Source: an optimization exercise on an open RTL-to-GDS flow (aim: small area). Production flows keep margins and buffers that such runs may drop. Only simulation tests tie the RTL to the original design; equivalence was not proved. Not every run is shown, and edits may drop behaviour that the tests do not exercise.

==> flow/design.v <==
module slowClock #(parameter N = 20)
(
	input	 logic	Clock,
	input  logic	Reset,
	output logic	Enable
);
	logic [N-1:0] Count;
	always_ff @(posedge Clock)
	begin
		if( Reset )
			begin
				Count <= 0;
				Enable <= 0;
			end
		else
			begin
				Count <= Count + 1;
				Enable <= ~| Count;
			end
	end
endmodule
module VgaController
(
	input  logic        Clock,
	input  logic        Reset,
	output logic        blank_n,
	output logic        sync_n,
	output logic        hSync_n,
	output logic        vSync_n,
	output logic [11:0] nextX,
	output logic [11:0] nextY
);
	logic [11:0] hCount;
	logic [11:0] vCount;
	always_ff @ (posedge Clock)
	begin
		hCount <= (Reset | hCount >= 1040) ? '0 : hCount + 1;
		if (Reset | vCount >= 666)
			vCount <= '0;
		else if (hCount >= 1040)
			vCount <= vCount + 1;
		else
			vCount <= vCount;
	end
	always_comb
	begin
		nextX = (hCount < 800 & vCount < 600) ? hCount : '0;
		nextY = (hCount < 800 & vCount < 600) ? vCount : '0;
		hSync_n = (hCount >= 856 & hCount < 976) ? 0 : 1;
		vSync_n = (vCount >= 637 & vCount < 643) ? 0 : 1;
		blank_n = (hCount >= 800 | vCount >= 600) ? 0 : 1;
		sync_n = (~hSync_n & ~vSync_n) ? 0 : 1;
	end
endmodule
module bar
#(									 
	parameter oLeft = 10,					 
	oTop = 10,					 
	oHeight = 50,				 
	oWidth = 20,				 
	sWidth = 800,				 
	sHeight = 600				 
)
(
	input Clock,				 
	input PixelClock,			 
	input Reset,				 
	input [1:0] Button,
	input  logic [11:0] xPos,	 
	input  logic [11:0] yPos,	 
	output logic drawBar,		 
	output logic [3:0][10:0] barEdges  
);
	logic [10:0] left;
	logic [10:0] right;
	logic [10:0] top;
	logic [10:0] bottom;
	logic [10:0] rectX;
	logic [10:0] rectY;
	assign rectX = oLeft;	 
	assign left = rectX;
	assign right = rectX + oWidth - 1;
	assign top = rectY;
	assign bottom = rectY + oHeight - 1;
	always_ff @(posedge Clock)
	begin
		if( Reset == 1 )			 
			begin
				rectY <= oTop;		 
			end						 
		if( PixelClock == 1 )	 
			begin						 
				if (Button[0] ~^ Button[1])     
					rectY <= rectY;
				else if (Button[0])  
					rectY <= (top <= 1) ? rectY : rectY - 1;
				else                 
					rectY <= (bottom >= sHeight-1) ? rectY : rectY + 1;
			end
	end
	assign drawBar = ((xPos >= left) & (yPos >= top) & (xPos <= right) & (yPos <= bottom)) ? 1 : 0;
	assign barEdges[0] = left;
	assign barEdges[1] = right;
	assign barEdges[2] = top;
	assign barEdges[3] = bottom;
endmodule
module ball
#(								 
	parameter oLeft = 10,				 
	oTop = 10,				 
	oHeight = 20,			 
	oWidth = 20,			 
	sWidth = 800,			 
	sHeight = 600,			 
	xDirMove = 48,			 
	yDirMove = 48,			 
	LBarHeight = 150,		 
	RBarHeight = 150		 
)
(
	input Clock,             	 
	input PixelClock,        	 
	input Reset,             	 
	input  logic [11:0] xPos,        	 
	input  logic [11:0] yPos,        	 
	input  logic [3:0][10:0] leftBarEdges,	 
	input  logic [3:0][10:0] rightBarEdges,	 
	output logic drawBall,		       	 
	output logic [6:0] leftScore,	 
	output logic [6:0] rightScore	 
);
	logic [10:0] left;
	logic [10:0] right;
	logic [10:0] top;
	logic [10:0] bottom;
	logic [10:0] yCentre;
	logic [10:0] ballX;
	logic [10:0] ballY;
	logic [16:0] ballX64;
	logic [16:0] ballY64;
	logic signed [7:0] nextxVel;
	logic signed [7:0] nextyVel;
	logic signed [7:0] xVel;
	logic signed [7:0] yVel;
	assign ballX = ballX64 >> 6;
	assign ballY = ballY64 >> 6;
	assign left   = ballX;              	 
	assign right  = ballX + oWidth - 1; 	 
	assign top    = ballY;              	 
	assign bottom = ballY + oHeight - 1;	 
	assign yCentre = (top + bottom) / 2;	 
	logic [10:0] LBarLeft, LBarRight, LBarTop, LBarBottom;
	logic [10:0] RBarLeft, RBarRight, RBarTop, RBarBottom;
	assign {LBarLeft,LBarRight,LBarTop,LBarBottom} = {leftBarEdges[0],leftBarEdges[1],leftBarEdges[2],leftBarEdges[3]};
	assign {RBarLeft,RBarRight,RBarTop,RBarBottom} = {rightBarEdges[0],rightBarEdges[1],rightBarEdges[2],rightBarEdges[3]};
	always_ff @ (posedge Clock)
	begin
		if( Reset == 1 )				 
		begin           				 
			ballX64 <= oLeft << 6;
			ballY64 <= oTop  << 6;
			xVel <= xDirMove;
			yVel <= yDirMove;
			leftScore <= 0;
			rightScore <= 0;
		end
		else if (PixelClock == 0)		 
		begin
		end
		else if (left <= 1 & xVel < 0)  
		begin
			ballX64 <= oLeft << 6;
			ballY64 <= oTop  << 6;
			xVel <= xDirMove;
			yVel <= yDirMove;
			rightScore <= rightScore + 1;
		end
		else if (right >= sWidth & xVel > 0)  
		begin
			ballX64 <= oLeft << 6;
			ballY64 <= oTop  << 6;
			xVel <= ~xDirMove;
			yVel <=  yDirMove;
			leftScore <= leftScore + 1;
		end
		else  
		begin
			xVel <= nextxVel;
			yVel <= nextyVel;
			ballX64 <= $signed(ballX64) + nextxVel;
			ballY64 <= $signed(ballY64) + nextyVel;
		end
	end
	logic [10:0] LUpper4,LUpper3,LUpper2,LUpper1,LMiddle,LLower1,LLower2,LLower3,LLower4;
	logic [10:0] RUpper4,RUpper3,RUpper2,RUpper1,RMiddle,RLower1,RLower2,RLower3,RLower4;
	parameter LCollisionHeight = LBarHeight + oHeight;
	parameter RCollisionHeight = RBarHeight + oHeight;
	assign LUpper4 = LBarTop -   oHeight/2;
	assign LUpper3 = LUpper4 +   LCollisionHeight/8;
	assign LUpper2 = LUpper4 + 2*LCollisionHeight/8;
	assign LUpper1 = LUpper4 + 3*LCollisionHeight/8;
	assign LMiddle = LUpper4 + 4*LCollisionHeight/8;
	assign LLower1 = LUpper4 + 5*LCollisionHeight/8;
	assign LLower2 = LUpper4 + 6*LCollisionHeight/8;
	assign LLower3 = LUpper4 + 7*LCollisionHeight/8;
	assign LLower4 = LUpper4 +   LCollisionHeight;
	assign RUpper4 = RBarTop -   oHeight/2;
	assign RUpper3 = RUpper4 +   RCollisionHeight/8;
	assign RUpper2 = RUpper4 + 2*RCollisionHeight/8;
	assign RUpper1 = RUpper4 + 3*RCollisionHeight/8;
	assign RMiddle = RUpper4 + 4*RCollisionHeight/8;
	assign RLower1 = RUpper4 + 5*RCollisionHeight/8;
	assign RLower2 = RUpper4 + 6*RCollisionHeight/8;
	assign RLower3 = RUpper4 + 7*RCollisionHeight/8;
	assign RLower4 = RUpper4 +   RCollisionHeight;
	always_comb
	begin
		if ((top <= 2) & (yVel < 0) | (bottom >= sHeight - 1) & (yVel > 0))
			{nextxVel,nextyVel} = {xVel,-yVel};
		else if ((left >= LBarRight) & (left <= LBarRight+2) & (xVel < 0))  
		begin
			if (yCentre >= LUpper4 & yCentre < LUpper3)     	 
				{nextxVel,nextyVel} = {8'sd59,-8'sd102};      	 
			else if (yCentre >= LUpper3 & yCentre < LUpper2)   
				{nextxVel,nextyVel} = {8'sd77,-8'sd77};      		 
			else if (yCentre >= LUpper2 & yCentre < LUpper1)
				{nextxVel,nextyVel} = {8'sd86,-8'sd50};
			else if (yCentre >= LUpper1 & yCentre < LMiddle)
				{nextxVel,nextyVel} = {8'sd87,-8'sd23};
			else if (yCentre >= LMiddle & yCentre < LLower1)
				{nextxVel,nextyVel} = {8'sd87, 8'sd23};
			else if (yCentre >= LLower1 & yCentre < LLower2)
				{nextxVel,nextyVel} = {8'sd86, 8'sd50};
			else if (yCentre >= LLower2 & yCentre < LLower3)
				{nextxVel,nextyVel} = {8'sd77, 8'sd77};
			else if (yCentre >= LLower3 & yCentre < LLower4)
				{nextxVel,nextyVel} = {8'sd59, 8'sd102};
			else
				{nextxVel,nextyVel} = {xVel,yVel};
		end
		else if ((bottom <= LBarTop) & (bottom >= LBarTop-3) & (left <= LBarRight) & (right >= LBarLeft) & (yVel > 0))
			{nextxVel,nextyVel} = {xVel,-yVel};
		else if ((top >= LBarBottom) & (top <= LBarBottom+3) & (left <= LBarRight) & (right >= LBarLeft) & (yVel < 0))
			{nextxVel,nextyVel} = {xVel,-yVel};
		else if ((right <= RBarLeft) & (right >= RBarLeft-2) & (xVel > 0))  
		begin
			if (yCentre >= RUpper4 & yCentre < RUpper3)     	 
				{nextxVel,nextyVel} = {-8'sd59,-8'sd102};    		 
			else if (yCentre >= RUpper3 & yCentre < RUpper2)	 
				{nextxVel,nextyVel} = {-8'sd77,-8'sd77};
			else if (yCentre >= RUpper2 & yCentre < RUpper1)
				{nextxVel,nextyVel} = {-8'sd86,-8'sd50};
			else if (yCentre >= RUpper1 & yCentre < RMiddle)
				{nextxVel,nextyVel} = {-8'sd87,-8'sd23};
			else if (yCentre >= RMiddle & yCentre < RLower1)
				{nextxVel,nextyVel} = {-8'sd87, 8'sd23};
			else if (yCentre >= RLower1 & yCentre < RLower2)
				{nextxVel,nextyVel} = {-8'sd86, 8'sd50};
			else if (yCentre >= RLower2 & yCentre < RLower3)
				{nextxVel,nextyVel} = {-8'sd77, 8'sd77};
			else if (yCentre >= RLower3 & yCentre < RLower4)
				{nextxVel,nextyVel} = {-8'sd59, 8'sd102};
			else
				{nextxVel,nextyVel} = {xVel,yVel};
		end
		else if ((bottom <= RBarTop) & (bottom >= RBarTop-3) & (left <= RBarRight) & (right >= RBarLeft) & (yVel > 0))
			{nextxVel,nextyVel} = {xVel,-yVel};
		else if ((top >= RBarBottom) & (top <= RBarBottom+3) & (left <= RBarRight) & (right >= RBarLeft) & (yVel < 0))
			{nextxVel,nextyVel} = {xVel,-yVel};
		else
			{nextxVel,nextyVel} = {xVel,yVel};
	end
	assign drawBall = ((xPos >= left) & (yPos >= top) & (xPos <= right) & (yPos <= bottom)) ? 1 : 0;
endmodule
module ScoreDecoder
#(
	parameter oLeft = 10,				 
	oTop = 10,				 
	oHeight = 50,			 
	oWidth = 70,
	oGap = 10
)
(
	input  logic [6:0] score,
	input  logic [11:0] xPos,		 
	input  logic [11:0] yPos,      
	output logic drawScore
);
	logic [3:0] scoreTens, scoreOnes;
	logic drawTens, drawOnes;
	localparam DigitWidth = oWidth/2 - oGap;
	localparam onesLeft = oLeft + DigitWidth + oGap;
	assign scoreTens = score / 10;
	assign scoreOnes = score % 10;
	assign drawScore = drawTens | drawOnes;
	SevenSegmentDisplay #(.oLeft(oLeft), .oTop(oTop), .oHeight(oHeight), .oWidth(DigitWidth)) TensDisplay
	(
		.scoreDigit(scoreTens),
		.xPos(xPos),
		.yPos(yPos),
		.drawDisplay(drawTens)
	);
	SevenSegmentDisplay #(.oLeft(onesLeft), .oTop(oTop), .oHeight(oHeight), .oWidth(DigitWidth)) OnesDisplay
	(
		.scoreDigit(scoreOnes),
		.xPos(xPos),
		.yPos(yPos),
		.drawDisplay(drawOnes)
	);
endmodule
module SevenSegmentDisplay
#(
	parameter oLeft = 10,				 
	oTop = 10,				 
	oHeight = 50,			 
	oWidth = 30
)
(
	input  logic [3:0] scoreDigit,
	input  logic [11:0] xPos,		 
	input  logic [11:0] yPos,      
	output logic drawDisplay
);
	logic a, b, c, d, e, f, g;
	logic [11:0] aSides[4];
	logic [11:0] bSides[4];
	logic [11:0] cSides[4];
	logic [11:0] dSides[4];
	logic [11:0] eSides[4];
	logic [11:0] fSides[4];
	logic [11:0] gSides[4];
	assign aSides[0] = oLeft;             
	assign aSides[1] = oLeft + oWidth;    
	assign aSides[2] = oTop;              
	assign aSides[3] = oTop + oHeight/5;  
	assign bSides[0] = oLeft;
	assign bSides[1] = oLeft + oWidth/3;
	assign bSides[2] = oTop;
	assign bSides[3] = oTop + 3*oHeight/5;
	assign cSides[0] = oLeft;
	assign cSides[1] = oLeft + oWidth/3;
	assign cSides[2] = oTop + 2*oHeight/5;
	assign cSides[3] = oTop + oHeight;
	assign dSides[0] = oLeft;
	assign dSides[1] = oLeft + oWidth;
	assign dSides[2] = oTop + 4*oHeight/5;
	assign dSides[3] = oTop + oHeight;
	assign eSides[0] = oLeft + 2*oWidth/3;
	assign eSides[1] = oLeft + oWidth;
	assign eSides[2] = oTop + 2*oHeight/5;
	assign eSides[3] = oTop + oHeight;
	assign fSides[0] = oLeft + 2*oWidth/3;
	assign fSides[1] = oLeft + oWidth;
	assign fSides[2] = oTop;
	assign fSides[3] = oTop + 3*oHeight/5;
	assign gSides[0] = oLeft;
	assign gSides[1] = oLeft + oWidth;
	assign gSides[2] = oTop + 2*oHeight/5;
	assign gSides[3] = oTop + 3*oHeight/5;
	always_comb
	begin
		case (scoreDigit)
			4'd0: {a,b,c,d,e,f,g} = 7'b1111110;
			4'd1: {a,b,c,d,e,f,g} = 7'b0000110;
			4'd2: {a,b,c,d,e,f,g} = 7'b1011011;
			4'd3: {a,b,c,d,e,f,g} = 7'b1001111;
			4'd4: {a,b,c,d,e,f,g} = 7'b0100111;
			4'd5: {a,b,c,d,e,f,g} = 7'b1101101;
			4'd6: {a,b,c,d,e,f,g} = 7'b1111101;
			4'd7: {a,b,c,d,e,f,g} = 7'b1000110;
			4'd8: {a,b,c,d,e,f,g} = 7'b1111111;
			4'd9: {a,b,c,d,e,f,g} = 7'b1100111;
			default: {a,b,c,d,e,f,g} = 7'b0000000;
		endcase
	end
	assign drawDisplay = (((xPos >= aSides[0]) & (xPos < aSides[1]) & (yPos >= aSides[2]) & (yPos < aSides[3]) & (a == 1))
	                   |  ((xPos >= bSides[0]) & (xPos < bSides[1]) & (yPos >= bSides[2]) & (yPos < bSides[3]) & (b == 1))
				          |  ((xPos >= cSides[0]) & (xPos < cSides[1]) & (yPos >= cSides[2]) & (yPos < cSides[3]) & (c == 1))
				          |  ((xPos >= dSides[0]) & (xPos < dSides[1]) & (yPos >= dSides[2]) & (yPos < dSides[3]) & (d == 1))
				          |  ((xPos >= eSides[0]) & (xPos < eSides[1]) & (yPos >= eSides[2]) & (yPos < eSides[3]) & (e == 1))
				          |  ((xPos >= fSides[0]) & (xPos < fSides[1]) & (yPos >= fSides[2]) & (yPos < fSides[3]) & (f == 1))
				          |  ((xPos >= gSides[0]) & (xPos < gSides[1]) & (yPos >= gSides[2]) & (yPos < gSides[3]) & (g == 1))) ? 1 : 0;
endmodule
module PongGame
(
	input CLOCK_50,
	input [3:0] KEY,
	input [9:0] SW,
	output logic VGA_BLANK_N,
	output logic VGA_SYNC_N,
	output logic VGA_HS,
	output logic VGA_VS,
	output logic [7:0] VGA_R,
	output logic [7:0] VGA_G,
	output logic [7:0] VGA_B
);
	logic [11:0] xPos;			 
	logic [11:0] yPos;			 
	logic drawLine;
	logic drawScore;
	logic drawLeftScore;
	logic drawRightScore;
	logic drawBall;
	logic drawLeftBar;
	logic drawRightBar;
	logic [3:0][10:0] leftBarEdges; 	 
	logic [3:0][10:0] rightBarEdges;	 
	logic pix_stb;
	logic [6:0] leftScore; 	 
	logic [6:0] rightScore;	 
	parameter LBarHeight = 70;
	parameter RBarHeight = 70;
	VgaController vgaDisplay
	(
		.Clock(CLOCK_50),
		.Reset(SW[9]),
		.blank_n(VGA_BLANK_N),
		.sync_n(VGA_SYNC_N),
		.hSync_n(VGA_HS),
		.vSync_n(VGA_VS),
		.nextX(xPos),
		.nextY(yPos)
	);
	slowClock #(6) tick(CLOCK_50, SW[9], pix_stb);
	ball #(.oLeft(395), .oTop(295), .oHeight(10), .oWidth(10), .LBarHeight(LBarHeight), .RBarHeight(RBarHeight)) BallObj
	(
		.Clock(CLOCK_50),
		.PixelClock(pix_stb),
		.Reset(SW[9]),
		.xPos(xPos),
		.yPos(yPos),
		.leftBarEdges(leftBarEdges),
		.rightBarEdges(rightBarEdges),
		.drawBall(drawBall),
		.leftScore(leftScore),
		.rightScore(rightScore)
	);
	bar #(.oLeft(30), .oTop(265), .oWidth(10), .oHeight(LBarHeight)) leftBar
	(
		.Clock(CLOCK_50),
		.PixelClock(pix_stb),
		.Reset(SW[9]),
		.Button(~KEY[3:2]),
		.xPos(xPos),
		.yPos(yPos),
		.drawBar(drawLeftBar),
		.barEdges(leftBarEdges)
	);
	bar #(.oLeft(760), .oTop(265), .oWidth(10), .oHeight(RBarHeight)) RightBar
	(
		.Clock(CLOCK_50),
		.PixelClock(pix_stb),
		.Reset(SW[9]),
		.Button(~KEY[1:0]),
		.xPos(xPos),
		.yPos(yPos),
		.drawBar(drawRightBar),
		.barEdges(rightBarEdges)
	);
	ScoreDecoder #(.oLeft(320)) LeftScoreDisplay
	(
		.score(leftScore),
		.xPos(xPos),
		.yPos(yPos),
		.drawScore(drawLeftScore)
	);
	ScoreDecoder #(.oLeft(410)) RightScoreDisplay
	(
		.score(rightScore),
		.xPos(xPos),
		.yPos(yPos),
		.drawScore(drawRightScore)
	);
	assign drawScore = drawLeftScore | drawRightScore;
	assign drawLine  = ((xPos >= 397) & (xPos < 401) & ~yPos[4]);
	always_comb
	begin
		if (drawBall)														 
			{VGA_R, VGA_G, VGA_B} = {8'hFF, 8'hFF, 8'hFF};
		else if (drawScore | drawLine)
			{VGA_R, VGA_G, VGA_B} = {8'hA0, 8'hA0, 8'hA0};		 
		else if (drawLeftBar)
			{VGA_R, VGA_G, VGA_B} = {8'hFF, 8'h60, 8'h60};
		else if (drawRightBar)
			{VGA_R, VGA_G, VGA_B} = {8'h60, 8'h60, 8'hFF};
		else
			{VGA_R, VGA_G, VGA_B} = {8'h00, 8'h00, 8'h00};		 
	end
endmodule
==> flow/run.sh <==
#!/bin/bash
# synth_recipe.tcl (not shown) runs the flow's synth.tcl, then flattens the netlist and writes it again
# the make line also repeats each setting of config.mk as NAME=value (left out here)
make -C /OpenROAD-flow-scripts/flow DESIGN_CONFIG=/design/flow/config.mk WORK_HOME=/design/flow/orfs CLKGATE_MAP_FILE= SYNTH_SCRIPT=/design/flow/synth_recipe.tcl finish
==> flow/config.mk <==
export PLATFORM = sky130hd
export DESIGN_NAME = PongGame
export DESIGN_NICKNAME = PongGame
export VERILOG_FILES = /design/flow/design.v
export SDC_FILE = /design/flow/constraint.sdc
export NUM_CORES = 4
export LEC_CHECK = 0
export CAP_MARGIN = 20
export CORE_MARGIN = 2
export CORE_UTILIZATION = 40
export SLEW_MARGIN = 20
==> flow/constraint.sdc <==
create_clock -name core_clock -period 20.0 [get_ports {CLOCK_50}]
set_input_delay 4.0000 -clock core_clock [delete_from_list [all_inputs] [get_ports {CLOCK_50}]]
set_output_delay 4.0000 -clock core_clock [all_outputs]
set_load 0.01 [all_outputs]
Figure 1. Cell outlines without signal wires (run 1).
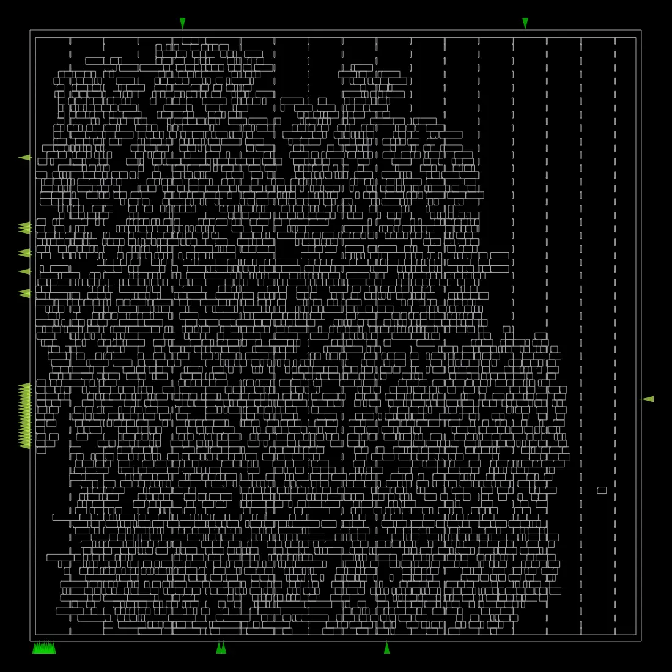
Seq area share: 10.05%
Fill cells: 5986
Placeable Area: 58910 sq um
FFs & Latches: 117

Figure 2. Sequential cells colored by instance or generate block (run 1).
The bar under the picture is 50 um long. Other sequential cells in the stronger gray, the rest of the logic in the fainter gray.
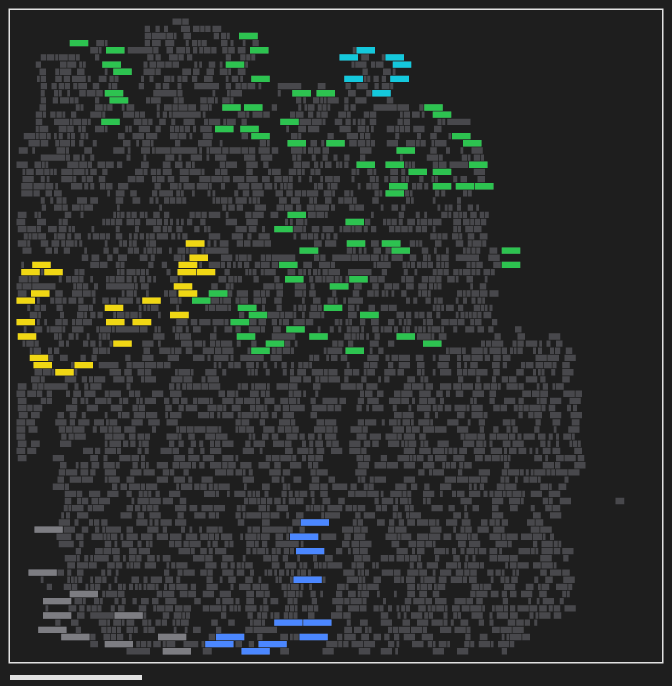
[blue] `leftBar` | flops: 11 | where: bottom center
[cyan] `tick` | flops: 7 | where: top center
[yellow] `vgaDisplay` | flops: 24 | where: middle left
[green] `BallObj` | flops: 64

Figure 3. Gate-type map (run 1).
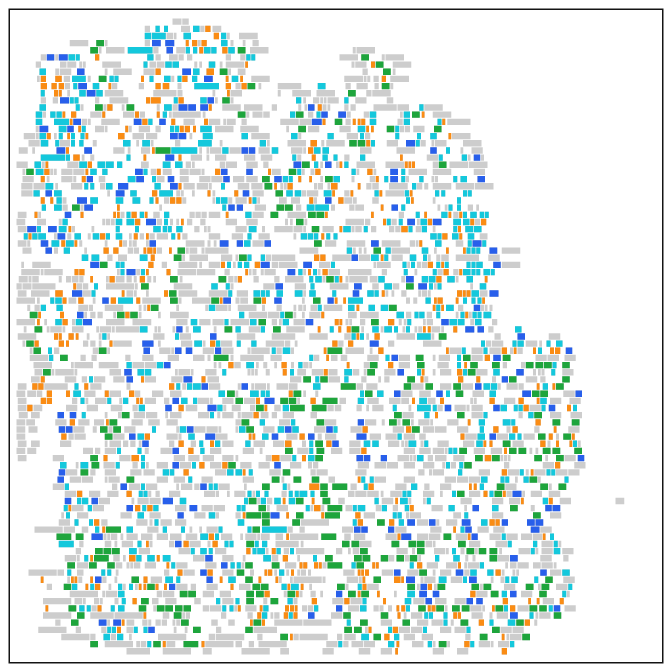
[green] XOR/XNOR gates | cells: 282 | most used: xnor2_1 | where: all over the die
[orange] NAND gates | cells: 463 | most used: nand2_1 | where: all over the die
[blue] AND-OR and OR-AND gates | cells: 212 | most used: a21o_1 | where: all over the die
[cyan] inverting AOI/OAI gates | cells: 668 | most used: a21oi_1 | where: all over the die

==> flow_summary.yaml, run 1 <==
run_status:
  outcome: "finished clean"
synthesis:
  synth.distinct_cells: 121
  synth_top_cell_area_share_pct: 24.35
  synth_area_sq_um: 23790
  synth_flop_cell: "dfxtp_1"
  synth_area_leader_cell: "ha_1"
  netlist_top_cells_count: "463 x ha_1, 254 x nor2_1, 226 x nand2_1, 185 x a21oi_1, 184 x xnor2_1"
  synthTopCellsByArea: "ha_1 24%, dfxtp_1 8.0%, xnor2_1 6.8%"
  ys_seq_elements: 117
  syn_area_per_cell_sq_um: 7.650
  synth_edf_count: 22
  synth_compound_area_share_pct: 25.71
  synth_top_family_by_area: "compound AO/OA/AOI/OAI gates"
setup_path:
  crit_chain: "nor2_1, inv_1, ha_1, nor2b_1, o22ai_1, a221oi_4, nand2_4, inv_4, nand2_1, o21ai_0, a21o_1, inv_1, ha_1, nand4_1, o31a_1, o31ai_1, a32o_1, a2111o_1, a211oi_1, nand4_1, a311oi_2, nand4_1, clkdlybuf4s50_1"
  startpoint: "BallObj.rightScore[4]"
  slowest_delay_ns: 0.82
  path_buf_inv: 4
  cp_data_arrival_time_ns: 6.65
  critPathRequiredTime_ns: 16.00
  r2r-start: "BallObj.ballY64[7]"
  critPathKind: "reg -> out"
  r2r_cells: 34
  cp_top_family: "compound AO/OA/AOI/OAI gates"
  worstSetupEndpointType: "output pin"
  crit_fanout: 24
  r2r_slack_ns: 9.84
  reg2reg_to: "BallObj.ballY64[16]"
  cp-start-kind: "flip-flop"
floorplan:
  start_util_pct: 40.39
  io_pins: 43
cells_and_area:
  num_antenna_cells: 0
  mostFrequentLayoutCell: "ha_1"
  multi_input_area_share_pct: 78.54
  buf_share_pct: 2.709
  design_area_sq_um: 25500
  clockNetworkAreaShare_pct: 2.277
  clkbuf_count: 19
sta:
  finalCriticalPeriod_ns: 10.65
  tightest_slew_ns: 1.090
  skew_ns: 0.01967
  drv_slew: 0
  period_share_pct: 53.24
global_routing:
  first_global_vias: 21900
  grt_max_degree: 32
  met1_usage_pct: 34.03
  track_usage_pct: 24.80
  overflow: 0
  use_met2_pct: 40.14
  met3_usage_pct: 3.395
detailed_routing:
  drc: 0
  vias_per_cell: 6.009
  wl_per_cell_um: 19.47
  vias: 23250
  met3WireLength_mm: 5.043
  first_pass_iters: 6
  highest_layer: "met4"
placed_design:
  place_ws_ns: 9.919
  dp_hpwl_mm: 56.82
clocking:
  hold_buffers: 0
  cts_tree: "yes"
  clk_latency_ns: 0.49
  cts.repair.resized: 0
  cts_max_level: 4
  cts_max_path_buffers: 2
run:
  cap_violations: 0
hold_path:
  hold_path_class: "reg -> reg"
  whs_path_depth: 1
  worstHoldEndpoint: "tick.Count[0]"
Figure 4. Sequential cells grouped by signal name (run 1).
The bar under the picture is 50 um long. Other sequential cells in the stronger gray, the rest of the logic in the fainter gray.
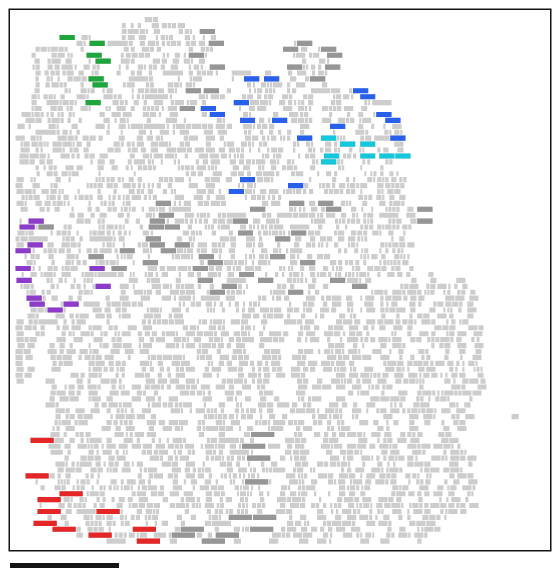

## Run 2: files that changed since run 1, shown whole
==> flow/design.v <==
module PongGame
(
	input CLOCK_50,
	input [3:0] KEY,
	input [9:0] SW,
	output logic VGA_BLANK_N,
	output logic VGA_SYNC_N,
	output logic VGA_HS,
	output logic VGA_VS,
	output logic [7:0] VGA_R,
	output logic [7:0] VGA_G,
	output logic [7:0] VGA_B
);
	function automatic [16:0] add(input [16:0] a, input [16:0] b, input ci);
		logic c;
		c = ci;
		for (int i = 0; i < 17; i++) begin
			add[i] = a[i] ^ b[i] ^ c;
			c = (a[i] & b[i]) | (c & (a[i] ^ b[i]));
		end
	endfunction
	function automatic lt(input [16:0] a, input [16:0] b);
		logic c;
		c = 1'b0;
		for (int i = 0; i < 17; i++)
			c = (~a[i] & b[i]) | (~(a[i] ^ b[i]) & c);
		lt = c;
	endfunction
	function automatic inr(input [16:0] a, input [16:0] lo, input [16:0] hi);
		inr = ~lt(a, lo) & ~lt(hi, a);
	endfunction
	wire rst = SW[9];
	logic [10:0] h;
	logic [9:0]  v;
	wire hEnd = h[10] & h[4];                        
	wire vEnd = v[9] & v[7] & v[4] & v[3] & v[1];    
	always_ff @(posedge CLOCK_50) begin
		h <= (rst | hEnd) ? 11'd0 : 11'(add(17'(h), 17'd0, 1'b1));
		v <= (rst | vEnd) ? 10'd0 : 10'(add(17'(v), 17'd0, hEnd));
	end
	wire visible = lt(17'(h), 17'd800) & lt(17'(v), 17'd600);
	assign VGA_BLANK_N = visible;
	assign VGA_HS = ~inr(17'(h), 17'd856, 17'd975);
	assign VGA_VS = ~inr(17'(v), 17'd637, 17'd642);
	assign VGA_SYNC_N = VGA_HS | VGA_VS;
	logic [5:0] cnt;
	always_ff @(posedge CLOCK_50)
		cnt <= rst ? 6'd0 : 6'(add(17'(cnt), 17'd0, 1'b1));
	wire tick = (cnt == 6'd1);
	logic [9:0] ly, ry;
	wire lUp = ~KEY[2] &  KEY[3];
	wire lDn =  KEY[2] & ~KEY[3];
	wire rUp = ~KEY[0] &  KEY[1];
	wire rDn =  KEY[0] & ~KEY[1];
	wire lInc = lDn & ~(ly[9] & ly[4] & ly[1]);    
	wire lDec = lUp & (|ly[9:1]);                  
	wire rInc = rDn & ~(ry[9] & ry[4] & ry[1]);
	wire rDec = rUp & (|ry[9:1]);
	always_ff @(posedge CLOCK_50) begin
		if (tick) begin
			ly <= 10'(add(17'(ly), 17'({{9{lDec}}, lInc | lDec}), 1'b0));
			ry <= 10'(add(17'(ry), 17'({{9{rDec}}, rInc | rDec}), 1'b0));
		end else if (rst) begin
			ly <= 10'd265;
			ry <= 10'd265;
		end
	end
	logic [15:0] bx;        
	logic [16:0] by;        
	logic        vr;        
	logic [1:0]  vm;        
	logic        vxs, vys;  
	logic [3:0]  lt_, lo_, rt_, ro_;  
	wire [9:0]  left = bx[15:6];
	wire [10:0] top  = by[16:6];
	wire scoreR = (~|bx[15:7]) & vxs;                  
	wire scoreL = ~lt(17'(left), 17'd791) & ~vxs;      
	wire        sel = left[9];                         
	wire [9:0]  bt  = sel ? ry : ly;
	wire [10:0] q   = 11'(add(17'(top), 17'(~{1'b0, bt}), 1'b1));
	wire [10:0] qa = q;
	wire qLow  = ~lt(17'(q), 17'd2039);                 
	wire qHigh = lt(17'(q), 17'd71);                    
	wire dOK   = (qLow | qHigh) & lt(17'(top), 17'd2039);
	wire btLT5 = lt(17'(bt), 17'd5);
	wire btGE3 = ~lt(17'(bt), 17'd3);
	logic [2:0] k;
	always_comb begin
		if      (qLow | lt(17'(qa), 17'd1))  k = 3'd0;
		else if (lt(17'(qa), 17'd11)) k = 3'd1;
		else if (lt(17'(qa), 17'd21)) k = 3'd2;
		else if (lt(17'(qa), 17'd31)) k = 3'd3;
		else if (lt(17'(qa), 17'd41)) k = 3'd4;
		else if (lt(17'(qa), 17'd51)) k = 3'd5;
		else if (lt(17'(qa), 17'd61)) k = 3'd6;
		else                          k = 3'd7;
	end
	wire inSec = dOK & ~((k == 3'd0) & btLT5);
	wire [1:0] km = k[2] ? ~k[1:0] : k[1:0];
	wire V = sel ? (inr(17'(left), 17'd749, 17'd751) & ~vxs)
	             : (inr(17'(left), 17'd39, 17'd41) & vxs);
	wire H = sel ? inr(17'(left), 17'd751, 17'd769)
	             : inr(17'(left), 17'd21, 17'd39);
	wire topHit = inr(17'(q), 17'd2036, 17'd2039) & btGE3 & ~vys;    
	wire botHit = inr(17'(q), 17'd69, 17'd72) & vys;                  
	wire wall = (lt(17'(top), 17'd3) & vys) | (inr(17'(top), 17'd590, 17'd2038) & ~vys);
	wire flip = wall | (~V & H & (topHit | botHit));
	wire paddle = ~wall & V & inSec;
	logic nr, nxs, nys;
	logic [1:0] nm;
	always_comb begin
		nr = vr; nm = vm; nxs = vxs; nys = vys;
		if (flip)
			nys = ~vys;
		else if (paddle) begin
			nr = 1'b0; nm = km; nxs = sel; nys = ~k[2];
		end
	end
	logic [7:0] xmag, ymag, xv, yv;
	always_comb begin
		case (nm)
			2'd0: begin xmag = 8'd59; ymag = 8'd102; end
			2'd1: begin xmag = 8'd77; ymag = 8'd77;  end
			2'd2: begin xmag = 8'd86; ymag = 8'd50;  end
			default: begin xmag = 8'd87; ymag = 8'd23; end
		endcase
		if (nr) begin
			xv = nxs ? 8'hCF : 8'd48;         
			yv = nys ? 8'hD0 : 8'd48;         
		end else begin
			xv = nxs ? ~xmag + 8'd1 : xmag;
			yv = nys ? ~ymag + 8'd1 : ymag;
		end
	end
	wire restart = rst | (tick & (scoreR | scoreL));
	wire [7:0] xadd = tick ? xv : 8'd0;
	wire [7:0] yadd = tick ? yv : 8'd0;
	always_ff @(posedge CLOCK_50) begin
		if (restart) begin
			bx <= 16'd25280;      
			by <= 17'd18880;      
		end else begin
			bx <= 16'(add(17'(bx), 17'({{8{xadd[7]}}, xadd}), 1'b0));
			by <= add(by, {{9{yadd[7]}}, yadd}, 1'b0);
		end
		if (rst) begin
			vr <= 1'b1; vm <= 2'd0; vxs <= 1'b0; vys <= 1'b0;
		end else if (tick) begin
			if (scoreR | scoreL) begin
				vr <= 1'b1; vm <= 2'd0; vxs <= scoreL; vys <= 1'b0;
			end else begin
				vr <= nr; vm <= nm; vxs <= nxs; vys <= nys;
			end
		end
		if (rst) begin
			lt_ <= 4'd0; lo_ <= 4'd0; rt_ <= 4'd0; ro_ <= 4'd0;
		end else if (tick) begin
			if (scoreL) begin
				if (lt_ == 4'd12 && lo_ == 4'd7) begin lt_ <= 4'd0; lo_ <= 4'd0; end
				else if (lo_ == 4'd9) begin lt_ <= 4'(add(17'(lt_), 17'd0, 1'b1)); lo_ <= 4'd0; end
				else lo_ <= 4'(add(17'(lo_), 17'd0, 1'b1));
			end
			if (scoreR) begin
				if (rt_ == 4'd12 && ro_ == 4'd7) begin rt_ <= 4'd0; ro_ <= 4'd0; end
				else if (ro_ == 4'd9) begin rt_ <= 4'(add(17'(rt_), 17'd0, 1'b1)); ro_ <= 4'd0; end
				else ro_ <= 4'(add(17'(ro_), 17'd0, 1'b1));
			end
		end
	end
	wire [11:0] dxb = 12'(add(17'(h), 17'(~{2'b0, left}), 1'b1));    
	wire [11:0] dyb = 12'(add(17'(v), 17'(~{1'b0, top}), 1'b1));     
	wire drawBallV = lt(17'(dxb), 17'd10) & lt(17'(dyb), 17'd10);
	wire ballOrigin = ~|left & ~|top;
	wire [9:0]  bd  = h[9] ? ry : ly;
	wire [10:0] dyp = 11'(add(17'(v), 17'(~{1'b0, bd}), 1'b1));    
	wire barRow = lt(17'(dyp), 17'd70);
	wire drawLBar = inr(17'(h), 17'd30, 17'd39) & barRow;
	wire drawRBar = inr(17'(h), 17'd760, 17'd769) & barRow;
	wire drawLine = inr(17'(h), 17'd397, 17'd400) & ~v[4];
	logic [3:0] dig;
	logic inDig;
	always_comb begin
		dig = 4'd15; inDig = 1'b0;
		if      (inr(17'(h), 17'd320, 17'd344)) begin dig = lt_; inDig = 1'b1; end
		else if (inr(17'(h), 17'd355, 17'd379)) begin dig = lo_; inDig = 1'b1; end
		else if (inr(17'(h), 17'd410, 17'd434)) begin dig = rt_; inDig = 1'b1; end
		else if (inr(17'(h), 17'd445, 17'd469)) begin dig = ro_; inDig = 1'b1; end
	end
	wire xL = inr(17'(h), 17'd320, 17'd327) | inr(17'(h), 17'd355, 17'd362)
	        | inr(17'(h), 17'd410, 17'd417) | inr(17'(h), 17'd445, 17'd452);
	wire xR = inr(17'(h), 17'd336, 17'd344) | inr(17'(h), 17'd371, 17'd379)
	        | inr(17'(h), 17'd426, 17'd434) | inr(17'(h), 17'd461, 17'd469);
	wire yA  = inr(17'(v), 17'd10, 17'd19);
	wire yAC = inr(17'(v), 17'd10, 17'd39);
	wire yC  = inr(17'(v), 17'd30, 17'd39);
	wire yCE = inr(17'(v), 17'd30, 17'd59);
	wire yE  = inr(17'(v), 17'd50, 17'd59);
	logic sa, sb, sc, sd, se, sf, sg;
	always_comb begin
		case (dig)
			4'd0: {sa,sb,sc,sd,se,sf,sg} = 7'b1111110;
			4'd1: {sa,sb,sc,sd,se,sf,sg} = 7'b0000110;
			4'd2: {sa,sb,sc,sd,se,sf,sg} = 7'b1011011;
			4'd3: {sa,sb,sc,sd,se,sf,sg} = 7'b1001111;
			4'd4: {sa,sb,sc,sd,se,sf,sg} = 7'b0100111;
			4'd5: {sa,sb,sc,sd,se,sf,sg} = 7'b1101101;
			4'd6: {sa,sb,sc,sd,se,sf,sg} = 7'b1111101;
			4'd7: {sa,sb,sc,sd,se,sf,sg} = 7'b1000110;
			4'd8: {sa,sb,sc,sd,se,sf,sg} = 7'b1111111;
			4'd9: {sa,sb,sc,sd,se,sf,sg} = 7'b1100111;
			default: {sa,sb,sc,sd,se,sf,sg} = 7'b0000000;
		endcase
	end
	wire drawScore = inDig & ((yA & sa) | (yE & sd) | (yC & sg)
	                        | (xL & ((yAC & sb) | (yCE & sc)))
	                        | (xR & ((yAC & sf) | (yCE & se))));
	wire pBall = visible ? drawBallV : ballOrigin;
	wire pGrey = visible & (drawScore | drawLine);
	wire pLBar = visible & drawLBar;
	wire pRBar = visible & drawRBar;
	always_comb begin
		if (pBall)
			{VGA_R, VGA_G, VGA_B} = {8'hFF, 8'hFF, 8'hFF};
		else if (pGrey)
			{VGA_R, VGA_G, VGA_B} = {8'hA0, 8'hA0, 8'hA0};
		else if (pLBar)
			{VGA_R, VGA_G, VGA_B} = {8'hFF, 8'h60, 8'h60};
		else if (pRBar)
			{VGA_R, VGA_G, VGA_B} = {8'h60, 8'h60, 8'hFF};
		else
			{VGA_R, VGA_G, VGA_B} = 24'h000000;
	end
endmodule
Figure 5. Sequential cells grouped by signal name (run 2).
The bar under the picture is 50 um long. Other sequential cells in the stronger gray, the rest of the logic in the fainter gray.
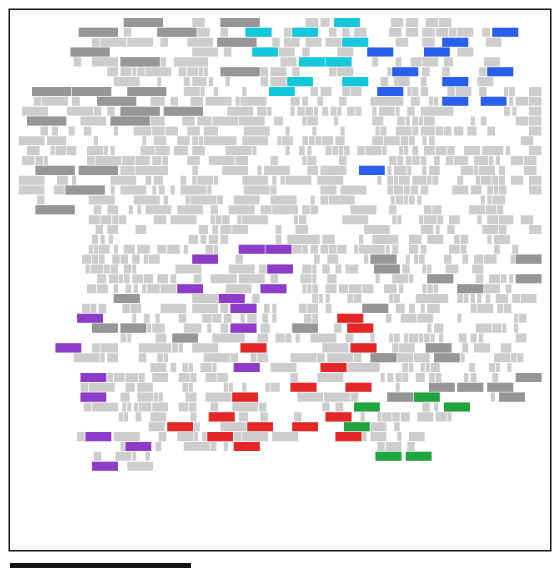
[cyan] `v` | flops: 10 | where: top center
[red] `bx` | flops: 16 | where: bottom center
[green] `cnt` | flops: 6 | where: lower right
[blue] `h` | flops: 11 | where: upper right
[purple] `by` | flops: 17
utilization after layout: 44.12%
register area: 2222 sq um
Seq area share: 24.19%

Figure 6. Cell outlines without signal wires (run 2).
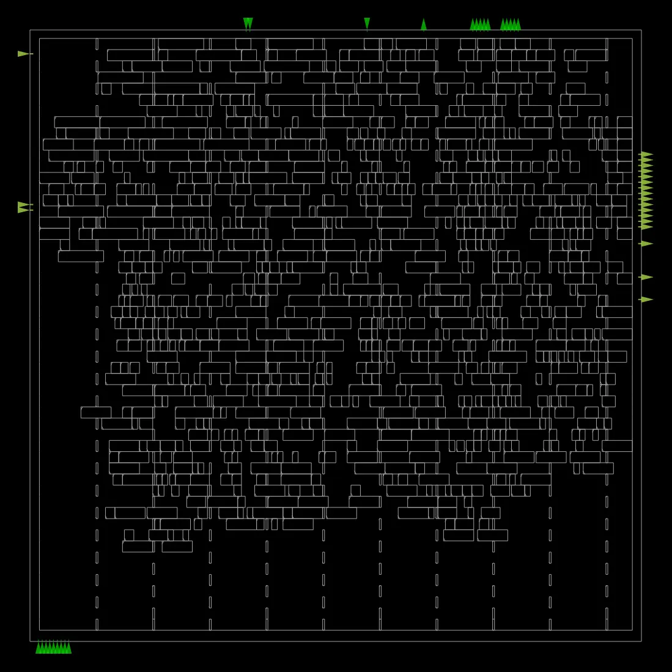
Placeable Area: 20820 sq um
Core Rows: 53
Fill cells: 2052

==> run 2 against run 1 <==
  * Maximum frequency is 19% lower
  * Critical path depth is 19 higher
  * Die area fell by 64%
  * Count of clock-buffer cells in the layout shrank 9
  * Critical path type is now reg -> reg
  * Critical endpoint is now by[16]
==> flow_summary.yaml, run 2 <==
run_status:
  outcome: "finished clean"
floorplan:
  die_x_um: 149.0
  start_util_pct: 40.36
  fp.dieH_um: 149.0
  io_pins: 43
hold_path:
  hold_start: "cnt[0]"
  worstHoldEndpoint: "cnt[0]"
  whs_path_depth: 1
  hold_path_class: "reg -> reg"
cells_and_area:
  clockNetworkAreaShare_pct: 3.200
  largest-register: "by"
  clkbuf_count: 10
  stdcell_count: 1176
  design_area_sq_um: 9188
  design.seq.count: 101
  largest_register_ffs: 17
  area_delta_synth_final_pct: 9.320
  num_antenna_cells: 0
  multi_input_area_share_pct: 61.23
  signal_buffers: 43
  largestClassByArea: "multi-input gates"
  buf_share_pct: 4.412
  fin_nets: 1050
  multiInputGateArea_sq_um: 5625
synthesis:
  synth.distinct_cells: 76
  synthAdderAreaFrac_pct: 27.93
  synthTopCellsByArea: "dfxtp_1 19%, fa_1 19%, ha_1 8.6%"
  netlist_top_cells_count: "81 x dfxtp_1, 81 x fa_1, 79 x inv_1, 70 x nor2_1, 58 x ha_1"
  synth_top_family_by_area: "adder cells"
  syn_area_per_cell_sq_um: 9.422
  ys_warn_count: 1
  synth_top_cell_area_share_pct: 19.29
  ys_seq_elements: 101
  synth_area_leader_cell: "dfxtp_1"
  synth_edf_count: 20
  synth_flop_cell: "dfxtp_1"
  synth_compound_area_share_pct: 12.73
  synth_area_sq_um: 8404
  synth_xor_xnor_area_share_pct: 1.667
detailed_routing:
  first_pass_iters: 5
  wl_met2_mm: 8.815
  highest_layer: "met4"
  met3WireLength_um: 808
  vias: 6374
  drc: 0
  wl_per_cell_um: 16.22
  vias_per_cell: 5.420
  routed_wirelength_mm: 19.08
placed_design:
  dp_hpwl_mm: 14.30
  dpl_cell_area_sq_um: 8882
  place_ws_ns: 6.871
clocking:
  clk_latency_ns: 0.36
  cts_root_buffer: "clkbuf_16"
  cts.repair.resized: 0
  cts_max_level: 3
  cts_tree: "yes"
  hold_buffers: 0
  cts_max_path_buffers: 2
sta:
  setup_viol: 0
  whs_ns: 0.4581
  fmax_mhz: 76.18
  skew_ns: 0.008599
  period_share_pct: 65.63
  drv_slew: 0
  finalCriticalPeriod_ns: 13.13
  rsz0062_at_grt: "false"
  tightest_slew_ns: 1.088
global_routing:
  top_usage_layer: "met2"
  met3_usage_pct: 3.333
  overflow: 0
  use_met2_pct: 28.55
  grt_max_degree: 44
  grt_pass1_wl_mm: 31.75
  track_usage_pct: 18.01
  met1_usage_pct: 25.68
  first_global_vias: 6054
setup_path:
  r2r_slack_ns: 6.87
  path_depth: 42
  slowest_delay_ns: 0.64
  crit_path_end: "by[16]"
  critPathRequiredTime_ns: 20.26
  reg2reg_to: "by[16]"
  path_buf_inv: 4
  cp_data_arrival_time_ns: 13.38
  worstSetupEndpointType: "flip-flop"
  r2r_cells: 42
  cp_top_family: "adder cells"
  slowest_stage: "dfxtp_1"
  critPathKind: "reg -> reg"
  crit_fanout: 10
  startpoint: "bx[15]"
  r2r-start: "bx[15]"
  cp-start-kind: "flip-flop"
run:
  cap_violations: 0
Figure 7. Metal 4 (run 2).
The bar under the picture is 50 um long.
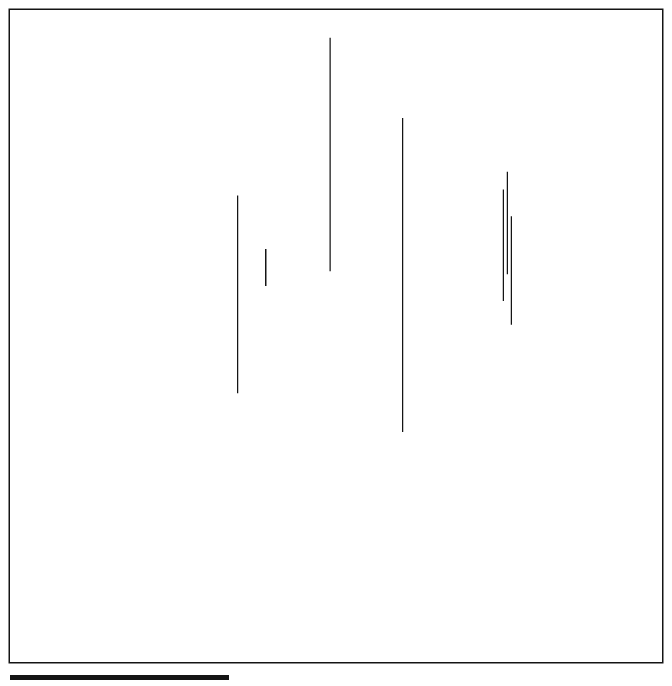

--- run 3 (changed files replaced; the others as in run 2) ---
==> flow/design.v <==
module PongGame
(
	input CLOCK_50,
	input [3:0] KEY,
	input [9:0] SW,
	output logic VGA_BLANK_N,
	output logic VGA_SYNC_N,
	output logic VGA_HS,
	output logic VGA_VS,
	output logic [7:0] VGA_R,
	output logic [7:0] VGA_G,
	output logic [7:0] VGA_B
);
	function automatic [16:0] add(input [16:0] a, input [16:0] b, input ci);
		logic c;
		c = ci;
		for (int i = 0; i < 17; i++) begin
			add[i] = a[i] ^ b[i] ^ c;
			c = (a[i] & b[i]) | (c & (a[i] ^ b[i]));
		end
	endfunction
	function automatic lt(input [16:0] a, input [16:0] b);
		logic c;
		c = 1'b0;
		for (int i = 0; i < 17; i++)
			c = (~a[i] & b[i]) | (~(a[i] ^ b[i]) & c);
		lt = c;
	endfunction
	function automatic inr(input [16:0] a, input [16:0] lo, input [16:0] hi);
		inr = ~lt(a, lo) & ~lt(hi, a);
	endfunction
	wire rst = SW[9];
	logic [10:0] h;
	logic [9:0]  v;
	wire hEnd = h[10] & h[4];                        
	wire vEnd = v[9] & v[7] & v[4] & v[3] & v[1];    
	always_ff @(posedge CLOCK_50) begin
		h <= (rst | hEnd) ? 11'd0 : 11'(add(17'(h), 17'd0, 1'b1));
		v <= (rst | vEnd) ? 10'd0 : 10'(add(17'(v), 17'd0, hEnd));
	end
	wire visible = lt(17'(h), 17'd800) & lt(17'(v), 17'd600);
	assign VGA_BLANK_N = visible;
	assign VGA_HS = ~inr(17'(h), 17'd856, 17'd975);
	assign VGA_VS = ~inr(17'(v), 17'd637, 17'd642);
	assign VGA_SYNC_N = VGA_HS | VGA_VS;
	logic [5:0] cnt;
	always_ff @(posedge CLOCK_50)
		cnt <= rst ? 6'd0 : 6'(add(17'(cnt), 17'd0, 1'b1));
	wire tick = (cnt == 6'd1);
	logic [9:0] ly, ry;
	wire lUp = ~KEY[2] &  KEY[3];
	wire lDn =  KEY[2] & ~KEY[3];
	wire rUp = ~KEY[0] &  KEY[1];
	wire rDn =  KEY[0] & ~KEY[1];
	wire lDec = lUp & (|ly[9:1]);                  
	wire lMov = tick & (lDec | (lDn & ~(ly[9] & ly[4] & ly[1])));    
	wire rDec = rUp & (|ry[9:1]);
	wire rMov = tick & (rDec | (rDn & ~(ry[9] & ry[4] & ry[1])));
	logic [9:0] lyN, ryN;
	always_comb begin
		logic tl, tr;
		tl = lMov; tr = rMov;
		for (int i = 0; i < 10; i++) begin
			lyN[i] = ly[i] ^ tl;
			ryN[i] = ry[i] ^ tr;
			tl = tl & (ly[i] ^ lDec);
			tr = tr & (ry[i] ^ rDec);
		end
	end
	always_ff @(posedge CLOCK_50) begin
		ly <= (rst & ~tick) ? 10'd265 : lyN;
		ry <= (rst & ~tick) ? 10'd265 : ryN;
	end
	logic [15:0] bx;        
	logic [16:0] by;        
	logic        vr;        
	logic [1:0]  vm;        
	logic        vxs, vys;  
	logic [3:0]  lt_, lo_, rt_, ro_;  
	wire [9:0]  left = bx[15:6];
	wire [10:0] T    = by[16:6];                        
	wire scoreR = tick & (~|bx[15:7]) & vxs;            
	wire scoreL = tick & ~lt(17'(left), 17'd791) & ~vxs;  
	wire        sel = left[9];                          
	wire [9:0]  bt  = sel ? ry : ly;
	wire [10:0] r   = 11'(add(17'(T), 17'(~{1'b0, bt}), 1'b1));    
	wire topValid = ~inr(17'(T), 17'd3, 17'd11);        
	wire dOK    = inr(17'(r), 17'd3, 17'd82) & topValid;
	wire k0     = lt(17'(r), 17'd13);
	wire kUp    = lt(17'(r), 17'd43);
	logic [1:0] km;
	always_comb begin
		if      (k0 | ~lt(17'(r), 17'd73))                     km = 2'd0;
		else if (lt(17'(r), 17'd23) | ~lt(17'(r), 17'd63))     km = 2'd1;
		else if (lt(17'(r), 17'd33) | ~lt(17'(r), 17'd53))     km = 2'd2;
		else                                                    km = 2'd3;
	end
	wire inSec = dOK & ~(k0 & lt(17'(bt), 17'd5));
	wire V = sel ? (inr(17'(left), 17'd749, 17'd751) & ~vxs)
	             : (inr(17'(left), 17'd39, 17'd41) & vxs);
	wire H = sel ? inr(17'(left), 17'd751, 17'd769)
	             : inr(17'(left), 17'd21, 17'd39);
	wire topHit = lt(17'(r), 17'd4) & ~lt(17'(bt), 17'd3) & ~vys;    
	wire botHit = inr(17'(r), 17'd81, 17'd84) & vys;                  
	wire wall = (inr(17'(T), 17'd12, 17'd14) & vys)                   
	          | ((~lt(17'(T), 17'd602) | lt(17'(T), 17'd3)) & ~vys);  
	wire flip   = tick & (wall | (~V & H & (topHit | botHit)));
	wire paddle = tick & ~wall & V & inSec;
	logic nr, nxs, nys;
	logic [1:0] nm;
	always_comb begin
		nr = vr; nm = vm; nxs = vxs; nys = vys;
		if (scoreR | scoreL) begin
			nr = 1'b1; nm = 2'd0; nxs = scoreL; nys = 1'b0;
		end else if (flip)
			nys = ~vys;
		else if (paddle) begin
			nr = 1'b0; nm = km; nxs = sel; nys = kUp;
		end
	end
	always_ff @(posedge CLOCK_50) begin
		if (rst) begin
			vr <= 1'b1; vm <= 2'd0; vxs <= 1'b0; vys <= 1'b0;
		end else begin
			vr <= nr; vm <= nm; vxs <= nxs; vys <= nys;
		end
	end
	logic [6:0] xm, ym;
	always_comb begin
		case (nm)
			2'd0: begin xm = 7'd59; ym = 7'd102; end
			2'd1: begin xm = 7'd77; ym = 7'd77;  end
			2'd2: begin xm = 7'd86; ym = 7'd50;  end
			default: begin xm = 7'd87; ym = 7'd23; end
		endcase
		if (nr) begin
			xm = 7'd48; ym = 7'd48;
		end
	end
	wire xneg = tick & nxs;
	wire yneg = tick & nys;
	wire [6:0] xop = (tick ? xm : 7'd0) ^ {7{xneg}};
	wire [6:0] yop = (tick ? ym : 7'd0) ^ {7{yneg}};
	wire restart = rst | scoreR | scoreL;
	always_ff @(posedge CLOCK_50) begin
		if (restart) begin
			bx <= 16'd25280;      
			by <= 17'd19648;      
		end else begin
			bx <= 16'(add(17'(bx), 17'({{9{xneg}}, xop}), xneg & ~nr));
			by <= add(by, {{10{yneg}}, yop}, yneg);
		end
	end
	always_ff @(posedge CLOCK_50) begin
		if (rst) begin
			lt_ <= 4'd0; lo_ <= 4'd0; rt_ <= 4'd0; ro_ <= 4'd0;
		end else begin
			if (scoreL) begin
				if (lt_ == 4'd12 && lo_ == 4'd7) begin lt_ <= 4'd0; lo_ <= 4'd0; end
				else if (lo_ == 4'd9) begin lt_ <= 4'(add(17'(lt_), 17'd0, 1'b1)); lo_ <= 4'd0; end
				else lo_ <= 4'(add(17'(lo_), 17'd0, 1'b1));
			end
			if (scoreR) begin
				if (rt_ == 4'd12 && ro_ == 4'd7) begin rt_ <= 4'd0; ro_ <= 4'd0; end
				else if (ro_ == 4'd9) begin rt_ <= 4'(add(17'(rt_), 17'd0, 1'b1)); ro_ <= 4'd0; end
				else ro_ <= 4'(add(17'(ro_), 17'd0, 1'b1));
			end
		end
	end
	wire [9:0]  dxb = 10'(add(17'(h[9:0]), 17'(~left), 1'b1));       
	wire [10:0] dyb = 11'(add(17'(T), 17'(~{1'b0, v}), 1'b1));      
	wire drawBallV = lt(17'(dxb), 17'd10) & inr(17'(dyb), 17'd3, 17'd12) & ~lt(17'(T), 17'd12);
	wire ballOrigin = ~|left & (T == 11'd12);
	wire [9:0] bd  = h[9] ? ry : ly;
	wire [9:0] dyp = 10'(add(17'(v), 17'(~bd), 1'b1));             
	wire barRow = lt(17'(dyp), 17'd70);
	wire drawLBar = inr(17'(h), 17'd30, 17'd39) & barRow;
	wire drawRBar = inr(17'(h), 17'd760, 17'd769) & barRow;
	wire drawLine = inr(17'(h), 17'd397, 17'd400) & ~v[4];
	logic [3:0] dig;
	logic inDig;
	always_comb begin
		dig = 4'd15; inDig = 1'b0;
		if      (inr(17'(h), 17'd320, 17'd344)) begin dig = lt_; inDig = 1'b1; end
		else if (inr(17'(h), 17'd355, 17'd379)) begin dig = lo_; inDig = 1'b1; end
		else if (inr(17'(h), 17'd410, 17'd434)) begin dig = rt_; inDig = 1'b1; end
		else if (inr(17'(h), 17'd445, 17'd469)) begin dig = ro_; inDig = 1'b1; end
	end
	wire xL = inr(17'(h), 17'd320, 17'd327) | inr(17'(h), 17'd355, 17'd362)
	        | inr(17'(h), 17'd410, 17'd417) | inr(17'(h), 17'd445, 17'd452);
	wire xR = inr(17'(h), 17'd336, 17'd344) | inr(17'(h), 17'd371, 17'd379)
	        | inr(17'(h), 17'd426, 17'd434) | inr(17'(h), 17'd461, 17'd469);
	wire yA  = inr(17'(v), 17'd10, 17'd19);
	wire yAC = inr(17'(v), 17'd10, 17'd39);
	wire yC  = inr(17'(v), 17'd30, 17'd39);
	wire yCE = inr(17'(v), 17'd30, 17'd59);
	wire yE  = inr(17'(v), 17'd50, 17'd59);
	logic sa, sb, sc, sd, se, sf, sg;
	always_comb begin
		case (dig)
			4'd0: {sa,sb,sc,sd,se,sf,sg} = 7'b1111110;
			4'd1: {sa,sb,sc,sd,se,sf,sg} = 7'b0000110;
			4'd2: {sa,sb,sc,sd,se,sf,sg} = 7'b1011011;
			4'd3: {sa,sb,sc,sd,se,sf,sg} = 7'b1001111;
			4'd4: {sa,sb,sc,sd,se,sf,sg} = 7'b0100111;
			4'd5: {sa,sb,sc,sd,se,sf,sg} = 7'b1101101;
			4'd6: {sa,sb,sc,sd,se,sf,sg} = 7'b1111101;
			4'd7: {sa,sb,sc,sd,se,sf,sg} = 7'b1000110;
			4'd8: {sa,sb,sc,sd,se,sf,sg} = 7'b1111111;
			4'd9: {sa,sb,sc,sd,se,sf,sg} = 7'b1100111;
			default: {sa,sb,sc,sd,se,sf,sg} = 7'b0000000;
		endcase
	end
	wire drawScore = inDig & ((yA & sa) | (yE & sd) | (yC & sg)
	                        | (xL & ((yAC & sb) | (yCE & sc)))
	                        | (xR & ((yAC & sf) | (yCE & se))));
	wire pBall = visible ? drawBallV : ballOrigin;
	wire pGrey = visible & (drawScore | drawLine);
	wire pLBar = visible & drawLBar;
	wire pRBar = visible & drawRBar;
	always_comb begin
		if (pBall)
			{VGA_R, VGA_G, VGA_B} = {8'hFF, 8'hFF, 8'hFF};
		else if (pGrey)
			{VGA_R, VGA_G, VGA_B} = {8'hA0, 8'hA0, 8'hA0};
		else if (pLBar)
			{VGA_R, VGA_G, VGA_B} = {8'hFF, 8'h60, 8'h60};
		else if (pRBar)
			{VGA_R, VGA_G, VGA_B} = {8'h60, 8'h60, 8'hFF};
		else
			{VGA_R, VGA_G, VGA_B} = 24'h000000;
	end
endmodule
==> flow/config.mk <==
export PLATFORM = sky130hd
export DESIGN_NAME = PongGame
export DESIGN_NICKNAME = PongGame
export VERILOG_FILES = /design/flow/design.v
export SDC_FILE = /design/flow/constraint.sdc
export NUM_CORES = 4
export LEC_CHECK = 0
export CAP_MARGIN = 20
export CORE_MARGIN = 2
export CORE_UTILIZATION = 60
export CTS_BUF_LIST = sky130_fd_sc_hd__clkbuf_8
export SLEW_MARGIN = 20
Figure 8. Metal 4 (run 3).
The bar under the picture is 20 um long.
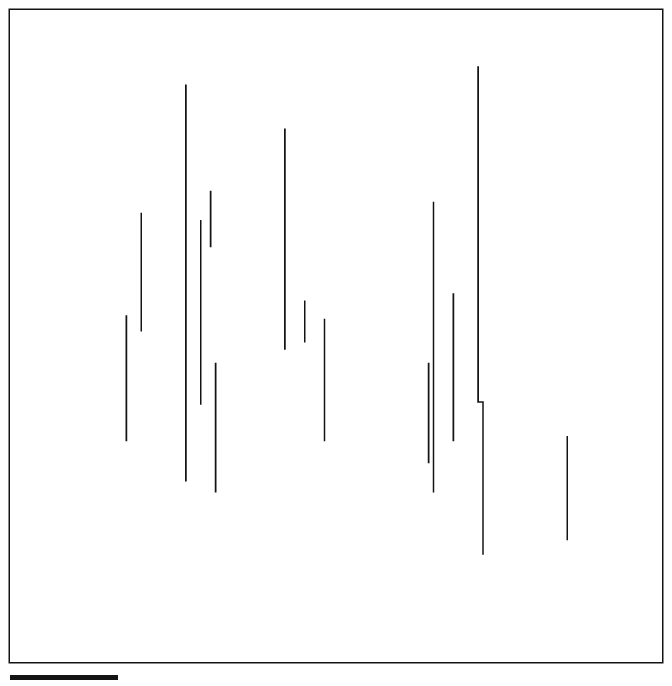
nets with wire on the layer: 13
share of all routed wire: 2.5%
main direction: vertical
wire length on this layer: 467 um

==> run 3 against run 2 <==
  * Routed wire length shrank 0.13%
  * Via count grew 6.4%
  * Largest cell class unchanged
  * Synthesized cell count grew 5.8%
  * Global-route usage grew 9.7 points
  * Cell count shrank 5.4%
  * Register-to-register slack gained 0.95 ns
  * Core utilization grew 21 points
  * First-iteration DRC count grew 20%
  * Design area shrank 5.1%
==> flow_summary.yaml, run 3 <==
run_status:
  outcome: "finished clean"
global_routing:
  met3_usage_pct: 4.041
  first_global_vias: 6840
  top_usage_layer: "met2"
  met1_usage_pct: 35.66
  track_usage_pct: 27.76
  use_met2_pct: 46.91
  overflow: 0
  grt_pass1_wl_mm: 32.69
  antenna_found_initial: 0
cells_and_area:
  largest-register: "by"
  fin_nets: 1057
  buf_share_pct: 4.048
  num_antenna_cells: 0
  design_area_sq_um: 8716
  clockNetworkAreaShare_pct: 2.354
  multiInputGateArea_sq_um: 5660
  area_delta_synth_final_pct: 5.947
  largest_register_ffs: 17
  largestClassByArea: "multi-input gates"
  seq_share_pct: 23.20
  multi_input_area_share_pct: 64.94
  clkbuf_count: 9
  mostFrequentLayoutCell: "dfxtp_1"
detailed_routing:
  wl_met2_mm: 9.285
  vias_per_cell: 6.095
  drc: 0
  highest_layer: "met4"
  first_pass_iters: 4
  vias: 6784
setup_path:
  cp_top_family: "adder cells"
  slowest_stage: "nand4b_1"
  cp_data_arrival_time_ns: 12.44
  cp-start-kind: "flip-flop"
  crit_path_end: "by[16]"
  crit_fanout: 18
  worstSetupEndpointType: "flip-flop"
  r2r-start: "bx[15]"
  startpoint: "bx[15]"
  slowest_delay_ns: 0.60
  path_depth: 44
  critPathRequiredTime_ns: 20.27
synthesis:
  synthTopCellsByArea: "dfxtp_1 25%, fa_1 16%, ha_1 7.0%"
  synth.distinct_cells: 74
  ys_warn_count: 1
  synth_xor_xnor_area_share_pct: 4.578
  synth_area_sq_um: 8227
  synth_edf_count: 0
  synth_top_family_by_area: "simple AND/OR/NAND/NOR gates"
  synth_flop_cell: "dfxtp_1"
  synth_top_cell_area_share_pct: 24.58
  async_flop_share_pct: 0
  syn_area_per_cell_sq_um: 8.715
  synth_area_leader_cell: "dfxtp_1"
  ys_seq_elements: 101
hold_path:
  worstHoldEndpoint: "cnt[0]"
  hold_path_class: "reg -> reg"
  hold_start: "cnt[0]"
floorplan:
  io_pins: 43
  die_x_um: 121.1
  fp.dieH_um: 121.1
  num_rows: 42
placed_design:
  place_ws_ns: 7.899
  dpl_cell_area_sq_um: 8504
  port_buffers: 33
  dp_hpwl_mm: 14.58
sta:
  period_share_pct: 60.89
  setup_viol: 0
  tightest_slew_ns: 1.121
  finalCriticalPeriod_ns: 12.18
  skew_ns: 0.02419
  whs_ns: 0.4649
  hold_viol_final: 0
  rsz0062_at_grt: "false"
clocking:
  cts_tree: "yes"
  cts_root_buffer: "clkbuf_8"
  cts.repair.resized: 0
  cts_max_path_buffers: 2
  clk_latency_ns: 0.41
  hold_buffers: 0
run:
  cap_violations: 0
Figure 9. Cell outlines without signal wires (run 3).
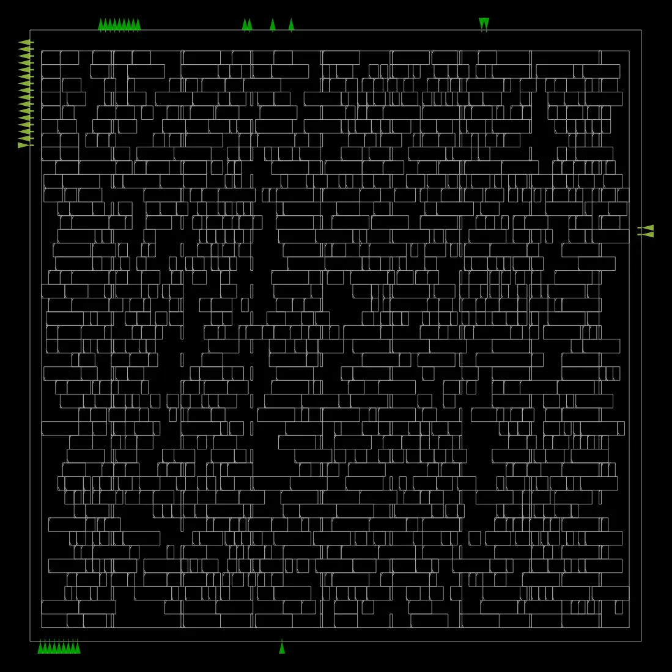
Placeable Area: 13300 sq um
utilization after layout: 65.56%
Fill cells: 1152
Final Non-Filler Cells: 1113

Figure 10. Sequential cells grouped by signal name (run 3).
The bar under the picture is 20 um long. Other sequential cells in the stronger gray, the rest of the logic in the fainter gray.
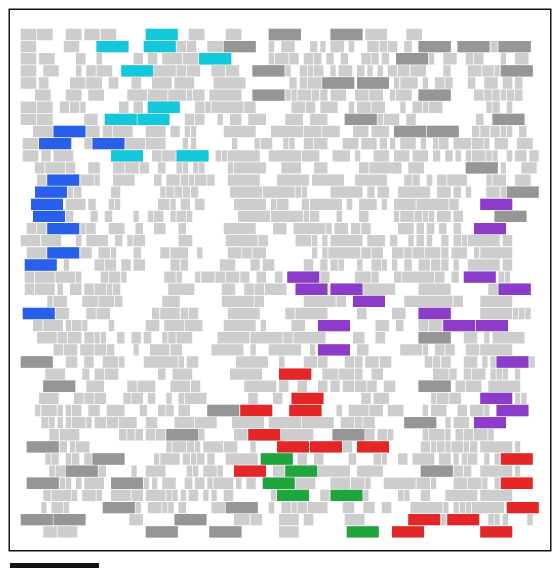

==> inputs of run 4 (changes only) <==
--- a/flow/config.mk
+++ b/flow/config.mk
@@ -9,4 +9,5 @@
 export CORE_MARGIN = 2
 export CORE_UTILIZATION = 60
-export CTS_BUF_LIST = sky130_fd_sc_hd__clkbuf_8
+export CTS_CLUSTER_DIAMETER = 200
+export CTS_CLUSTER_SIZE = 30
 export SLEW_MARGIN = 20
Figure 11. Sequential cells grouped by signal name (run 4).
The bar under the picture is 20 um long. Other sequential cells in the stronger gray, the rest of the logic in the fainter gray.
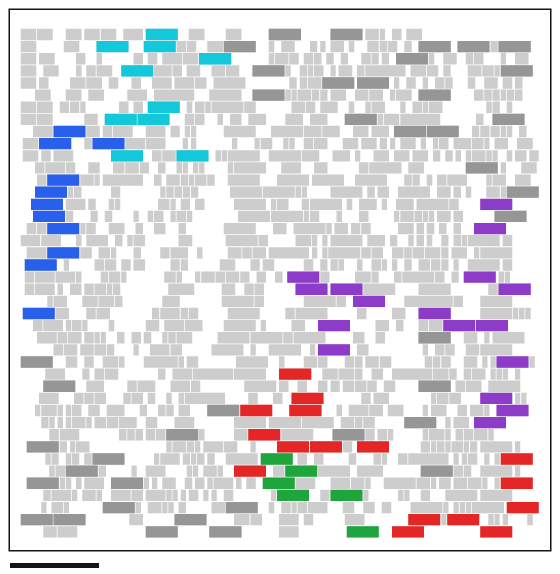
utilization after layout: 66.32%
register area: 2022 sq um

Figure 12. Cell outlines without signal wires (run 4).
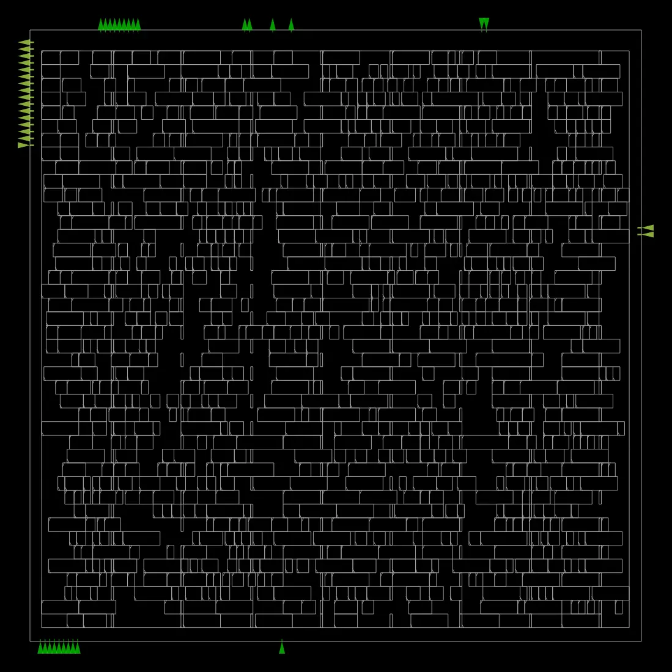
Tapcells: 176
Fill cells: 1145

==> run 4 against run 3 <==
  * Clock skew decreased by 0.0096 ns
  * Register-to-register slack about the same
  * Area after synthesis unchanged
  * Non-clock buffer count unchanged
  * Maximum frequency increased by 0.12%
  * Critical endpoint unchanged
==> flow_summary.yaml, run 4 <==
placed_design:
  port_buffers: 33
  place_ws_ns: 7.899
detailed_routing:
  highest_layer: "met4"
  routed_wirelength_mm: 19.19
  wl_met2_mm: 9.456
  drt-met1-wl_mm: 8.501
  vias_per_cell: 6.098
  met3WireLength_um: 834
  first_pass_iters: 5
  wl_per_cell_um: 17.24
global_routing:
  track_usage_pct: 27.75
  use_met2_pct: 47.61
  met3_usage_pct: 3.524
  antenna_found_initial: 0
  grt_pass1_wl_mm: 32.82
  grt_max_degree: 29
  top_usage_layer: "met2"
  first_global_vias: 6854
  overflow: 0
  met1_usage_pct: 35.90
synthesis:
  syn_area_per_cell_sq_um: 8.715
  synth_area_leader_cell: "dfxtp_1"
  ys_warn_count: 1
  synth_top_cell_area_share_pct: 24.58
  synth_top_family_by_area: "simple AND/OR/NAND/NOR gates"
  synth_area_sq_um: 8227
  netlist_top_cells_count: "101 x dfxtp_1, 82 x nor2_1, 68 x inv_1, 68 x nand2_1, 64 x fa_1"
  async_flop_share_pct: 0
  synth_compound_area_share_pct: 13.43
  synth-seq-area-share_pct: 24.58
  synth.distinct_cells: 74
  synth_flop_cell: "dfxtp_1"
  synth_xor_xnor_area_share_pct: 4.578
  synthAdderAreaFrac_pct: 22.57
  synthTopCellsByArea: "dfxtp_1 25%, fa_1 16%, ha_1 7.0%"
  ys_seq_elements: 101
  synth_edf_count: 0
clocking:
  cts_tree: "yes"
  cts.repair.resized: 0
  cts_max_level: 3
  cts_root_buffer: "clkbuf_16"
  clk_latency_ns: 0.36
  cts_max_path_buffers: 2
  hold_buffers: 0
sta:
  whs_ns: 0.4567
  finalCriticalPeriod_ns: 12.16
  setup_viol: 0
  fmax_mhz: 82.22
  hold_viol_final: 0
  rsz0062_at_grt: "false"
  tightest_slew_ns: 1.128
  skew_ns: 0.01463
  drv_slew: 0
floorplan:
  io_pins: 43
  die_x_um: 121.1
  num_rows: 42
  core_area_sq_um: 13300
  fp.dieH_um: 121.1
cells_and_area:
  signal_buffers: 36
  clkbuf_count: 10
  num_antenna_cells: 0
  mostFrequentLayoutCell: "dfxtp_1"
  stdcell_count: 1113
  area_delta_synth_final_pct: 7.179
  layout_common_cells: "101 x dfxtp_1, 82 x nor2_1, 68 x inv_1, 68 x nand2_1, 64 x fa_1"
  multi_input_area_share_pct: 64.20
  largest_register_ffs: 17
  clockNetworkAreaShare_pct: 3.477
  fin_nets: 1057
  largest-register: "by"
  design.seq.count: 101
setup_path:
  cp_top_family: "adder cells"
  path_depth: 44
  critPathRequiredTime_ns: 20.22
  r2r-start: "bx[15]"
  critPathKind: "reg -> reg"
  worstSetupEndpointType: "flip-flop"
  slowest_stage: "nand4b_1"
  r2r_cells: 44
  slowest_delay_ns: 0.60
  startpoint: "bx[15]"
  cp_data_arrival_time_ns: 12.38
  reg2reg_to: "by[16]"
  crit_path_end: "by[16]"
  path_buf_inv: 6
  r2r_slack_ns: 7.84
  crit_fanout: 18
  cp-start-kind: "flip-flop"
run:
  cap_violations: 0
run_status:
  outcome: "finished clean"
hold_path:
  hold_path_class: "reg -> reg"
  whs_path_depth: 1
  worstHoldEndpoint: "cnt[0]"
Figure 13. Gate-type map (run 4).
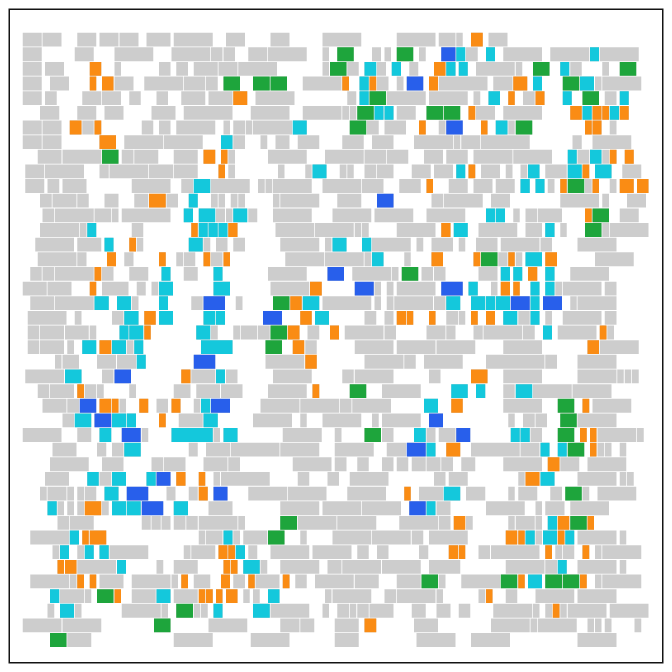

==> inputs of run 5 (changes only) <==
--- a/flow/config.mk
+++ b/flow/config.mk
@@ -8,6 +8,4 @@
 export CAP_MARGIN = 20
 export CORE_MARGIN = 2
-export CORE_UTILIZATION = 60
-export CTS_CLUSTER_DIAMETER = 200
-export CTS_CLUSTER_SIZE = 30
+export CORE_UTILIZATION = 40
 export SLEW_MARGIN = 20
Figure 14. Gate-type map (run 5).
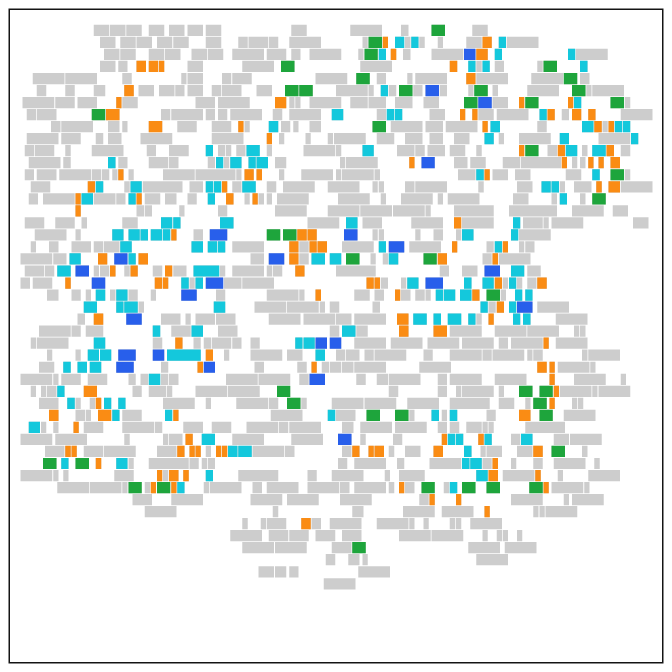
[orange] NAND gates | cells: 128 | most used: nand2_1
[cyan] inverting AOI/OAI gates | cells: 137 | most used: a21oi_1
[blue] AND-OR and OR-AND gates | cells: 25 | most used: a211o_1
[green] XOR/XNOR gates | cells: 43 | most used: xnor2_1

Figure 15. Sequential cells grouped by signal name (run 5).
The bar under the picture is 50 um long. Other sequential cells in the stronger gray, the rest of the logic in the fainter gray.
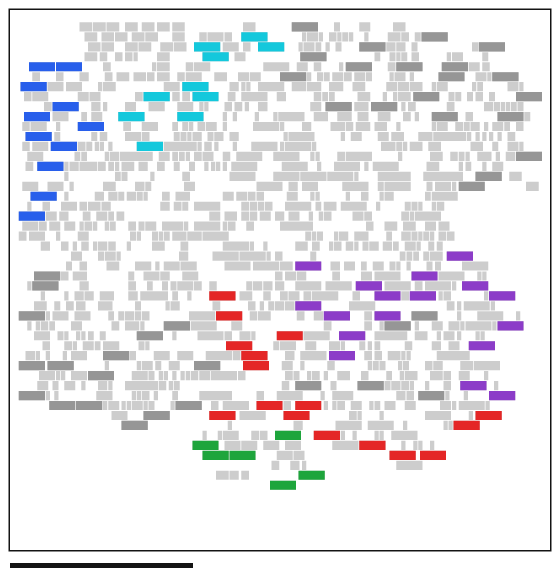
[green] `cnt` | flops: 6 | where: bottom center
[cyan] `v` | flops: 10
[purple] `by` | flops: 17 | where: middle right
[blue] `h` | flops: 11 | where: upper left
[red] `bx` | flops: 16 | where: bottom center
not colored: 41
utilization after layout: 44.15%
Seq area share: 22.63%

==> run 5 against run 4 <==
  * Register-to-register slack better by 0.04 ns
  * Core utilization fell by 22 points
  * Die area rose by 48%
  * Clock skew decreased by 0.0038 ns
  * Synthesized cell count unchanged
  * Routed wire length down 1.5%
  * Count of clock-buffer cells in the layout is 1 higher
  * First-iteration DRC count rose by 2.8%
  * Critical path depth down 1
  * Flip-flop and latch count is the same
==> flow_summary.yaml, run 5 <==
run_status:
  outcome: "finished clean"
global_routing:
  track_usage_pct: 18.04
  use_met2_pct: 29.32
  overflow: 0
  grt_pass1_wl_mm: 31.72
  antenna_found_initial: 0
  grt_max_degree: 29
  met3_usage_pct: 2.716
  top_usage_layer: "met2"
  met1_usage_pct: 25.13
sta:
  fmax_mhz: 82.48
  tightest_slew_ns: 1.014
  setup_viol: 0
  hold_viol_final: 0
  drv_slew: 0
  rsz0062_at_grt: "false"
setup_path:
  cp-start-kind: "flip-flop"
  critPathRequiredTime_ns: 20.22
  slowest_delay_ns: 0.61
  cp_top_family: "adder cells"
  path_depth: 43
  reg2reg_to: "by[16]"
  path_buf_inv: 5
  cp_data_arrival_time_ns: 12.35
  r2r_slack_ns: 7.88
  worstSetupEndpointType: "flip-flop"
  startpoint: "bx[15]"
  critPathKind: "reg -> reg"
  r2r-start: "bx[15]"
floorplan:
  num_rows: 52
  die_x_um: 147.4
  core_area_sq_um: 20230
  start_util_pct: 40.66
cells_and_area:
  largest-register: "by"
  mostFrequentLayoutCell: "dfxtp_1"
  nFillCells: 2013
  largest_register_ffs: 17
  multiInputGateArea_sq_um: 5660
  signal_buffers: 38
  fin_nets: 1059
  clkbuf_count: 11
  buf_share_pct: 4.118
  clockNetworkAreaShare_pct: 3.249
  stdcell_count: 1209
  multi_input_area_share_pct: 63.36
  area_delta_synth_final_pct: 8.593
placed_design:
  place_ws_ns: 7.899
  dpl_cell_area_sq_um: 8637
  port_buffers: 33
hold_path:
  whs_path_depth: 1
  worstHoldEndpoint: "cnt[0]"
  hold_start: "cnt[0]"
detailed_routing:
  first_pass_iters: 5
  vias: 6526
  highest_layer: "met4"
  routed_wirelength_mm: 18.90
  met3WireLength_um: 534
  drt-met1-wl_mm: 9.356
synthesis:
  synth_area_leader_cell: "dfxtp_1"
  synth_edf_count: 0
  syn_area_per_cell_sq_um: 8.715
  ys_seq_elements: 101
  async_flop_share_pct: 0
  synth_xor_xnor_area_share_pct: 4.578
  synth_top_family_by_area: "simple AND/OR/NAND/NOR gates"
  synth-seq-area-share_pct: 24.58
  ys_warn_count: 1
  synth_flop_cell: "dfxtp_1"
run:
  cap_violations: 0
clocking:
  clk_latency_ns: 0.36
  cts_root_buffer: "clkbuf_16"
  cts_max_level: 3
  hold_buffers: 0
Figure 16. Sizing map (run 5).
The bar under the picture is 50 um long.
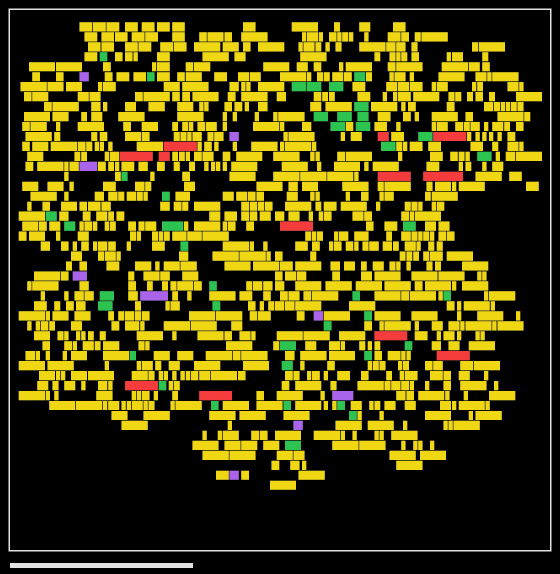

==> inputs of run 6 (changes only) <==
--- a/flow/design.v
+++ b/flow/design.v
@@ -31,4 +31,17 @@
 	endfunction
 	wire rst = SW[9];
+	function automatic [7:0] scoreToggles(input [3:0] t, input [3:0] o, input inc);
+		logic nine, wrap;
+		nine = o[3] & o[0];                           
+		wrap = t[3] & t[2] & o[2] & o[1] & o[0];      
+		scoreToggles[0] = inc;
+		scoreToggles[1] = inc & o[0] & ~o[3];
+		scoreToggles[2] = inc & o[0] & o[1];
+		scoreToggles[3] = inc & o[0] & (o[3] | (o[1] & o[2] & ~(t[3] & t[2])));
+		scoreToggles[4] = inc & nine;
+		scoreToggles[5] = inc & nine & t[0];
+		scoreToggles[6] = inc & ((nine & t[0] & t[1]) | wrap);
+		scoreToggles[7] = inc & ((nine & t[0] & t[1] & t[2]) | wrap);
+	endfunction
 	logic [10:0] h;
 	logic [9:0]  v;
@@ -84,7 +97,8 @@
 	wire        sel = left[9];                          
 	wire [9:0]  bt  = sel ? ry : ly;
-	wire [10:0] r   = 11'(add(17'(T), 17'(~{1'b0, bt}), 1'b1));    
+	wire [9:0]  r   = 10'(add(17'(T[9:0]), 17'(~bt), 1'b1));
+	wire rOK    = ~T[10];
 	wire topValid = ~inr(17'(T), 17'd3, 17'd11);        
-	wire dOK    = inr(17'(r), 17'd3, 17'd82) & topValid;
+	wire dOK    = inr(17'(r), 17'd3, 17'd82) & rOK & topValid;
 	wire k0     = lt(17'(r), 17'd13);
 	wire kUp    = lt(17'(r), 17'd43);
@@ -101,6 +115,6 @@
 	wire H = sel ? inr(17'(left), 17'd751, 17'd769)
 	             : inr(17'(left), 17'd21, 17'd39);
-	wire topHit = lt(17'(r), 17'd4) & ~lt(17'(bt), 17'd3) & ~vys;    
-	wire botHit = inr(17'(r), 17'd81, 17'd84) & vys;                  
+	wire topHit = lt(17'(r), 17'd4) & rOK & ~lt(17'(bt), 17'd3) & ~vys;    
+	wire botHit = inr(17'(r), 17'd81, 17'd84) & rOK & vys;                  
 	wire wall = (inr(17'(T), 17'd12, 17'd14) & vys)                   
 	          | ((~lt(17'(T), 17'd602) | lt(17'(T), 17'd3)) & ~vys);  
@@ -156,19 +170,11 @@
 			lt_ <= 4'd0; lo_ <= 4'd0; rt_ <= 4'd0; ro_ <= 4'd0;
 		end else begin
-			if (scoreL) begin
-				if (lt_ == 4'd12 && lo_ == 4'd7) begin lt_ <= 4'd0; lo_ <= 4'd0; end
-				else if (lo_ == 4'd9) begin lt_ <= 4'(add(17'(lt_), 17'd0, 1'b1)); lo_ <= 4'd0; end
-				else lo_ <= 4'(add(17'(lo_), 17'd0, 1'b1));
-			end
-			if (scoreR) begin
-				if (rt_ == 4'd12 && ro_ == 4'd7) begin rt_ <= 4'd0; ro_ <= 4'd0; end
-				else if (ro_ == 4'd9) begin rt_ <= 4'(add(17'(rt_), 17'd0, 1'b1)); ro_ <= 4'd0; end
-				else ro_ <= 4'(add(17'(ro_), 17'd0, 1'b1));
-			end
+			{lt_, lo_} <= {lt_, lo_} ^ scoreToggles(lt_, lo_, scoreL);
+			{rt_, ro_} <= {rt_, ro_} ^ scoreToggles(rt_, ro_, scoreR);
 		end
 	end
 	wire [9:0]  dxb = 10'(add(17'(h[9:0]), 17'(~left), 1'b1));       
-	wire [10:0] dyb = 11'(add(17'(T), 17'(~{1'b0, v}), 1'b1));      
-	wire drawBallV = lt(17'(dxb), 17'd10) & inr(17'(dyb), 17'd3, 17'd12) & ~lt(17'(T), 17'd12);
+	wire [9:0]  dyb = 10'(add(17'(T[9:0]), 17'(~v), 1'b1));         
+	wire drawBallV = lt(17'(dxb), 17'd10) & inr(17'(dyb), 17'd3, 17'd12) & ~T[10] & ~lt(17'(T), 17'd12);
 	wire ballOrigin = ~|left & (T == 11'd12);
 	wire [9:0] bd  = h[9] ? ry : ly;
==> flow/flow/run.sh (new file) <==
#!/bin/bash
# The standard layout (standard.sh) with three area changes:
#  * port buffers made from the smallest buffer cell,
#  * after the floorplan, every logic cell that synthesis upsized is put
#    back to its smallest drive strength (repair_design fixes any slew or
#    capacitance violation this causes later on),
#  * no dummy loads in the clock tree.
set -e
FLOWDIR=$(cd "$(dirname "$0")" && pwd)
export BUFFER_PORTS_ARGS="-buffer_cell sky130_fd_sc_hd__buf_1"
export POST_FLOORPLAN_TCL="$FLOWDIR/downsize.tcl"
export CTS_ARGS="-sink_clustering_enable -repair_clock_nets -buf_list sky130_fd_sc_hd__clkbuf_16 -dont_use_dummy_load -sink_clustering_size 50 -sink_clustering_max_diameter 200"
bash standard.sh > standard.log 2>&1
==> flow/flow/downsize.tcl (new file) <==
# Put every combinational cell at its smallest drive strength.
set db [ord::get_db]
set block [ord::get_db_block]
set count 0
foreach inst [$block getInsts] {
  set master [$inst getMaster]
  set name [$master getName]
  if { ![regexp {^(sky130_fd_sc_hd__[a-z0-9]+)_([0-9]+)$} $name -> base size] } { continue }
  if { [regexp {df|dl|conb|tap|fill|decap|clk} $base] } { continue }
  set best ""
  set best_area [expr {[$master getWidth] * [$master getHeight]}]
  foreach s {0 1 2} {
    if { $s >= $size } { continue }
    set cand [$db findMaster "${base}_$s"]
    if { $cand == "NULL" } { continue }
    set a [expr {[$cand getWidth] * [$cand getHeight]}]
    if { $a < $best_area } { set best_area $a; set best "${base}_$s" }
  }
  if { $best != "" } {
    replace_cell [$inst getName] $best
    incr count
  }
}
puts "downsize.tcl: resized $count cells"
==> flow/standard.sh (new file) <==
#!/bin/bash
# synth_recipe.tcl (not shown) runs the flow's synth.tcl, then flattens the netlist and writes it again
# the make line also repeats each setting of config.mk as NAME=value (left out here)
make -C /OpenROAD-flow-scripts/flow DESIGN_CONFIG=/design/flow/config.mk WORK_HOME=/design/flow/orfs CLKGATE_MAP_FILE= SYNTH_SCRIPT=/design/flow/synth_recipe.tcl "${@:-finish}"
--- a/flow/config.mk
+++ b/flow/config.mk
@@ -8,4 +8,5 @@
 export CAP_MARGIN = 20
 export CORE_MARGIN = 2
-export CORE_UTILIZATION = 40
+export CORE_UTILIZATION = 60
+export CTS_BUF_LIST = sky130_fd_sc_hd__clkbuf_8
 export SLEW_MARGIN = 20
removed: flow/run.sh
Figure 17. Sizing map (run 6).
The bar under the picture is 20 um long.
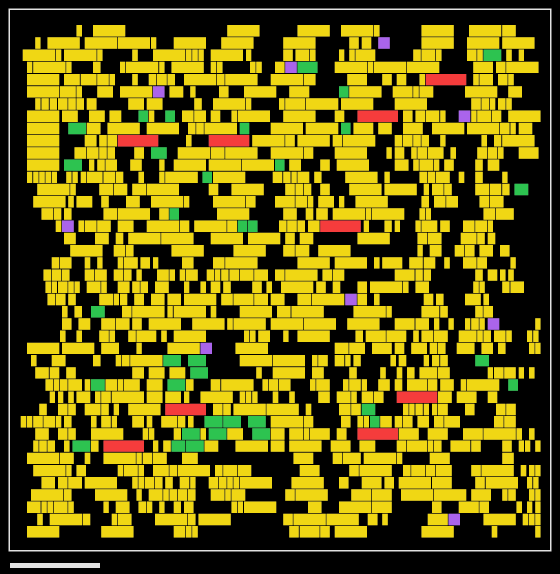
[red] drive 6 and up | cells: 9 | share: 0.98% | most used: clkbuf_16
[yellow] drive 1 or less | cells: 862 | share: 94% | most used: dfxtp_1
[green] drive 2 | cells: 35 | share: 3.8% | most used: mux2_2
[purple] drive 3 to 4 | cells: 9 | share: 0.98% | most used: buf_4

Figure 18. Gate-type map (run 6).
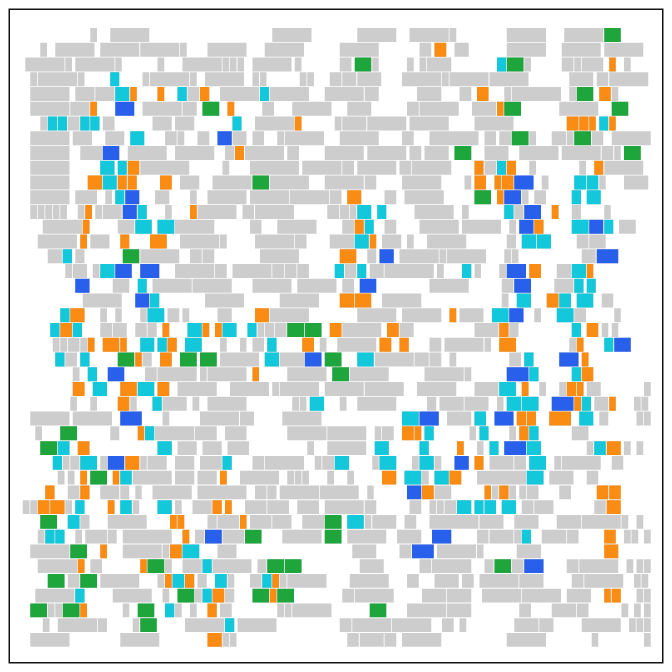
[orange] NAND gates | cells: 129 | most used: nand2_1 | where: all over the die
[green] XOR/XNOR gates | cells: 43 | most used: xnor2_1 | where: all over the die
[cyan] inverting AOI/OAI gates | cells: 123
[blue] AND-OR and OR-AND gates | cells: 37 | most used: a21o_1

==> run 6 against run 5 <==
  * Area after synthesis is 1.5% lower
  * Synthesized cell count is 2.8% lower
  * Sequential share of layout area is 1.4 points higher
  * Register-to-register slack worse by 0.33 ns
  * Critical endpoint unchanged
  * Still clean on timing, DRC and antenna
==> flow_summary.yaml, run 6 <==
cells_and_area:
  fin_util_pct: 63.45
  area_delta_synth_final_pct: 3.690
  multi_input_area_share_pct: 65.50
  seq_share_pct: 24.06
  largest_register_ffs: 17
  stdcell_count: 1091
  design.seq.count: 101
  seqCellArea_sq_um: 2022
  largest-register: "by"
  clkbuf_count: 9
  fin_nets: 1032
synthesis:
  ys_seq_elements: 101
  synthTopCellsByArea: "dfxtp_1 25%, fa_1 15%, ha_1 5.9%"
  synth_area_sq_um: 8104
  ys_warn_count: 1
  synth_top_family_by_area: "simple AND/OR/NAND/NOR gates"
  synth_area_leader_cell: "dfxtp_1"
  synth.distinct_cells: 70
  syn_area_per_cell_sq_um: 8.828
  async_flop_share_pct: 0
  synth_compound_area_share_pct: 13.88
global_routing:
  antenna_found_initial: 0
  track_usage_pct: 27.79
  first_global_vias: 6505
  met1_usage_pct: 36.12
  grt_pass1_wl_mm: 32.04
setup_path:
  worstSetupEndpointType: "flip-flop"
  cp_top_family: "adder cells"
  critPathKind: "reg -> reg"
  r2r_slack_ns: 7.55
  slowest_stage: "a211oi_1"
  r2r_cells: 42
  slowest_delay_ns: 0.77
  critPathRequiredTime_ns: 20.21
  cp-start-kind: "flip-flop"
  cp_data_arrival_time_ns: 12.66
  crit_fanout: 12
  startpoint: "bx[15]"
run:
  cap_violations: 0
run_status:
  outcome: "finished clean"
detailed_routing:
  wl_per_cell_um: 17.68
  highest_layer: "met4"
  vias: 6671
  first_pass_iters: 5
  vias_per_cell: 6.115
  routed_wirelength_mm: 19.29
  met3WireLength_um: 960
floorplan:
  die_x_um: 120.2
  tap_cells: 176
  fp.dieH_um: 120.2
  io_pins: 43
  num_rows: 42
  core_area_sq_um: 13240
clocking:
  cts_max_path_buffers: 2
  clk_latency_ns: 0.35
  cts.repair.resized: 0
placed_design:
  dp_hpwl_mm: 14.61
  place_ws_ns: 7.665
sta:
  whs_ns: 0.4706
  rsz0062_at_grt: "false"
  hold_viol_final: 0
  finalCriticalPeriod_ns: 12.45
  setup_viol: 0
hold_path:
  hold_path_class: "reg -> reg"
  hold_start: "cnt[0]"
Figure 19. Metal 4 (run 6).
The bar under the picture is 20 um long.
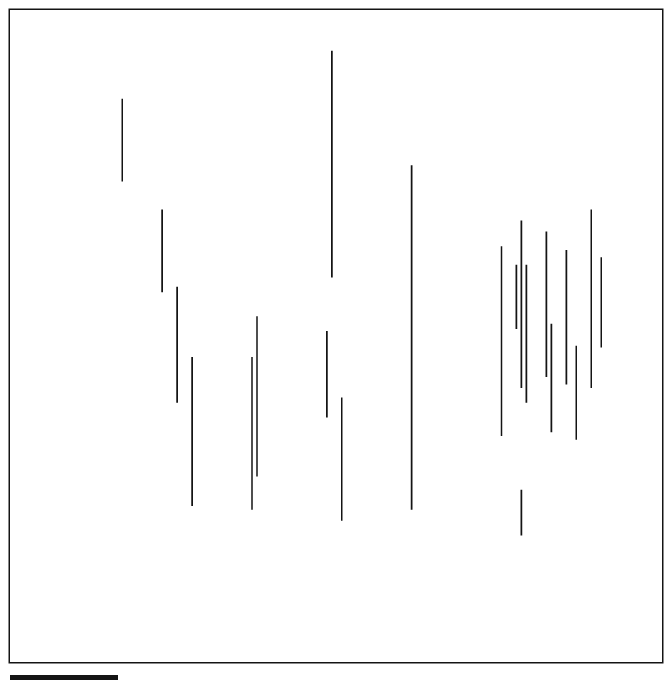

==> inputs of run 7 (changes only) <==
--- a/flow/flow/run.sh
+++ b/flow/flow/run.sh
@@ -10,4 +10,4 @@
 export BUFFER_PORTS_ARGS="-buffer_cell sky130_fd_sc_hd__buf_1"
 export POST_FLOORPLAN_TCL="$FLOWDIR/downsize.tcl"
-export CTS_ARGS="-sink_clustering_enable -repair_clock_nets -buf_list sky130_fd_sc_hd__clkbuf_16 -dont_use_dummy_load -sink_clustering_size 50 -sink_clustering_max_diameter 200"
+export CTS_ARGS="-sink_clustering_enable -repair_clock_nets -buf_list sky130_fd_sc_hd__clkbuf_8 -dont_use_dummy_load -sink_clustering_size 30 -sink_clustering_max_diameter 150"
 bash standard.sh > standard.log 2>&1
Figure 20. Metal 4 (run 7).
The bar under the picture is 20 um long.
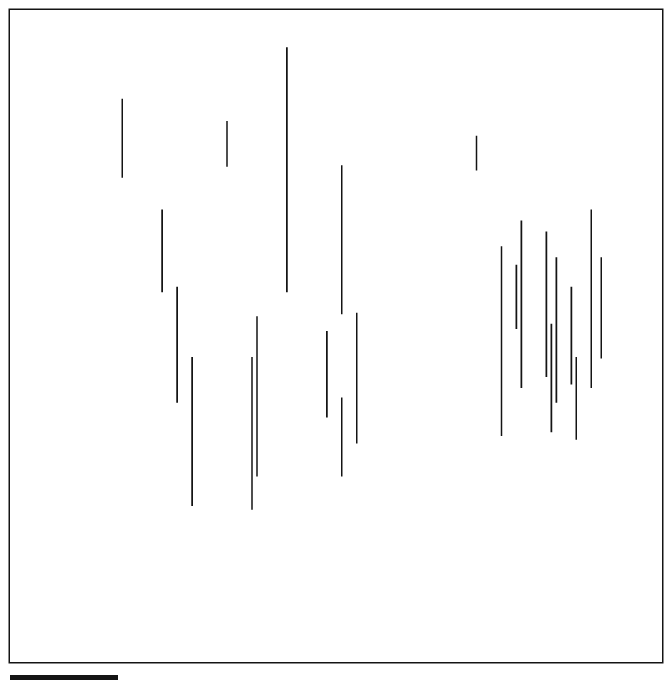
nets with wire on the layer: 19
share of all routed wire: 2.7%
main direction: vertical
wire length on this layer: 508 um

==> run 7 against run 6 <==
  * Still clean
  * Maximum frequency down 0.15%
  * Core utilization down 0.77 points
  * Setup slack worse by 0.019 ns
  * Critical path depth did not move
==> flow_summary.yaml, run 7 <==
run_status:
  outcome: "finished clean"
clocking:
  clk_latency_ns: 0.39
  cts_root_buffer: "clkbuf_8"
  cts_tree: "yes"
  cts_max_level: 3
detailed_routing:
  first_pass_iters: 5
  vias: 6700
  highest_layer: "met4"
  drc: 0
  routed_wirelength_mm: 19.15
  wl_per_cell_um: 17.55
  vias_per_cell: 6.141
cells_and_area:
  num_antenna_cells: 0
  mostFrequentLayoutCell: "dfxtp_1"
  clkbuf_count: 9
  signal_buffers: 42
  largestClassByArea: "multi-input gates"
  multiInputGateArea_sq_um: 5504
  buf_share_pct: 2.306
  fin_nets: 1032
  multi_input_area_share_pct: 66.30
  nFillCells: 1213
  clockNetworkAreaShare_pct: 1.492
setup_path:
  cp-start-kind: "flip-flop"
  r2r_cells: 42
  startpoint: "bx[15]"
  slowest_delay_ns: 0.77
  critPathKind: "reg -> reg"
  cp_top_family: "adder cells"
  r2r_slack_ns: 7.53
  reg2reg_to: "by[16]"
  path_buf_inv: 6
  slowest_stage: "a211oi_1"
synthesis:
  synth_top_cell_area_share_pct: 24.95
  synth_top_family_by_area: "simple AND/OR/NAND/NOR gates"
  synthAdderAreaFrac_pct: 21.18
  synth.distinct_cells: 70
  syn_area_per_cell_sq_um: 8.828
  synth_flop_cell: "dfxtp_1"
  synthTopCellsByArea: "dfxtp_1 25%, fa_1 15%, ha_1 5.9%"
  synth_xor_xnor_area_share_pct: 4.647
floorplan:
  io_pins: 43
  core_area_sq_um: 13240
  num_rows: 42
  tap_cells: 176
  start_util_pct: 61.20
global_routing:
  use_met2_pct: 46.52
  first_global_vias: 6524
  grt_pass1_wl_mm: 31.94
  overflow: 0
  top_usage_layer: "met2"
  track_usage_pct: 27.65
sta:
  rsz0062_at_grt: "false"
  fmax_mhz: 80.17
  tightest_slew_ns: 0.9223
  setup_viol: 0
  finalCriticalPeriod_ns: 12.47
  period_share_pct: 62.37
  drv_slew: 0
  hold_viol_final: 0
placed_design:
  port_buffers: 33
run:
  cap_violations: 0
hold_path:
  hold_start: "h[0]"
  whs_path_depth: 1
  hold_path_class: "reg -> reg"
Figure 21. Sequential cells grouped by signal name (run 7).
The bar under the picture is 20 um long. Other sequential cells in the stronger gray, the rest of the logic in the fainter gray.
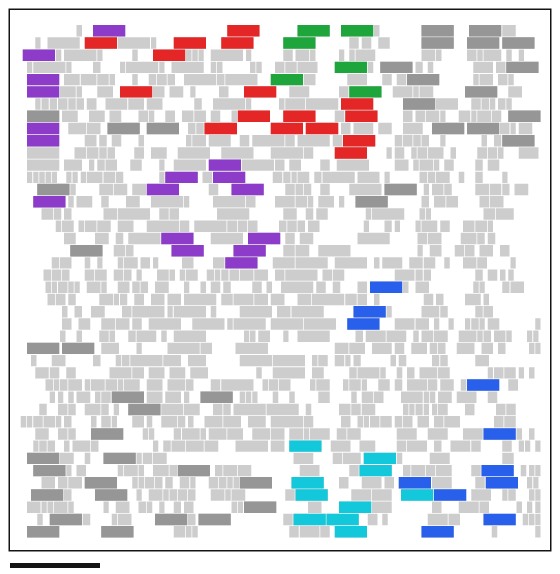
Seq area share: 24.36%
utilization after layout: 62.69%

==> inputs of run 8 (changes only) <==
--- a/flow/flow/run.sh
+++ b/flow/flow/run.sh
@@ -10,4 +10,4 @@
 export BUFFER_PORTS_ARGS="-buffer_cell sky130_fd_sc_hd__buf_1"
 export POST_FLOORPLAN_TCL="$FLOWDIR/downsize.tcl"
-export CTS_ARGS="-sink_clustering_enable -repair_clock_nets -buf_list sky130_fd_sc_hd__clkbuf_8 -dont_use_dummy_load -sink_clustering_size 30 -sink_clustering_max_diameter 150"
+export CTS_ARGS="-sink_clustering_enable -repair_clock_nets -buf_list sky130_fd_sc_hd__clkbuf_8 -dont_use_dummy_load"
 bash standard.sh > standard.log 2>&1
Figure 22. Cell outlines without signal wires (run 8).
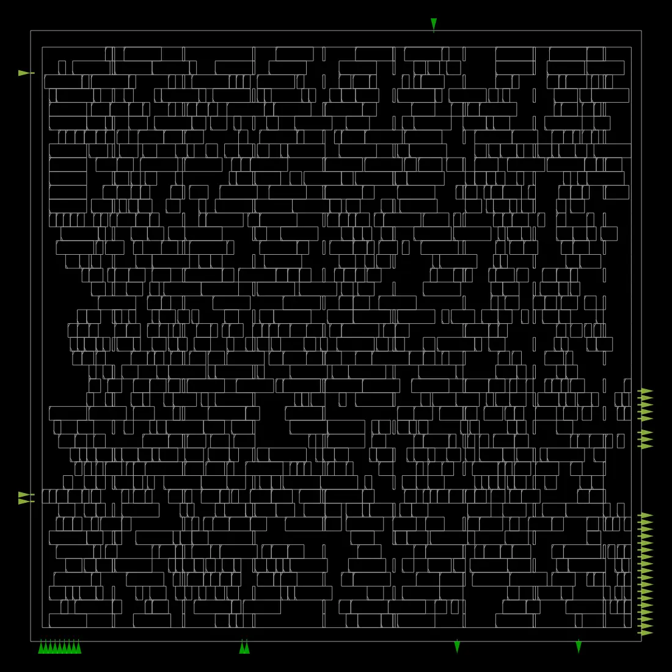
Final Non-Filler Cells: 1091
Placeable Area: 13240 sq um
FFs & Latches: 101
Fill cells: 1213
Core Rows: 42

Figure 23. Sizing map (run 8).
The bar under the picture is 20 um long.
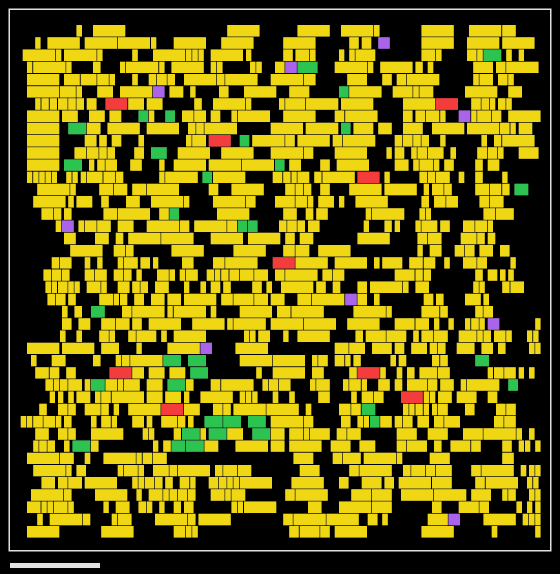
[green] drive 2 | cells: 35 | share: 3.8% | most used: mux2_2
[purple] drive 3 to 4 | cells: 9 | share: 0.98% | most used: buf_4
[yellow] drive 1 or less | cells: 862 | share: 94% | most used: dfxtp_1
[red] drive 6 and up | cells: 9 | share: 0.98% | most used: clkbuf_8
final worst slack: 7.526 ns
post-route design area: 8302 sq um

==> run 8 against run 7 <==
  * Cell count unchanged
  * Synthesized cell count did not move
  * First-iteration DRC count unchanged
  * Count of clock-buffer cells in the layout is the same
  * Worst hold slack did not move
  * Design area unchanged
  * Highest routed layer unchanged
  * Critical path type unchanged
  * Still clean on timing, DRC and antenna
  * Setup slack is the same
  * Global-route usage is the same
  * Routed wire length unchanged
  * Via count did not move
==> flow_summary.yaml, run 8 <==
run_status:
  outcome: "finished clean"
hold_path:
  whs_path_depth: 1
  hold_start: "h[0]"
  worstHoldEndpoint: "h[0]"
  hold_path_class: "reg -> reg"
setup_path:
  path_buf_inv: 6
  r2r-start: "bx[15]"
  startpoint: "bx[15]"
  critPathKind: "reg -> reg"
  slowest_stage: "a211oi_1"
  cp_top_family: "adder cells"
  path_depth: 42
  reg2reg_to: "by[16]"
  worstSetupEndpointType: "flip-flop"
  cp-start-kind: "flip-flop"
  slowest_delay_ns: 0.77
  r2r_cells: 42
  crit_fanout: 12
  cp_data_arrival_time_ns: 12.72
  crit_path_end: "by[16]"
synthesis:
  synth_xor_xnor_area_share_pct: 4.647
  synthAdderAreaFrac_pct: 21.18
  netlist_top_cells_count: "101 x dfxtp_1, 90 x nor2_1, 64 x inv_1, 62 x fa_1, 53 x nand2_1"
  synth_compound_area_share_pct: 13.88
  synth_top_family_by_area: "simple AND/OR/NAND/NOR gates"
  synth_area_sq_um: 8104
  synth_flop_cell: "dfxtp_1"
  ys_warn_count: 1
  synth_edf_count: 0
  synth.distinct_cells: 70
  syn_area_per_cell_sq_um: 8.828
  synth_area_leader_cell: "dfxtp_1"
  synthTopCellsByArea: "dfxtp_1 25%, fa_1 15%, ha_1 5.9%"
  ys_seq_elements: 101
floorplan:
  fp.dieH_um: 120.2
  io_pins: 43
  tap_cells: 176
placed_design:
  dpl_cell_area_sq_um: 8178
  dp_hpwl_mm: 14.61
  port_buffers: 33
sta:
  setup_viol: 0
  period_share_pct: 62.37
  fmax_mhz: 80.17
  finalCriticalPeriod_ns: 12.47
  tightest_slew_ns: 0.9223
  skew_ns: 0.01967
  hold_viol_final: 0
  whs_ns: 0.4770
detailed_routing:
  vias: 6700
  highest_layer: "met4"
  first_pass_iters: 5
  vias_per_cell: 6.141
  wl_met2_mm: 9.320
  met3WireLength_um: 982
clocking:
  cts.repair.resized: 0
  cts_max_level: 3
  hold_buffers: 0
  cts_tree: "yes"
  clk_latency_ns: 0.39
cells_and_area:
  mostFrequentLayoutCell: "dfxtp_1"
  largest_register_ffs: 17
  seqCellArea_sq_um: 2022
  fin_nets: 1032
  seq_share_pct: 24.36
  area_delta_synth_final_pct: 2.439
  signal_buffers: 42
  clockNetworkAreaShare_pct: 1.492
  buf_share_pct: 2.306
  multiInputGateArea_sq_um: 5504
  num_antenna_cells: 0
  largest-register: "by"
  fin_util_pct: 62.69
global_routing:
  top_usage_layer: "met2"
  use_met2_pct: 46.52
  first_global_vias: 6524
  grt_max_degree: 34
  antenna_found_initial: 0
  met1_usage_pct: 35.85
  met3_usage_pct: 4.953
run:
  cap_violations: 0
Figure 24. Gate-type map (run 8).
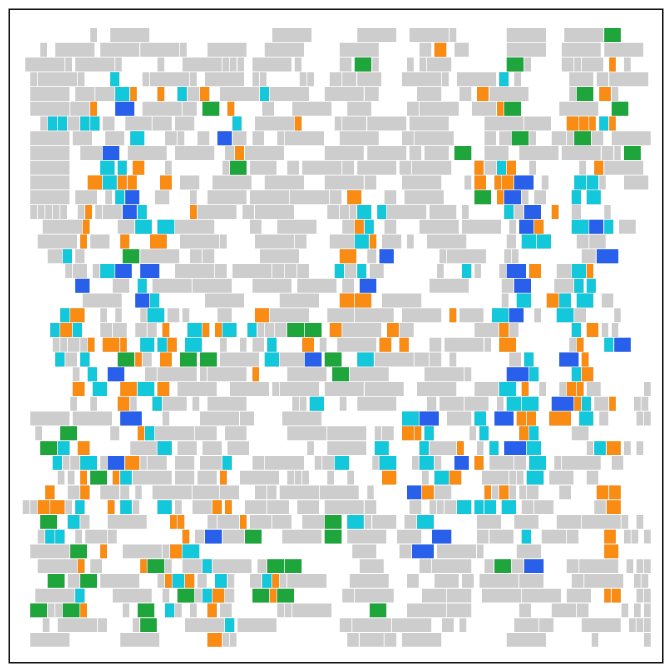

==> inputs of run 9 (changes only) <==
==> flow/flow/run.sh (replaced) <==
#!/bin/bash
# The standard layout (standard.sh) with these area changes:
#  * after the standard synthesis, its combinational logic is mapped again
#    with an area-oriented ABC script (flip-flops and full adders kept as
#    they are, with their names); the result is checked for equivalence
#    with the standard netlist, and the standard netlist is used if that
#    check fails,
#  * port buffers made from the smallest buffer cell,
#  * after the floorplan, every logic cell left upsized is put back to its
#    smallest drive strength (repair_design fixes any slew or capacitance
#    violation this causes later on),
#  * no dummy loads in the clock tree, built from clkbuf_8.
set -e
FLOWDIR=$(cd "$(dirname "$0")" && pwd)
YOSYS=yosys
[ -x "$FLOW_HOME/../tools/install/yosys/bin/yosys" ] && YOSYS="$FLOW_HOME/../tools/install/yosys/bin/yosys"
LIB="$FLOW_HOME/platforms/sky130hd/lib/sky130_fd_sc_hd__tt_025C_1v80.lib"
export BUFFER_PORTS_ARGS="-buffer_cell sky130_fd_sc_hd__buf_1"
export POST_FLOORPLAN_TCL="$FLOWDIR/downsize.tcl"
export CTS_ARGS="-sink_clustering_enable -repair_clock_nets -buf_list sky130_fd_sc_hd__clkbuf_8 -dont_use_dummy_load"

bash standard.sh synth > synth.log 2>&1

R=orfs/results/sky130hd/PongGame/base
cp $R/1_2_yosys.v $R/1_2_yosys_standard.v
sed "s#LIBFILE#$LIB#g; s#NETIN#$R/1_2_yosys_standard.v#; s#NETOUT#$R/1_2_yosys_remap.v#" "$FLOWDIR/remap.ys" > remap_run.ys
sed "s#LIBFILE#$LIB#g; s#NETSTD#$R/1_2_yosys_standard.v#; s#NETNEW#$R/1_2_yosys_remap.v#" "$FLOWDIR/equiv.ys" > equiv_run.ys
if "$YOSYS" -s remap_run.ys > remap.log 2>&1 && "$YOSYS" -s equiv_run.ys > equiv.log 2>&1; then
  echo "remapped netlist used" > remap_status.txt
  cp $R/1_2_yosys_remap.v $R/1_2_yosys.v
  rm -f $R/1_synth.odb $R/1_synth.sdc
else
  echo "remap failed; standard netlist used" > remap_status.txt
fi

bash standard.sh > standard.log 2>&1
==> flow/flow/equiv.ys (new file) <==
# Check that the re-mapped netlist does what the standard synthesis does.
read_liberty -ignore_miss_func LIBFILE
read_verilog NETSTD
rename PongGame gold
read_verilog NETNEW
rename PongGame gate
hierarchy -check
flatten
opt_clean
equiv_make gold gate equiv
hierarchy -top equiv
equiv_simple -seq 1
equiv_induct
equiv_status -assert
==> flow/flow/remap.ys (new file) <==
# Re-map the combinational logic of the standard synthesis for area.
# The flip-flops (and full adders) are kept as they are, with their names.
read_liberty -ignore_miss_func LIBFILE
read_verilog NETIN
hierarchy -top PongGame
setattr -mod -set keep_hierarchy 1 sky130_fd_sc_hd__dfxtp_1 sky130_fd_sc_hd__fa_1 sky130_fd_sc_hd__conb_1
flatten
opt_clean
abc -liberty LIBFILE -dont_use sky130_fd_sc_hd__lpflow_* -dont_use sky130_fd_sc_hd__probe* -script +strash;ifraig;dc2;dc2;&get,-n;&dch,-f;&nf,-a,-R,1000;&put;strash;dc2;&get,-n;&dch,-f;&nf,-a,-R,1000;&put;dnsize
opt_clean
setundef -zero
splitnets
opt_clean -purge
hilomap -singleton -hicell sky130_fd_sc_hd__conb_1 HI -locell sky130_fd_sc_hd__conb_1 LO
insbuf -buf sky130_fd_sc_hd__buf_1 A X
opt_clean -purge
stat -liberty LIBFILE
select -module PongGame
write_verilog -noattr -nohex -nodec -selected NETOUT
Figure 25. Gate-type map (run 9).
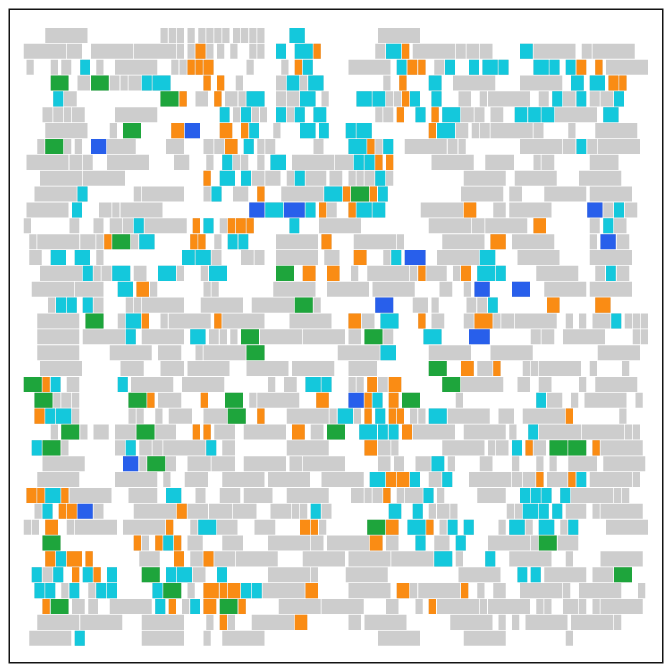
Final Non-Filler Cells: 1013
multi-input combinational area share: 63.08%
commonest non-fill, non-tap cell in the layout: dfxtp_1

Figure 26. Cell outlines without signal wires (run 9).
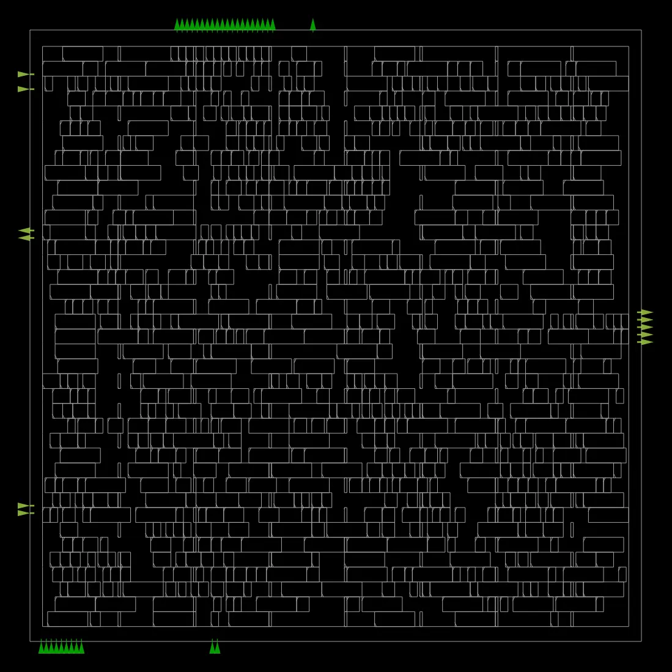
Fill cells: 991
Placeable Area: 11370 sq um
Tapcells: 143

==> run 9 against run 8 <==
  * Synthesized cell count down 9.2%
  * Routed wire length decreased by 13%
  * Maximum frequency rose by 12%
  * Count of clock-buffer cells in the layout stayed put
  * Flip-flop and latch count unchanged
  * Highest routed layer unchanged
  * Clock skew is 0.0045 ns higher
==> flow_summary.yaml, run 9 <==
run_status:
  outcome: "finished clean"
detailed_routing:
  first_pass_iters: 6
  wl_met2_mm: 7.846
  vias_per_cell: 6.131
  drc: 0
setup_path:
  worstSetupEndpointType: "flip-flop"
  r2r_slack_ns: 8.84
  slowest_delay_ns: 0.56
  cp_data_arrival_time_ns: 11.43
  startpoint: "bx[15]"
  cp-start-kind: "flip-flop"
  path_depth: 41
  crit_path_end: "by[16]"
  r2r-start: "bx[15]"
  slowest_stage: "dfxtp_1"
cells_and_area:
  design.seq.count: 101
  area_delta_synth_final_pct: 6.334
  multiInputGateArea_sq_um: 4677
  seq_share_pct: 27.27
  largestClassByArea: "multi-input gates"
  num_antenna_cells: 0
  design_area_sq_um: 7415
placed_design:
  dp_hpwl_mm: 12.86
  port_buffers: 33
floorplan:
  fp.dieH_um: 111.8
  io_pins: 43
  num_rows: 39
  start_util_pct: 61.33
clocking:
  cts_max_path_buffers: 2
  cts.repair.resized: 0
global_routing:
  overflow: 0
  top_usage_layer: "met2"
  track_usage_pct: 28.15
  first_global_vias: 5982
  met1_usage_pct: 38.39
  use_met2_pct: 44.89
sta:
  hold_viol_final: 0
  timing.final.ws_setup_ns: 8.836
synthesis:
  ys_warn_count: 1
Figure 27. Sizing map (run 9).
The bar under the picture is 20 um long.
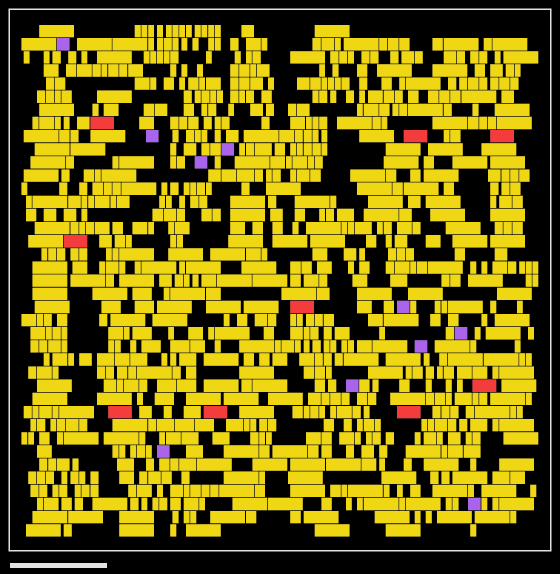

==> inputs of run 10 (changes only) <==
--- a/flow/design.v
+++ b/flow/design.v
@@ -20,4 +20,12 @@
 		end
 	endfunction
+	function automatic [16:0] dec(input [16:0] a, input bi);
+		logic b;
+		b = bi;
+		for (int i = 0; i < 17; i++) begin
+			dec[i] = a[i] ^ b;
+			b = b & ~a[i];
+		end
+	endfunction
 	function automatic lt(input [16:0] a, input [16:0] b);
 		logic c;
@@ -44,11 +52,13 @@
 		scoreToggles[7] = inc & ((nine & t[0] & t[1] & t[2]) | wrap);
 	endfunction
-	logic [10:0] h;
-	logic [9:0]  v;
+	logic [10:0] hn;
+	logic [9:0]  vn;
+	wire [10:0] h = ~hn;
+	wire [9:0]  v = ~vn;
 	wire hEnd = h[10] & h[4];                        
 	wire vEnd = v[9] & v[7] & v[4] & v[3] & v[1];    
 	always_ff @(posedge CLOCK_50) begin
-		h <= (rst | hEnd) ? 11'd0 : 11'(add(17'(h), 17'd0, 1'b1));
-		v <= (rst | vEnd) ? 10'd0 : 10'(add(17'(v), 17'd0, hEnd));
+		hn <= (rst | hEnd) ? 11'h7FF : 11'(dec(17'(hn), 1'b1));
+		vn <= (rst | vEnd) ? 10'h3FF : 10'(dec(17'(vn), hEnd));
 	end
 	wire visible = lt(17'(h), 17'd800) & lt(17'(v), 17'd600);
@@ -174,11 +184,11 @@
 		end
 	end
-	wire [9:0]  dxb = 10'(add(17'(h[9:0]), 17'(~left), 1'b1));       
-	wire [9:0]  dyb = 10'(add(17'(T[9:0]), 17'(~v), 1'b1));         
-	wire drawBallV = lt(17'(dxb), 17'd10) & inr(17'(dyb), 17'd3, 17'd12) & ~T[10] & ~lt(17'(T), 17'd12);
+	wire [9:0]  dxb = 10'(add(17'(hn[9:0]), 17'(left), 1'b0));      
+	wire [9:0]  dyb = 10'(add(17'(T[9:0]), 17'(vn), 1'b0));         
+	wire drawBallV = ~lt(17'(dxb), 17'd1014) & inr(17'(dyb), 17'd2, 17'd11) & ~T[10] & ~lt(17'(T), 17'd12);
 	wire ballOrigin = ~|left & (T == 11'd12);
 	wire [9:0] bd  = h[9] ? ry : ly;
-	wire [9:0] dyp = 10'(add(17'(v), 17'(~bd), 1'b1));             
-	wire barRow = lt(17'(dyp), 17'd70);
+	wire [9:0] dyp = 10'(add(17'(vn), 17'(bd), 1'b0));             
+	wire barRow = ~lt(17'(dyp), 17'd954);
 	wire drawLBar = inr(17'(h), 17'd30, 17'd39) & barRow;
 	wire drawRBar = inr(17'(h), 17'd760, 17'd769) & barRow;
--- a/flow/config.mk
+++ b/flow/config.mk
@@ -6,7 +6,7 @@
 export NUM_CORES = 4
 export LEC_CHECK = 0
-export CAP_MARGIN = 20
+export CAP_MARGIN = 0
 export CORE_MARGIN = 2
 export CORE_UTILIZATION = 60
 export CTS_BUF_LIST = sky130_fd_sc_hd__clkbuf_8
-export SLEW_MARGIN = 20
+export SLEW_MARGIN = 0
Figure 28. Sizing map (run 10).
The bar under the picture is 20 um long.
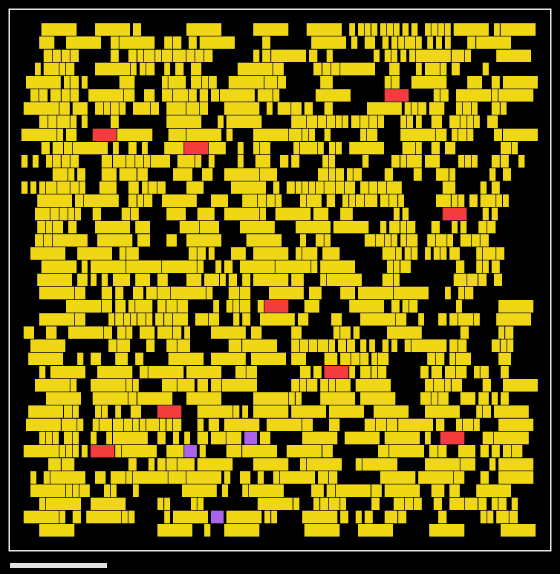
nonclk buf count: 36
synth-to-layout area growth: 5.616%
final worst slack: 8.550 ns
post-route design area: 7318 sq um

Figure 29. Sequential cells grouped by signal name (run 10).
The bar under the picture is 20 um long. Other sequential cells in the stronger gray, the rest of the logic in the fainter gray.
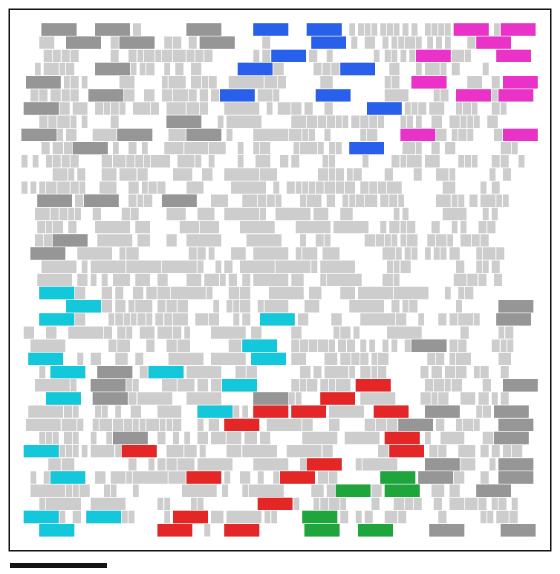
[magenta] `hn` | flops: 11 | where: upper right
[green] `cnt` | flops: 6
[red] `bx` | flops: 16 | where: bottom center
[blue] `vn` | flops: 10 | where: top center
[cyan] `by` | flops: 17
not colored: 41
utilization after layout: 64.64%
Seq area share: 27.63%

==> run 10 against run 9 <==
  * Setup slack worse by 0.29 ns
  * Synthesized cell count is 2.0% higher
  * Global-route usage up 0.17 points
  * Flip-flop and latch count unchanged
  * Maximum frequency down 2.5%
  * Die area down 0.61%
  * Critical endpoint unchanged
==> flow_summary.yaml, run 10 <==
setup_path:
  worstSetupEndpointType: "flip-flop"
  crit_fanout: 22
  startpoint: "bx[15]"
  path_buf_inv: 4
  cp_top_family: "adder cells"
  slowest_stage: "o31ai_1"
placed_design:
  place_ws_ns: 8.701
  dpl_cell_area_sq_um: 7194
  port_buffers: 33
synthesis:
  ys_warn_count: 1
  syn_area_per_cell_sq_um: 8.142
global_routing:
  antenna_found_initial: 0
  met3_usage_pct: 6.042
  grt_pass1_wl_mm: 28.73
  top_usage_layer: "met2"
detailed_routing:
  drt-met1-wl_mm: 7.509
  first_pass_iters: 5
  routed_wirelength_mm: 17.01
  wl_met2_mm: 8.158
  vias_per_cell: 6.196
  met3WireLength_mm: 1.027
  drc: 0
sta:
  hold_viol_final: 0
  fmax_mhz: 87.34
  finalCriticalPeriod_ns: 11.45
  setup_viol: 0
  tightest_slew_ns: 1.055
  rsz0062_at_grt: "false"
floorplan:
  start_util_pct: 61.21
  fp.dieH_um: 111.5
run_status:
  outcome: "finished clean"
cells_and_area:
  multi_input_area_share_pct: 63.10
  buf_share_pct: 2.000
  clockNetworkAreaShare_pct: 1.693
  largest-register: "by"
clocking:
  cts.repair.resized: 0
  cts_tree: "yes"
  cts_max_path_buffers: 2
  cts_root_buffer: "clkbuf_8"
Figure 30. Cell outlines without signal wires (run 10).
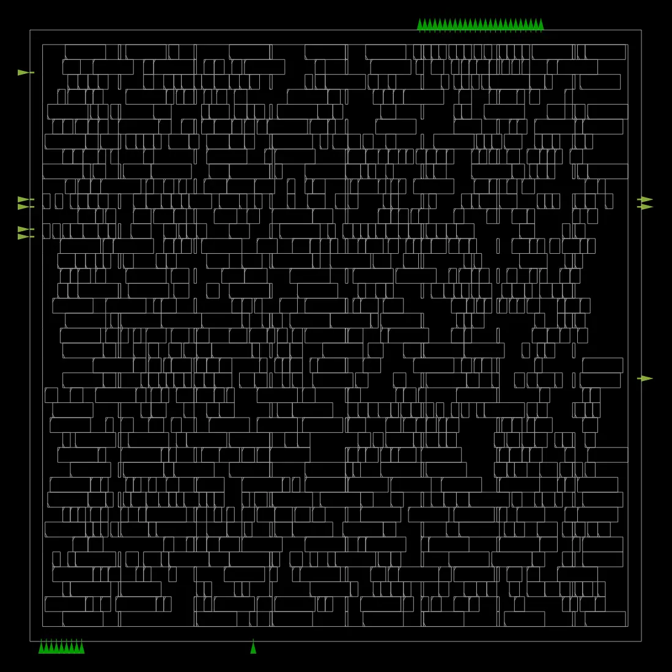

==> inputs of run 11 (changes only) <==
--- a/flow/config.mk
+++ b/flow/config.mk
@@ -6,7 +6,8 @@
 export NUM_CORES = 4
 export LEC_CHECK = 0
-export CAP_MARGIN = 0
+export CAP_MARGIN = 20
 export CORE_MARGIN = 2
 export CORE_UTILIZATION = 60
 export CTS_BUF_LIST = sky130_fd_sc_hd__clkbuf_8
-export SLEW_MARGIN = 0
+export GPL_TIMING_DRIVEN = 0
+export SLEW_MARGIN = 20
Figure 31. Cell outlines without signal wires (run 11).
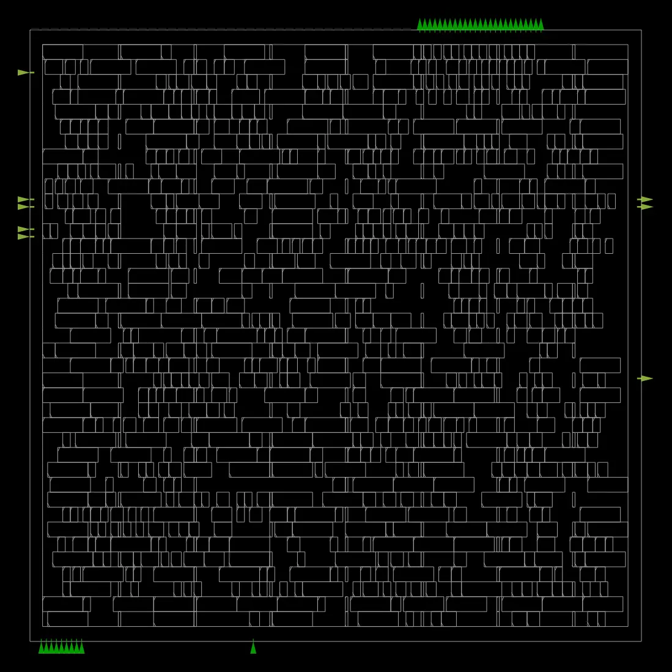
Final Non-Filler Cells: 1036
Fill cells: 990
utilization after layout: 65.01%

Figure 32. Gate-type map (run 11).
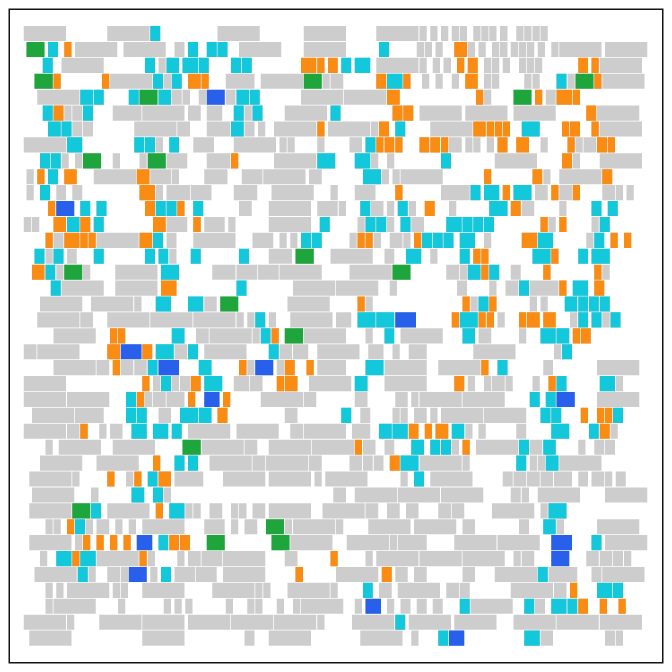
[green] XOR/XNOR gates | cells: 18
[orange] NAND gates | cells: 154 | most used: nand2_1 | where: all over the die
[cyan] inverting AOI/OAI gates | cells: 189 | most used: o21ai_0 | where: all over the die
[blue] AND-OR and OR-AND gates | cells: 14 | most used: o21a_1
multi-input combinational area share: 62.78%

==> run 11 against run 10 <==
  * Sequential share of layout area fell by 0.16 points
  * Cell count up 1.3%
  * Die area unchanged
  * Non-clock buffer count increased by 13
  * Count of clock-buffer cells in the layout stayed put
  * Design area is 0.56% higher
  * Critical path type unchanged
  * Critical endpoint unchanged
  * Largest cell class unchanged
==> flow_summary.yaml, run 11 <==
setup_path:
  path_buf_inv: 3
  cp_top_family: "adder cells"
  worstSetupEndpointType: "flip-flop"
  critPathKind: "reg -> reg"
  slowest_stage: "dfxtp_1"
  reg2reg_to: "by[16]"
  crit_path_end: "by[16]"
  r2r-start: "bx[15]"
  slowest_delay_ns: 0.93
  path_depth: 41
  cp-start-kind: "flip-flop"
  r2r_cells: 41
detailed_routing:
  wl_met2_mm: 8.254
  vias_per_cell: 6.171
  routed_wirelength_mm: 17.23
  drt-met1-wl_mm: 7.592
  met3WireLength_um: 957
  wl_per_cell_um: 16.63
  drc: 0
run:
  cap_violations: 0
global_routing:
  use_met2_pct: 46.91
  met3_usage_pct: 5.063
  met1_usage_pct: 37.96
  grt_pass1_wl_mm: 29.21
  first_global_vias: 6124
  overflow: 0
  top_usage_layer: "met2"
clocking:
  clk_latency_ns: 0.40
  cts.repair.resized: 0
  cts_root_buffer: "clkbuf_8"
  hold_buffers: 0
  cts_tree: "yes"
  cts_max_level: 3
  cts_max_path_buffers: 2
sta:
  fmax_mhz: 84.04
  skew_ns: 0.02962
  drv_slew: 0
  rsz0062_at_grt: "false"
  setup_viol: 0
  period_share_pct: 59.49
  timing.final.ws_setup_ns: 8.101
  tightest_slew_ns: 1.051
  finalCriticalPeriod_ns: 11.90
  hold_viol_final: 0
floorplan:
  io_pins: 43
  tap_cells: 143
  start_util_pct: 61.21
  die_x_um: 111.5
  num_rows: 39
cells_and_area:
  design_area_sq_um: 7360
  mostFrequentLayoutCell: "dfxtp_1"
  num_antenna_cells: 0
  largest_register_ffs: 17
  largestClassByArea: "multi-input gates"
  seq_share_pct: 27.47
  signal_buffers: 49
  seqCellArea_sq_um: 2022
  area_delta_synth_final_pct: 6.212
  multiInputGateArea_sq_um: 4621
  largest-register: "by"
  design.seq.count: 101
  clockNetworkAreaShare_pct: 1.683
  layout_common_cells: "101 x dfxtp_1, 94 x nand2_1, 93 x nor2_1"
synthesis:
  syn_area_per_cell_sq_um: 8.142
  synth_area_sq_um: 6929
placed_design:
  port_buffers: 33
  dp_hpwl_mm: 13.07
hold_path:
  whs_path_depth: 1
run_status:
  outcome: "finished clean"

-- port drivers added, routing unchanged --
In the flow no input, the clock included, has a driving cell. The finished layouts below were timed again as built, in two steps. Step 1 assumes that a clkbuf_16 drives the clock port and a buf_2 every other input. Step 2, shift: input delay + t, output delay - t, t = (earliest + latest rising clock arrival at the registers) / 2. This alone moves slack from input paths to output paths. Three values: no drivers, after step 1, after step 2; two values: the first two.
| run | t, ns | setup slack, ns | slew at the worst register clock pin (ns) | cell pins on the clock port's net |
|---|---|---|---|---|
| run 1 | 0.536 | 9.352 / 9.293 / 9.829 | 0.07 / 0.07 | 1 |
| run 2 | 0.405 | 6.874 / 6.874 / 6.874 | 0.08 / 0.08 | 1 |
| run 3 | 0.436 | 7.822 / 7.822 / 7.822 | 0.12 / 0.12 | 1 |
| run 4 | 0.398 | 7.837 / 7.837 / 7.837 | 0.08 / 0.08 | 1 |
| run 5 | 0.400 | 7.876 / 7.876 / 7.876 | 0.08 / 0.08 | 1 |
| run 6 | 0.389 | 7.545 / 7.545 / 7.545 | 0.07 / 0.07 | 1 |
| run 7 | 0.412 | 7.526 / 7.526 / 7.526 | 0.10 / 0.10 | 1 |
| run 8 | 0.412 | 7.526 / 7.526 / 7.526 | 0.10 / 0.10 | 1 |
| run 9 | 0.421 | 8.836 / 8.836 / 8.836 | 0.09 / 0.09 | 1 |
| run 10 | 0.420 | 8.550 / 8.550 / 8.550 | 0.11 / 0.11 | 1 |
| run 11 | 0.428 | 8.101 / 8.101 / 8.101 | 0.11 / 0.11 | 1 |
After both steps every run listed still meets setup and hold.
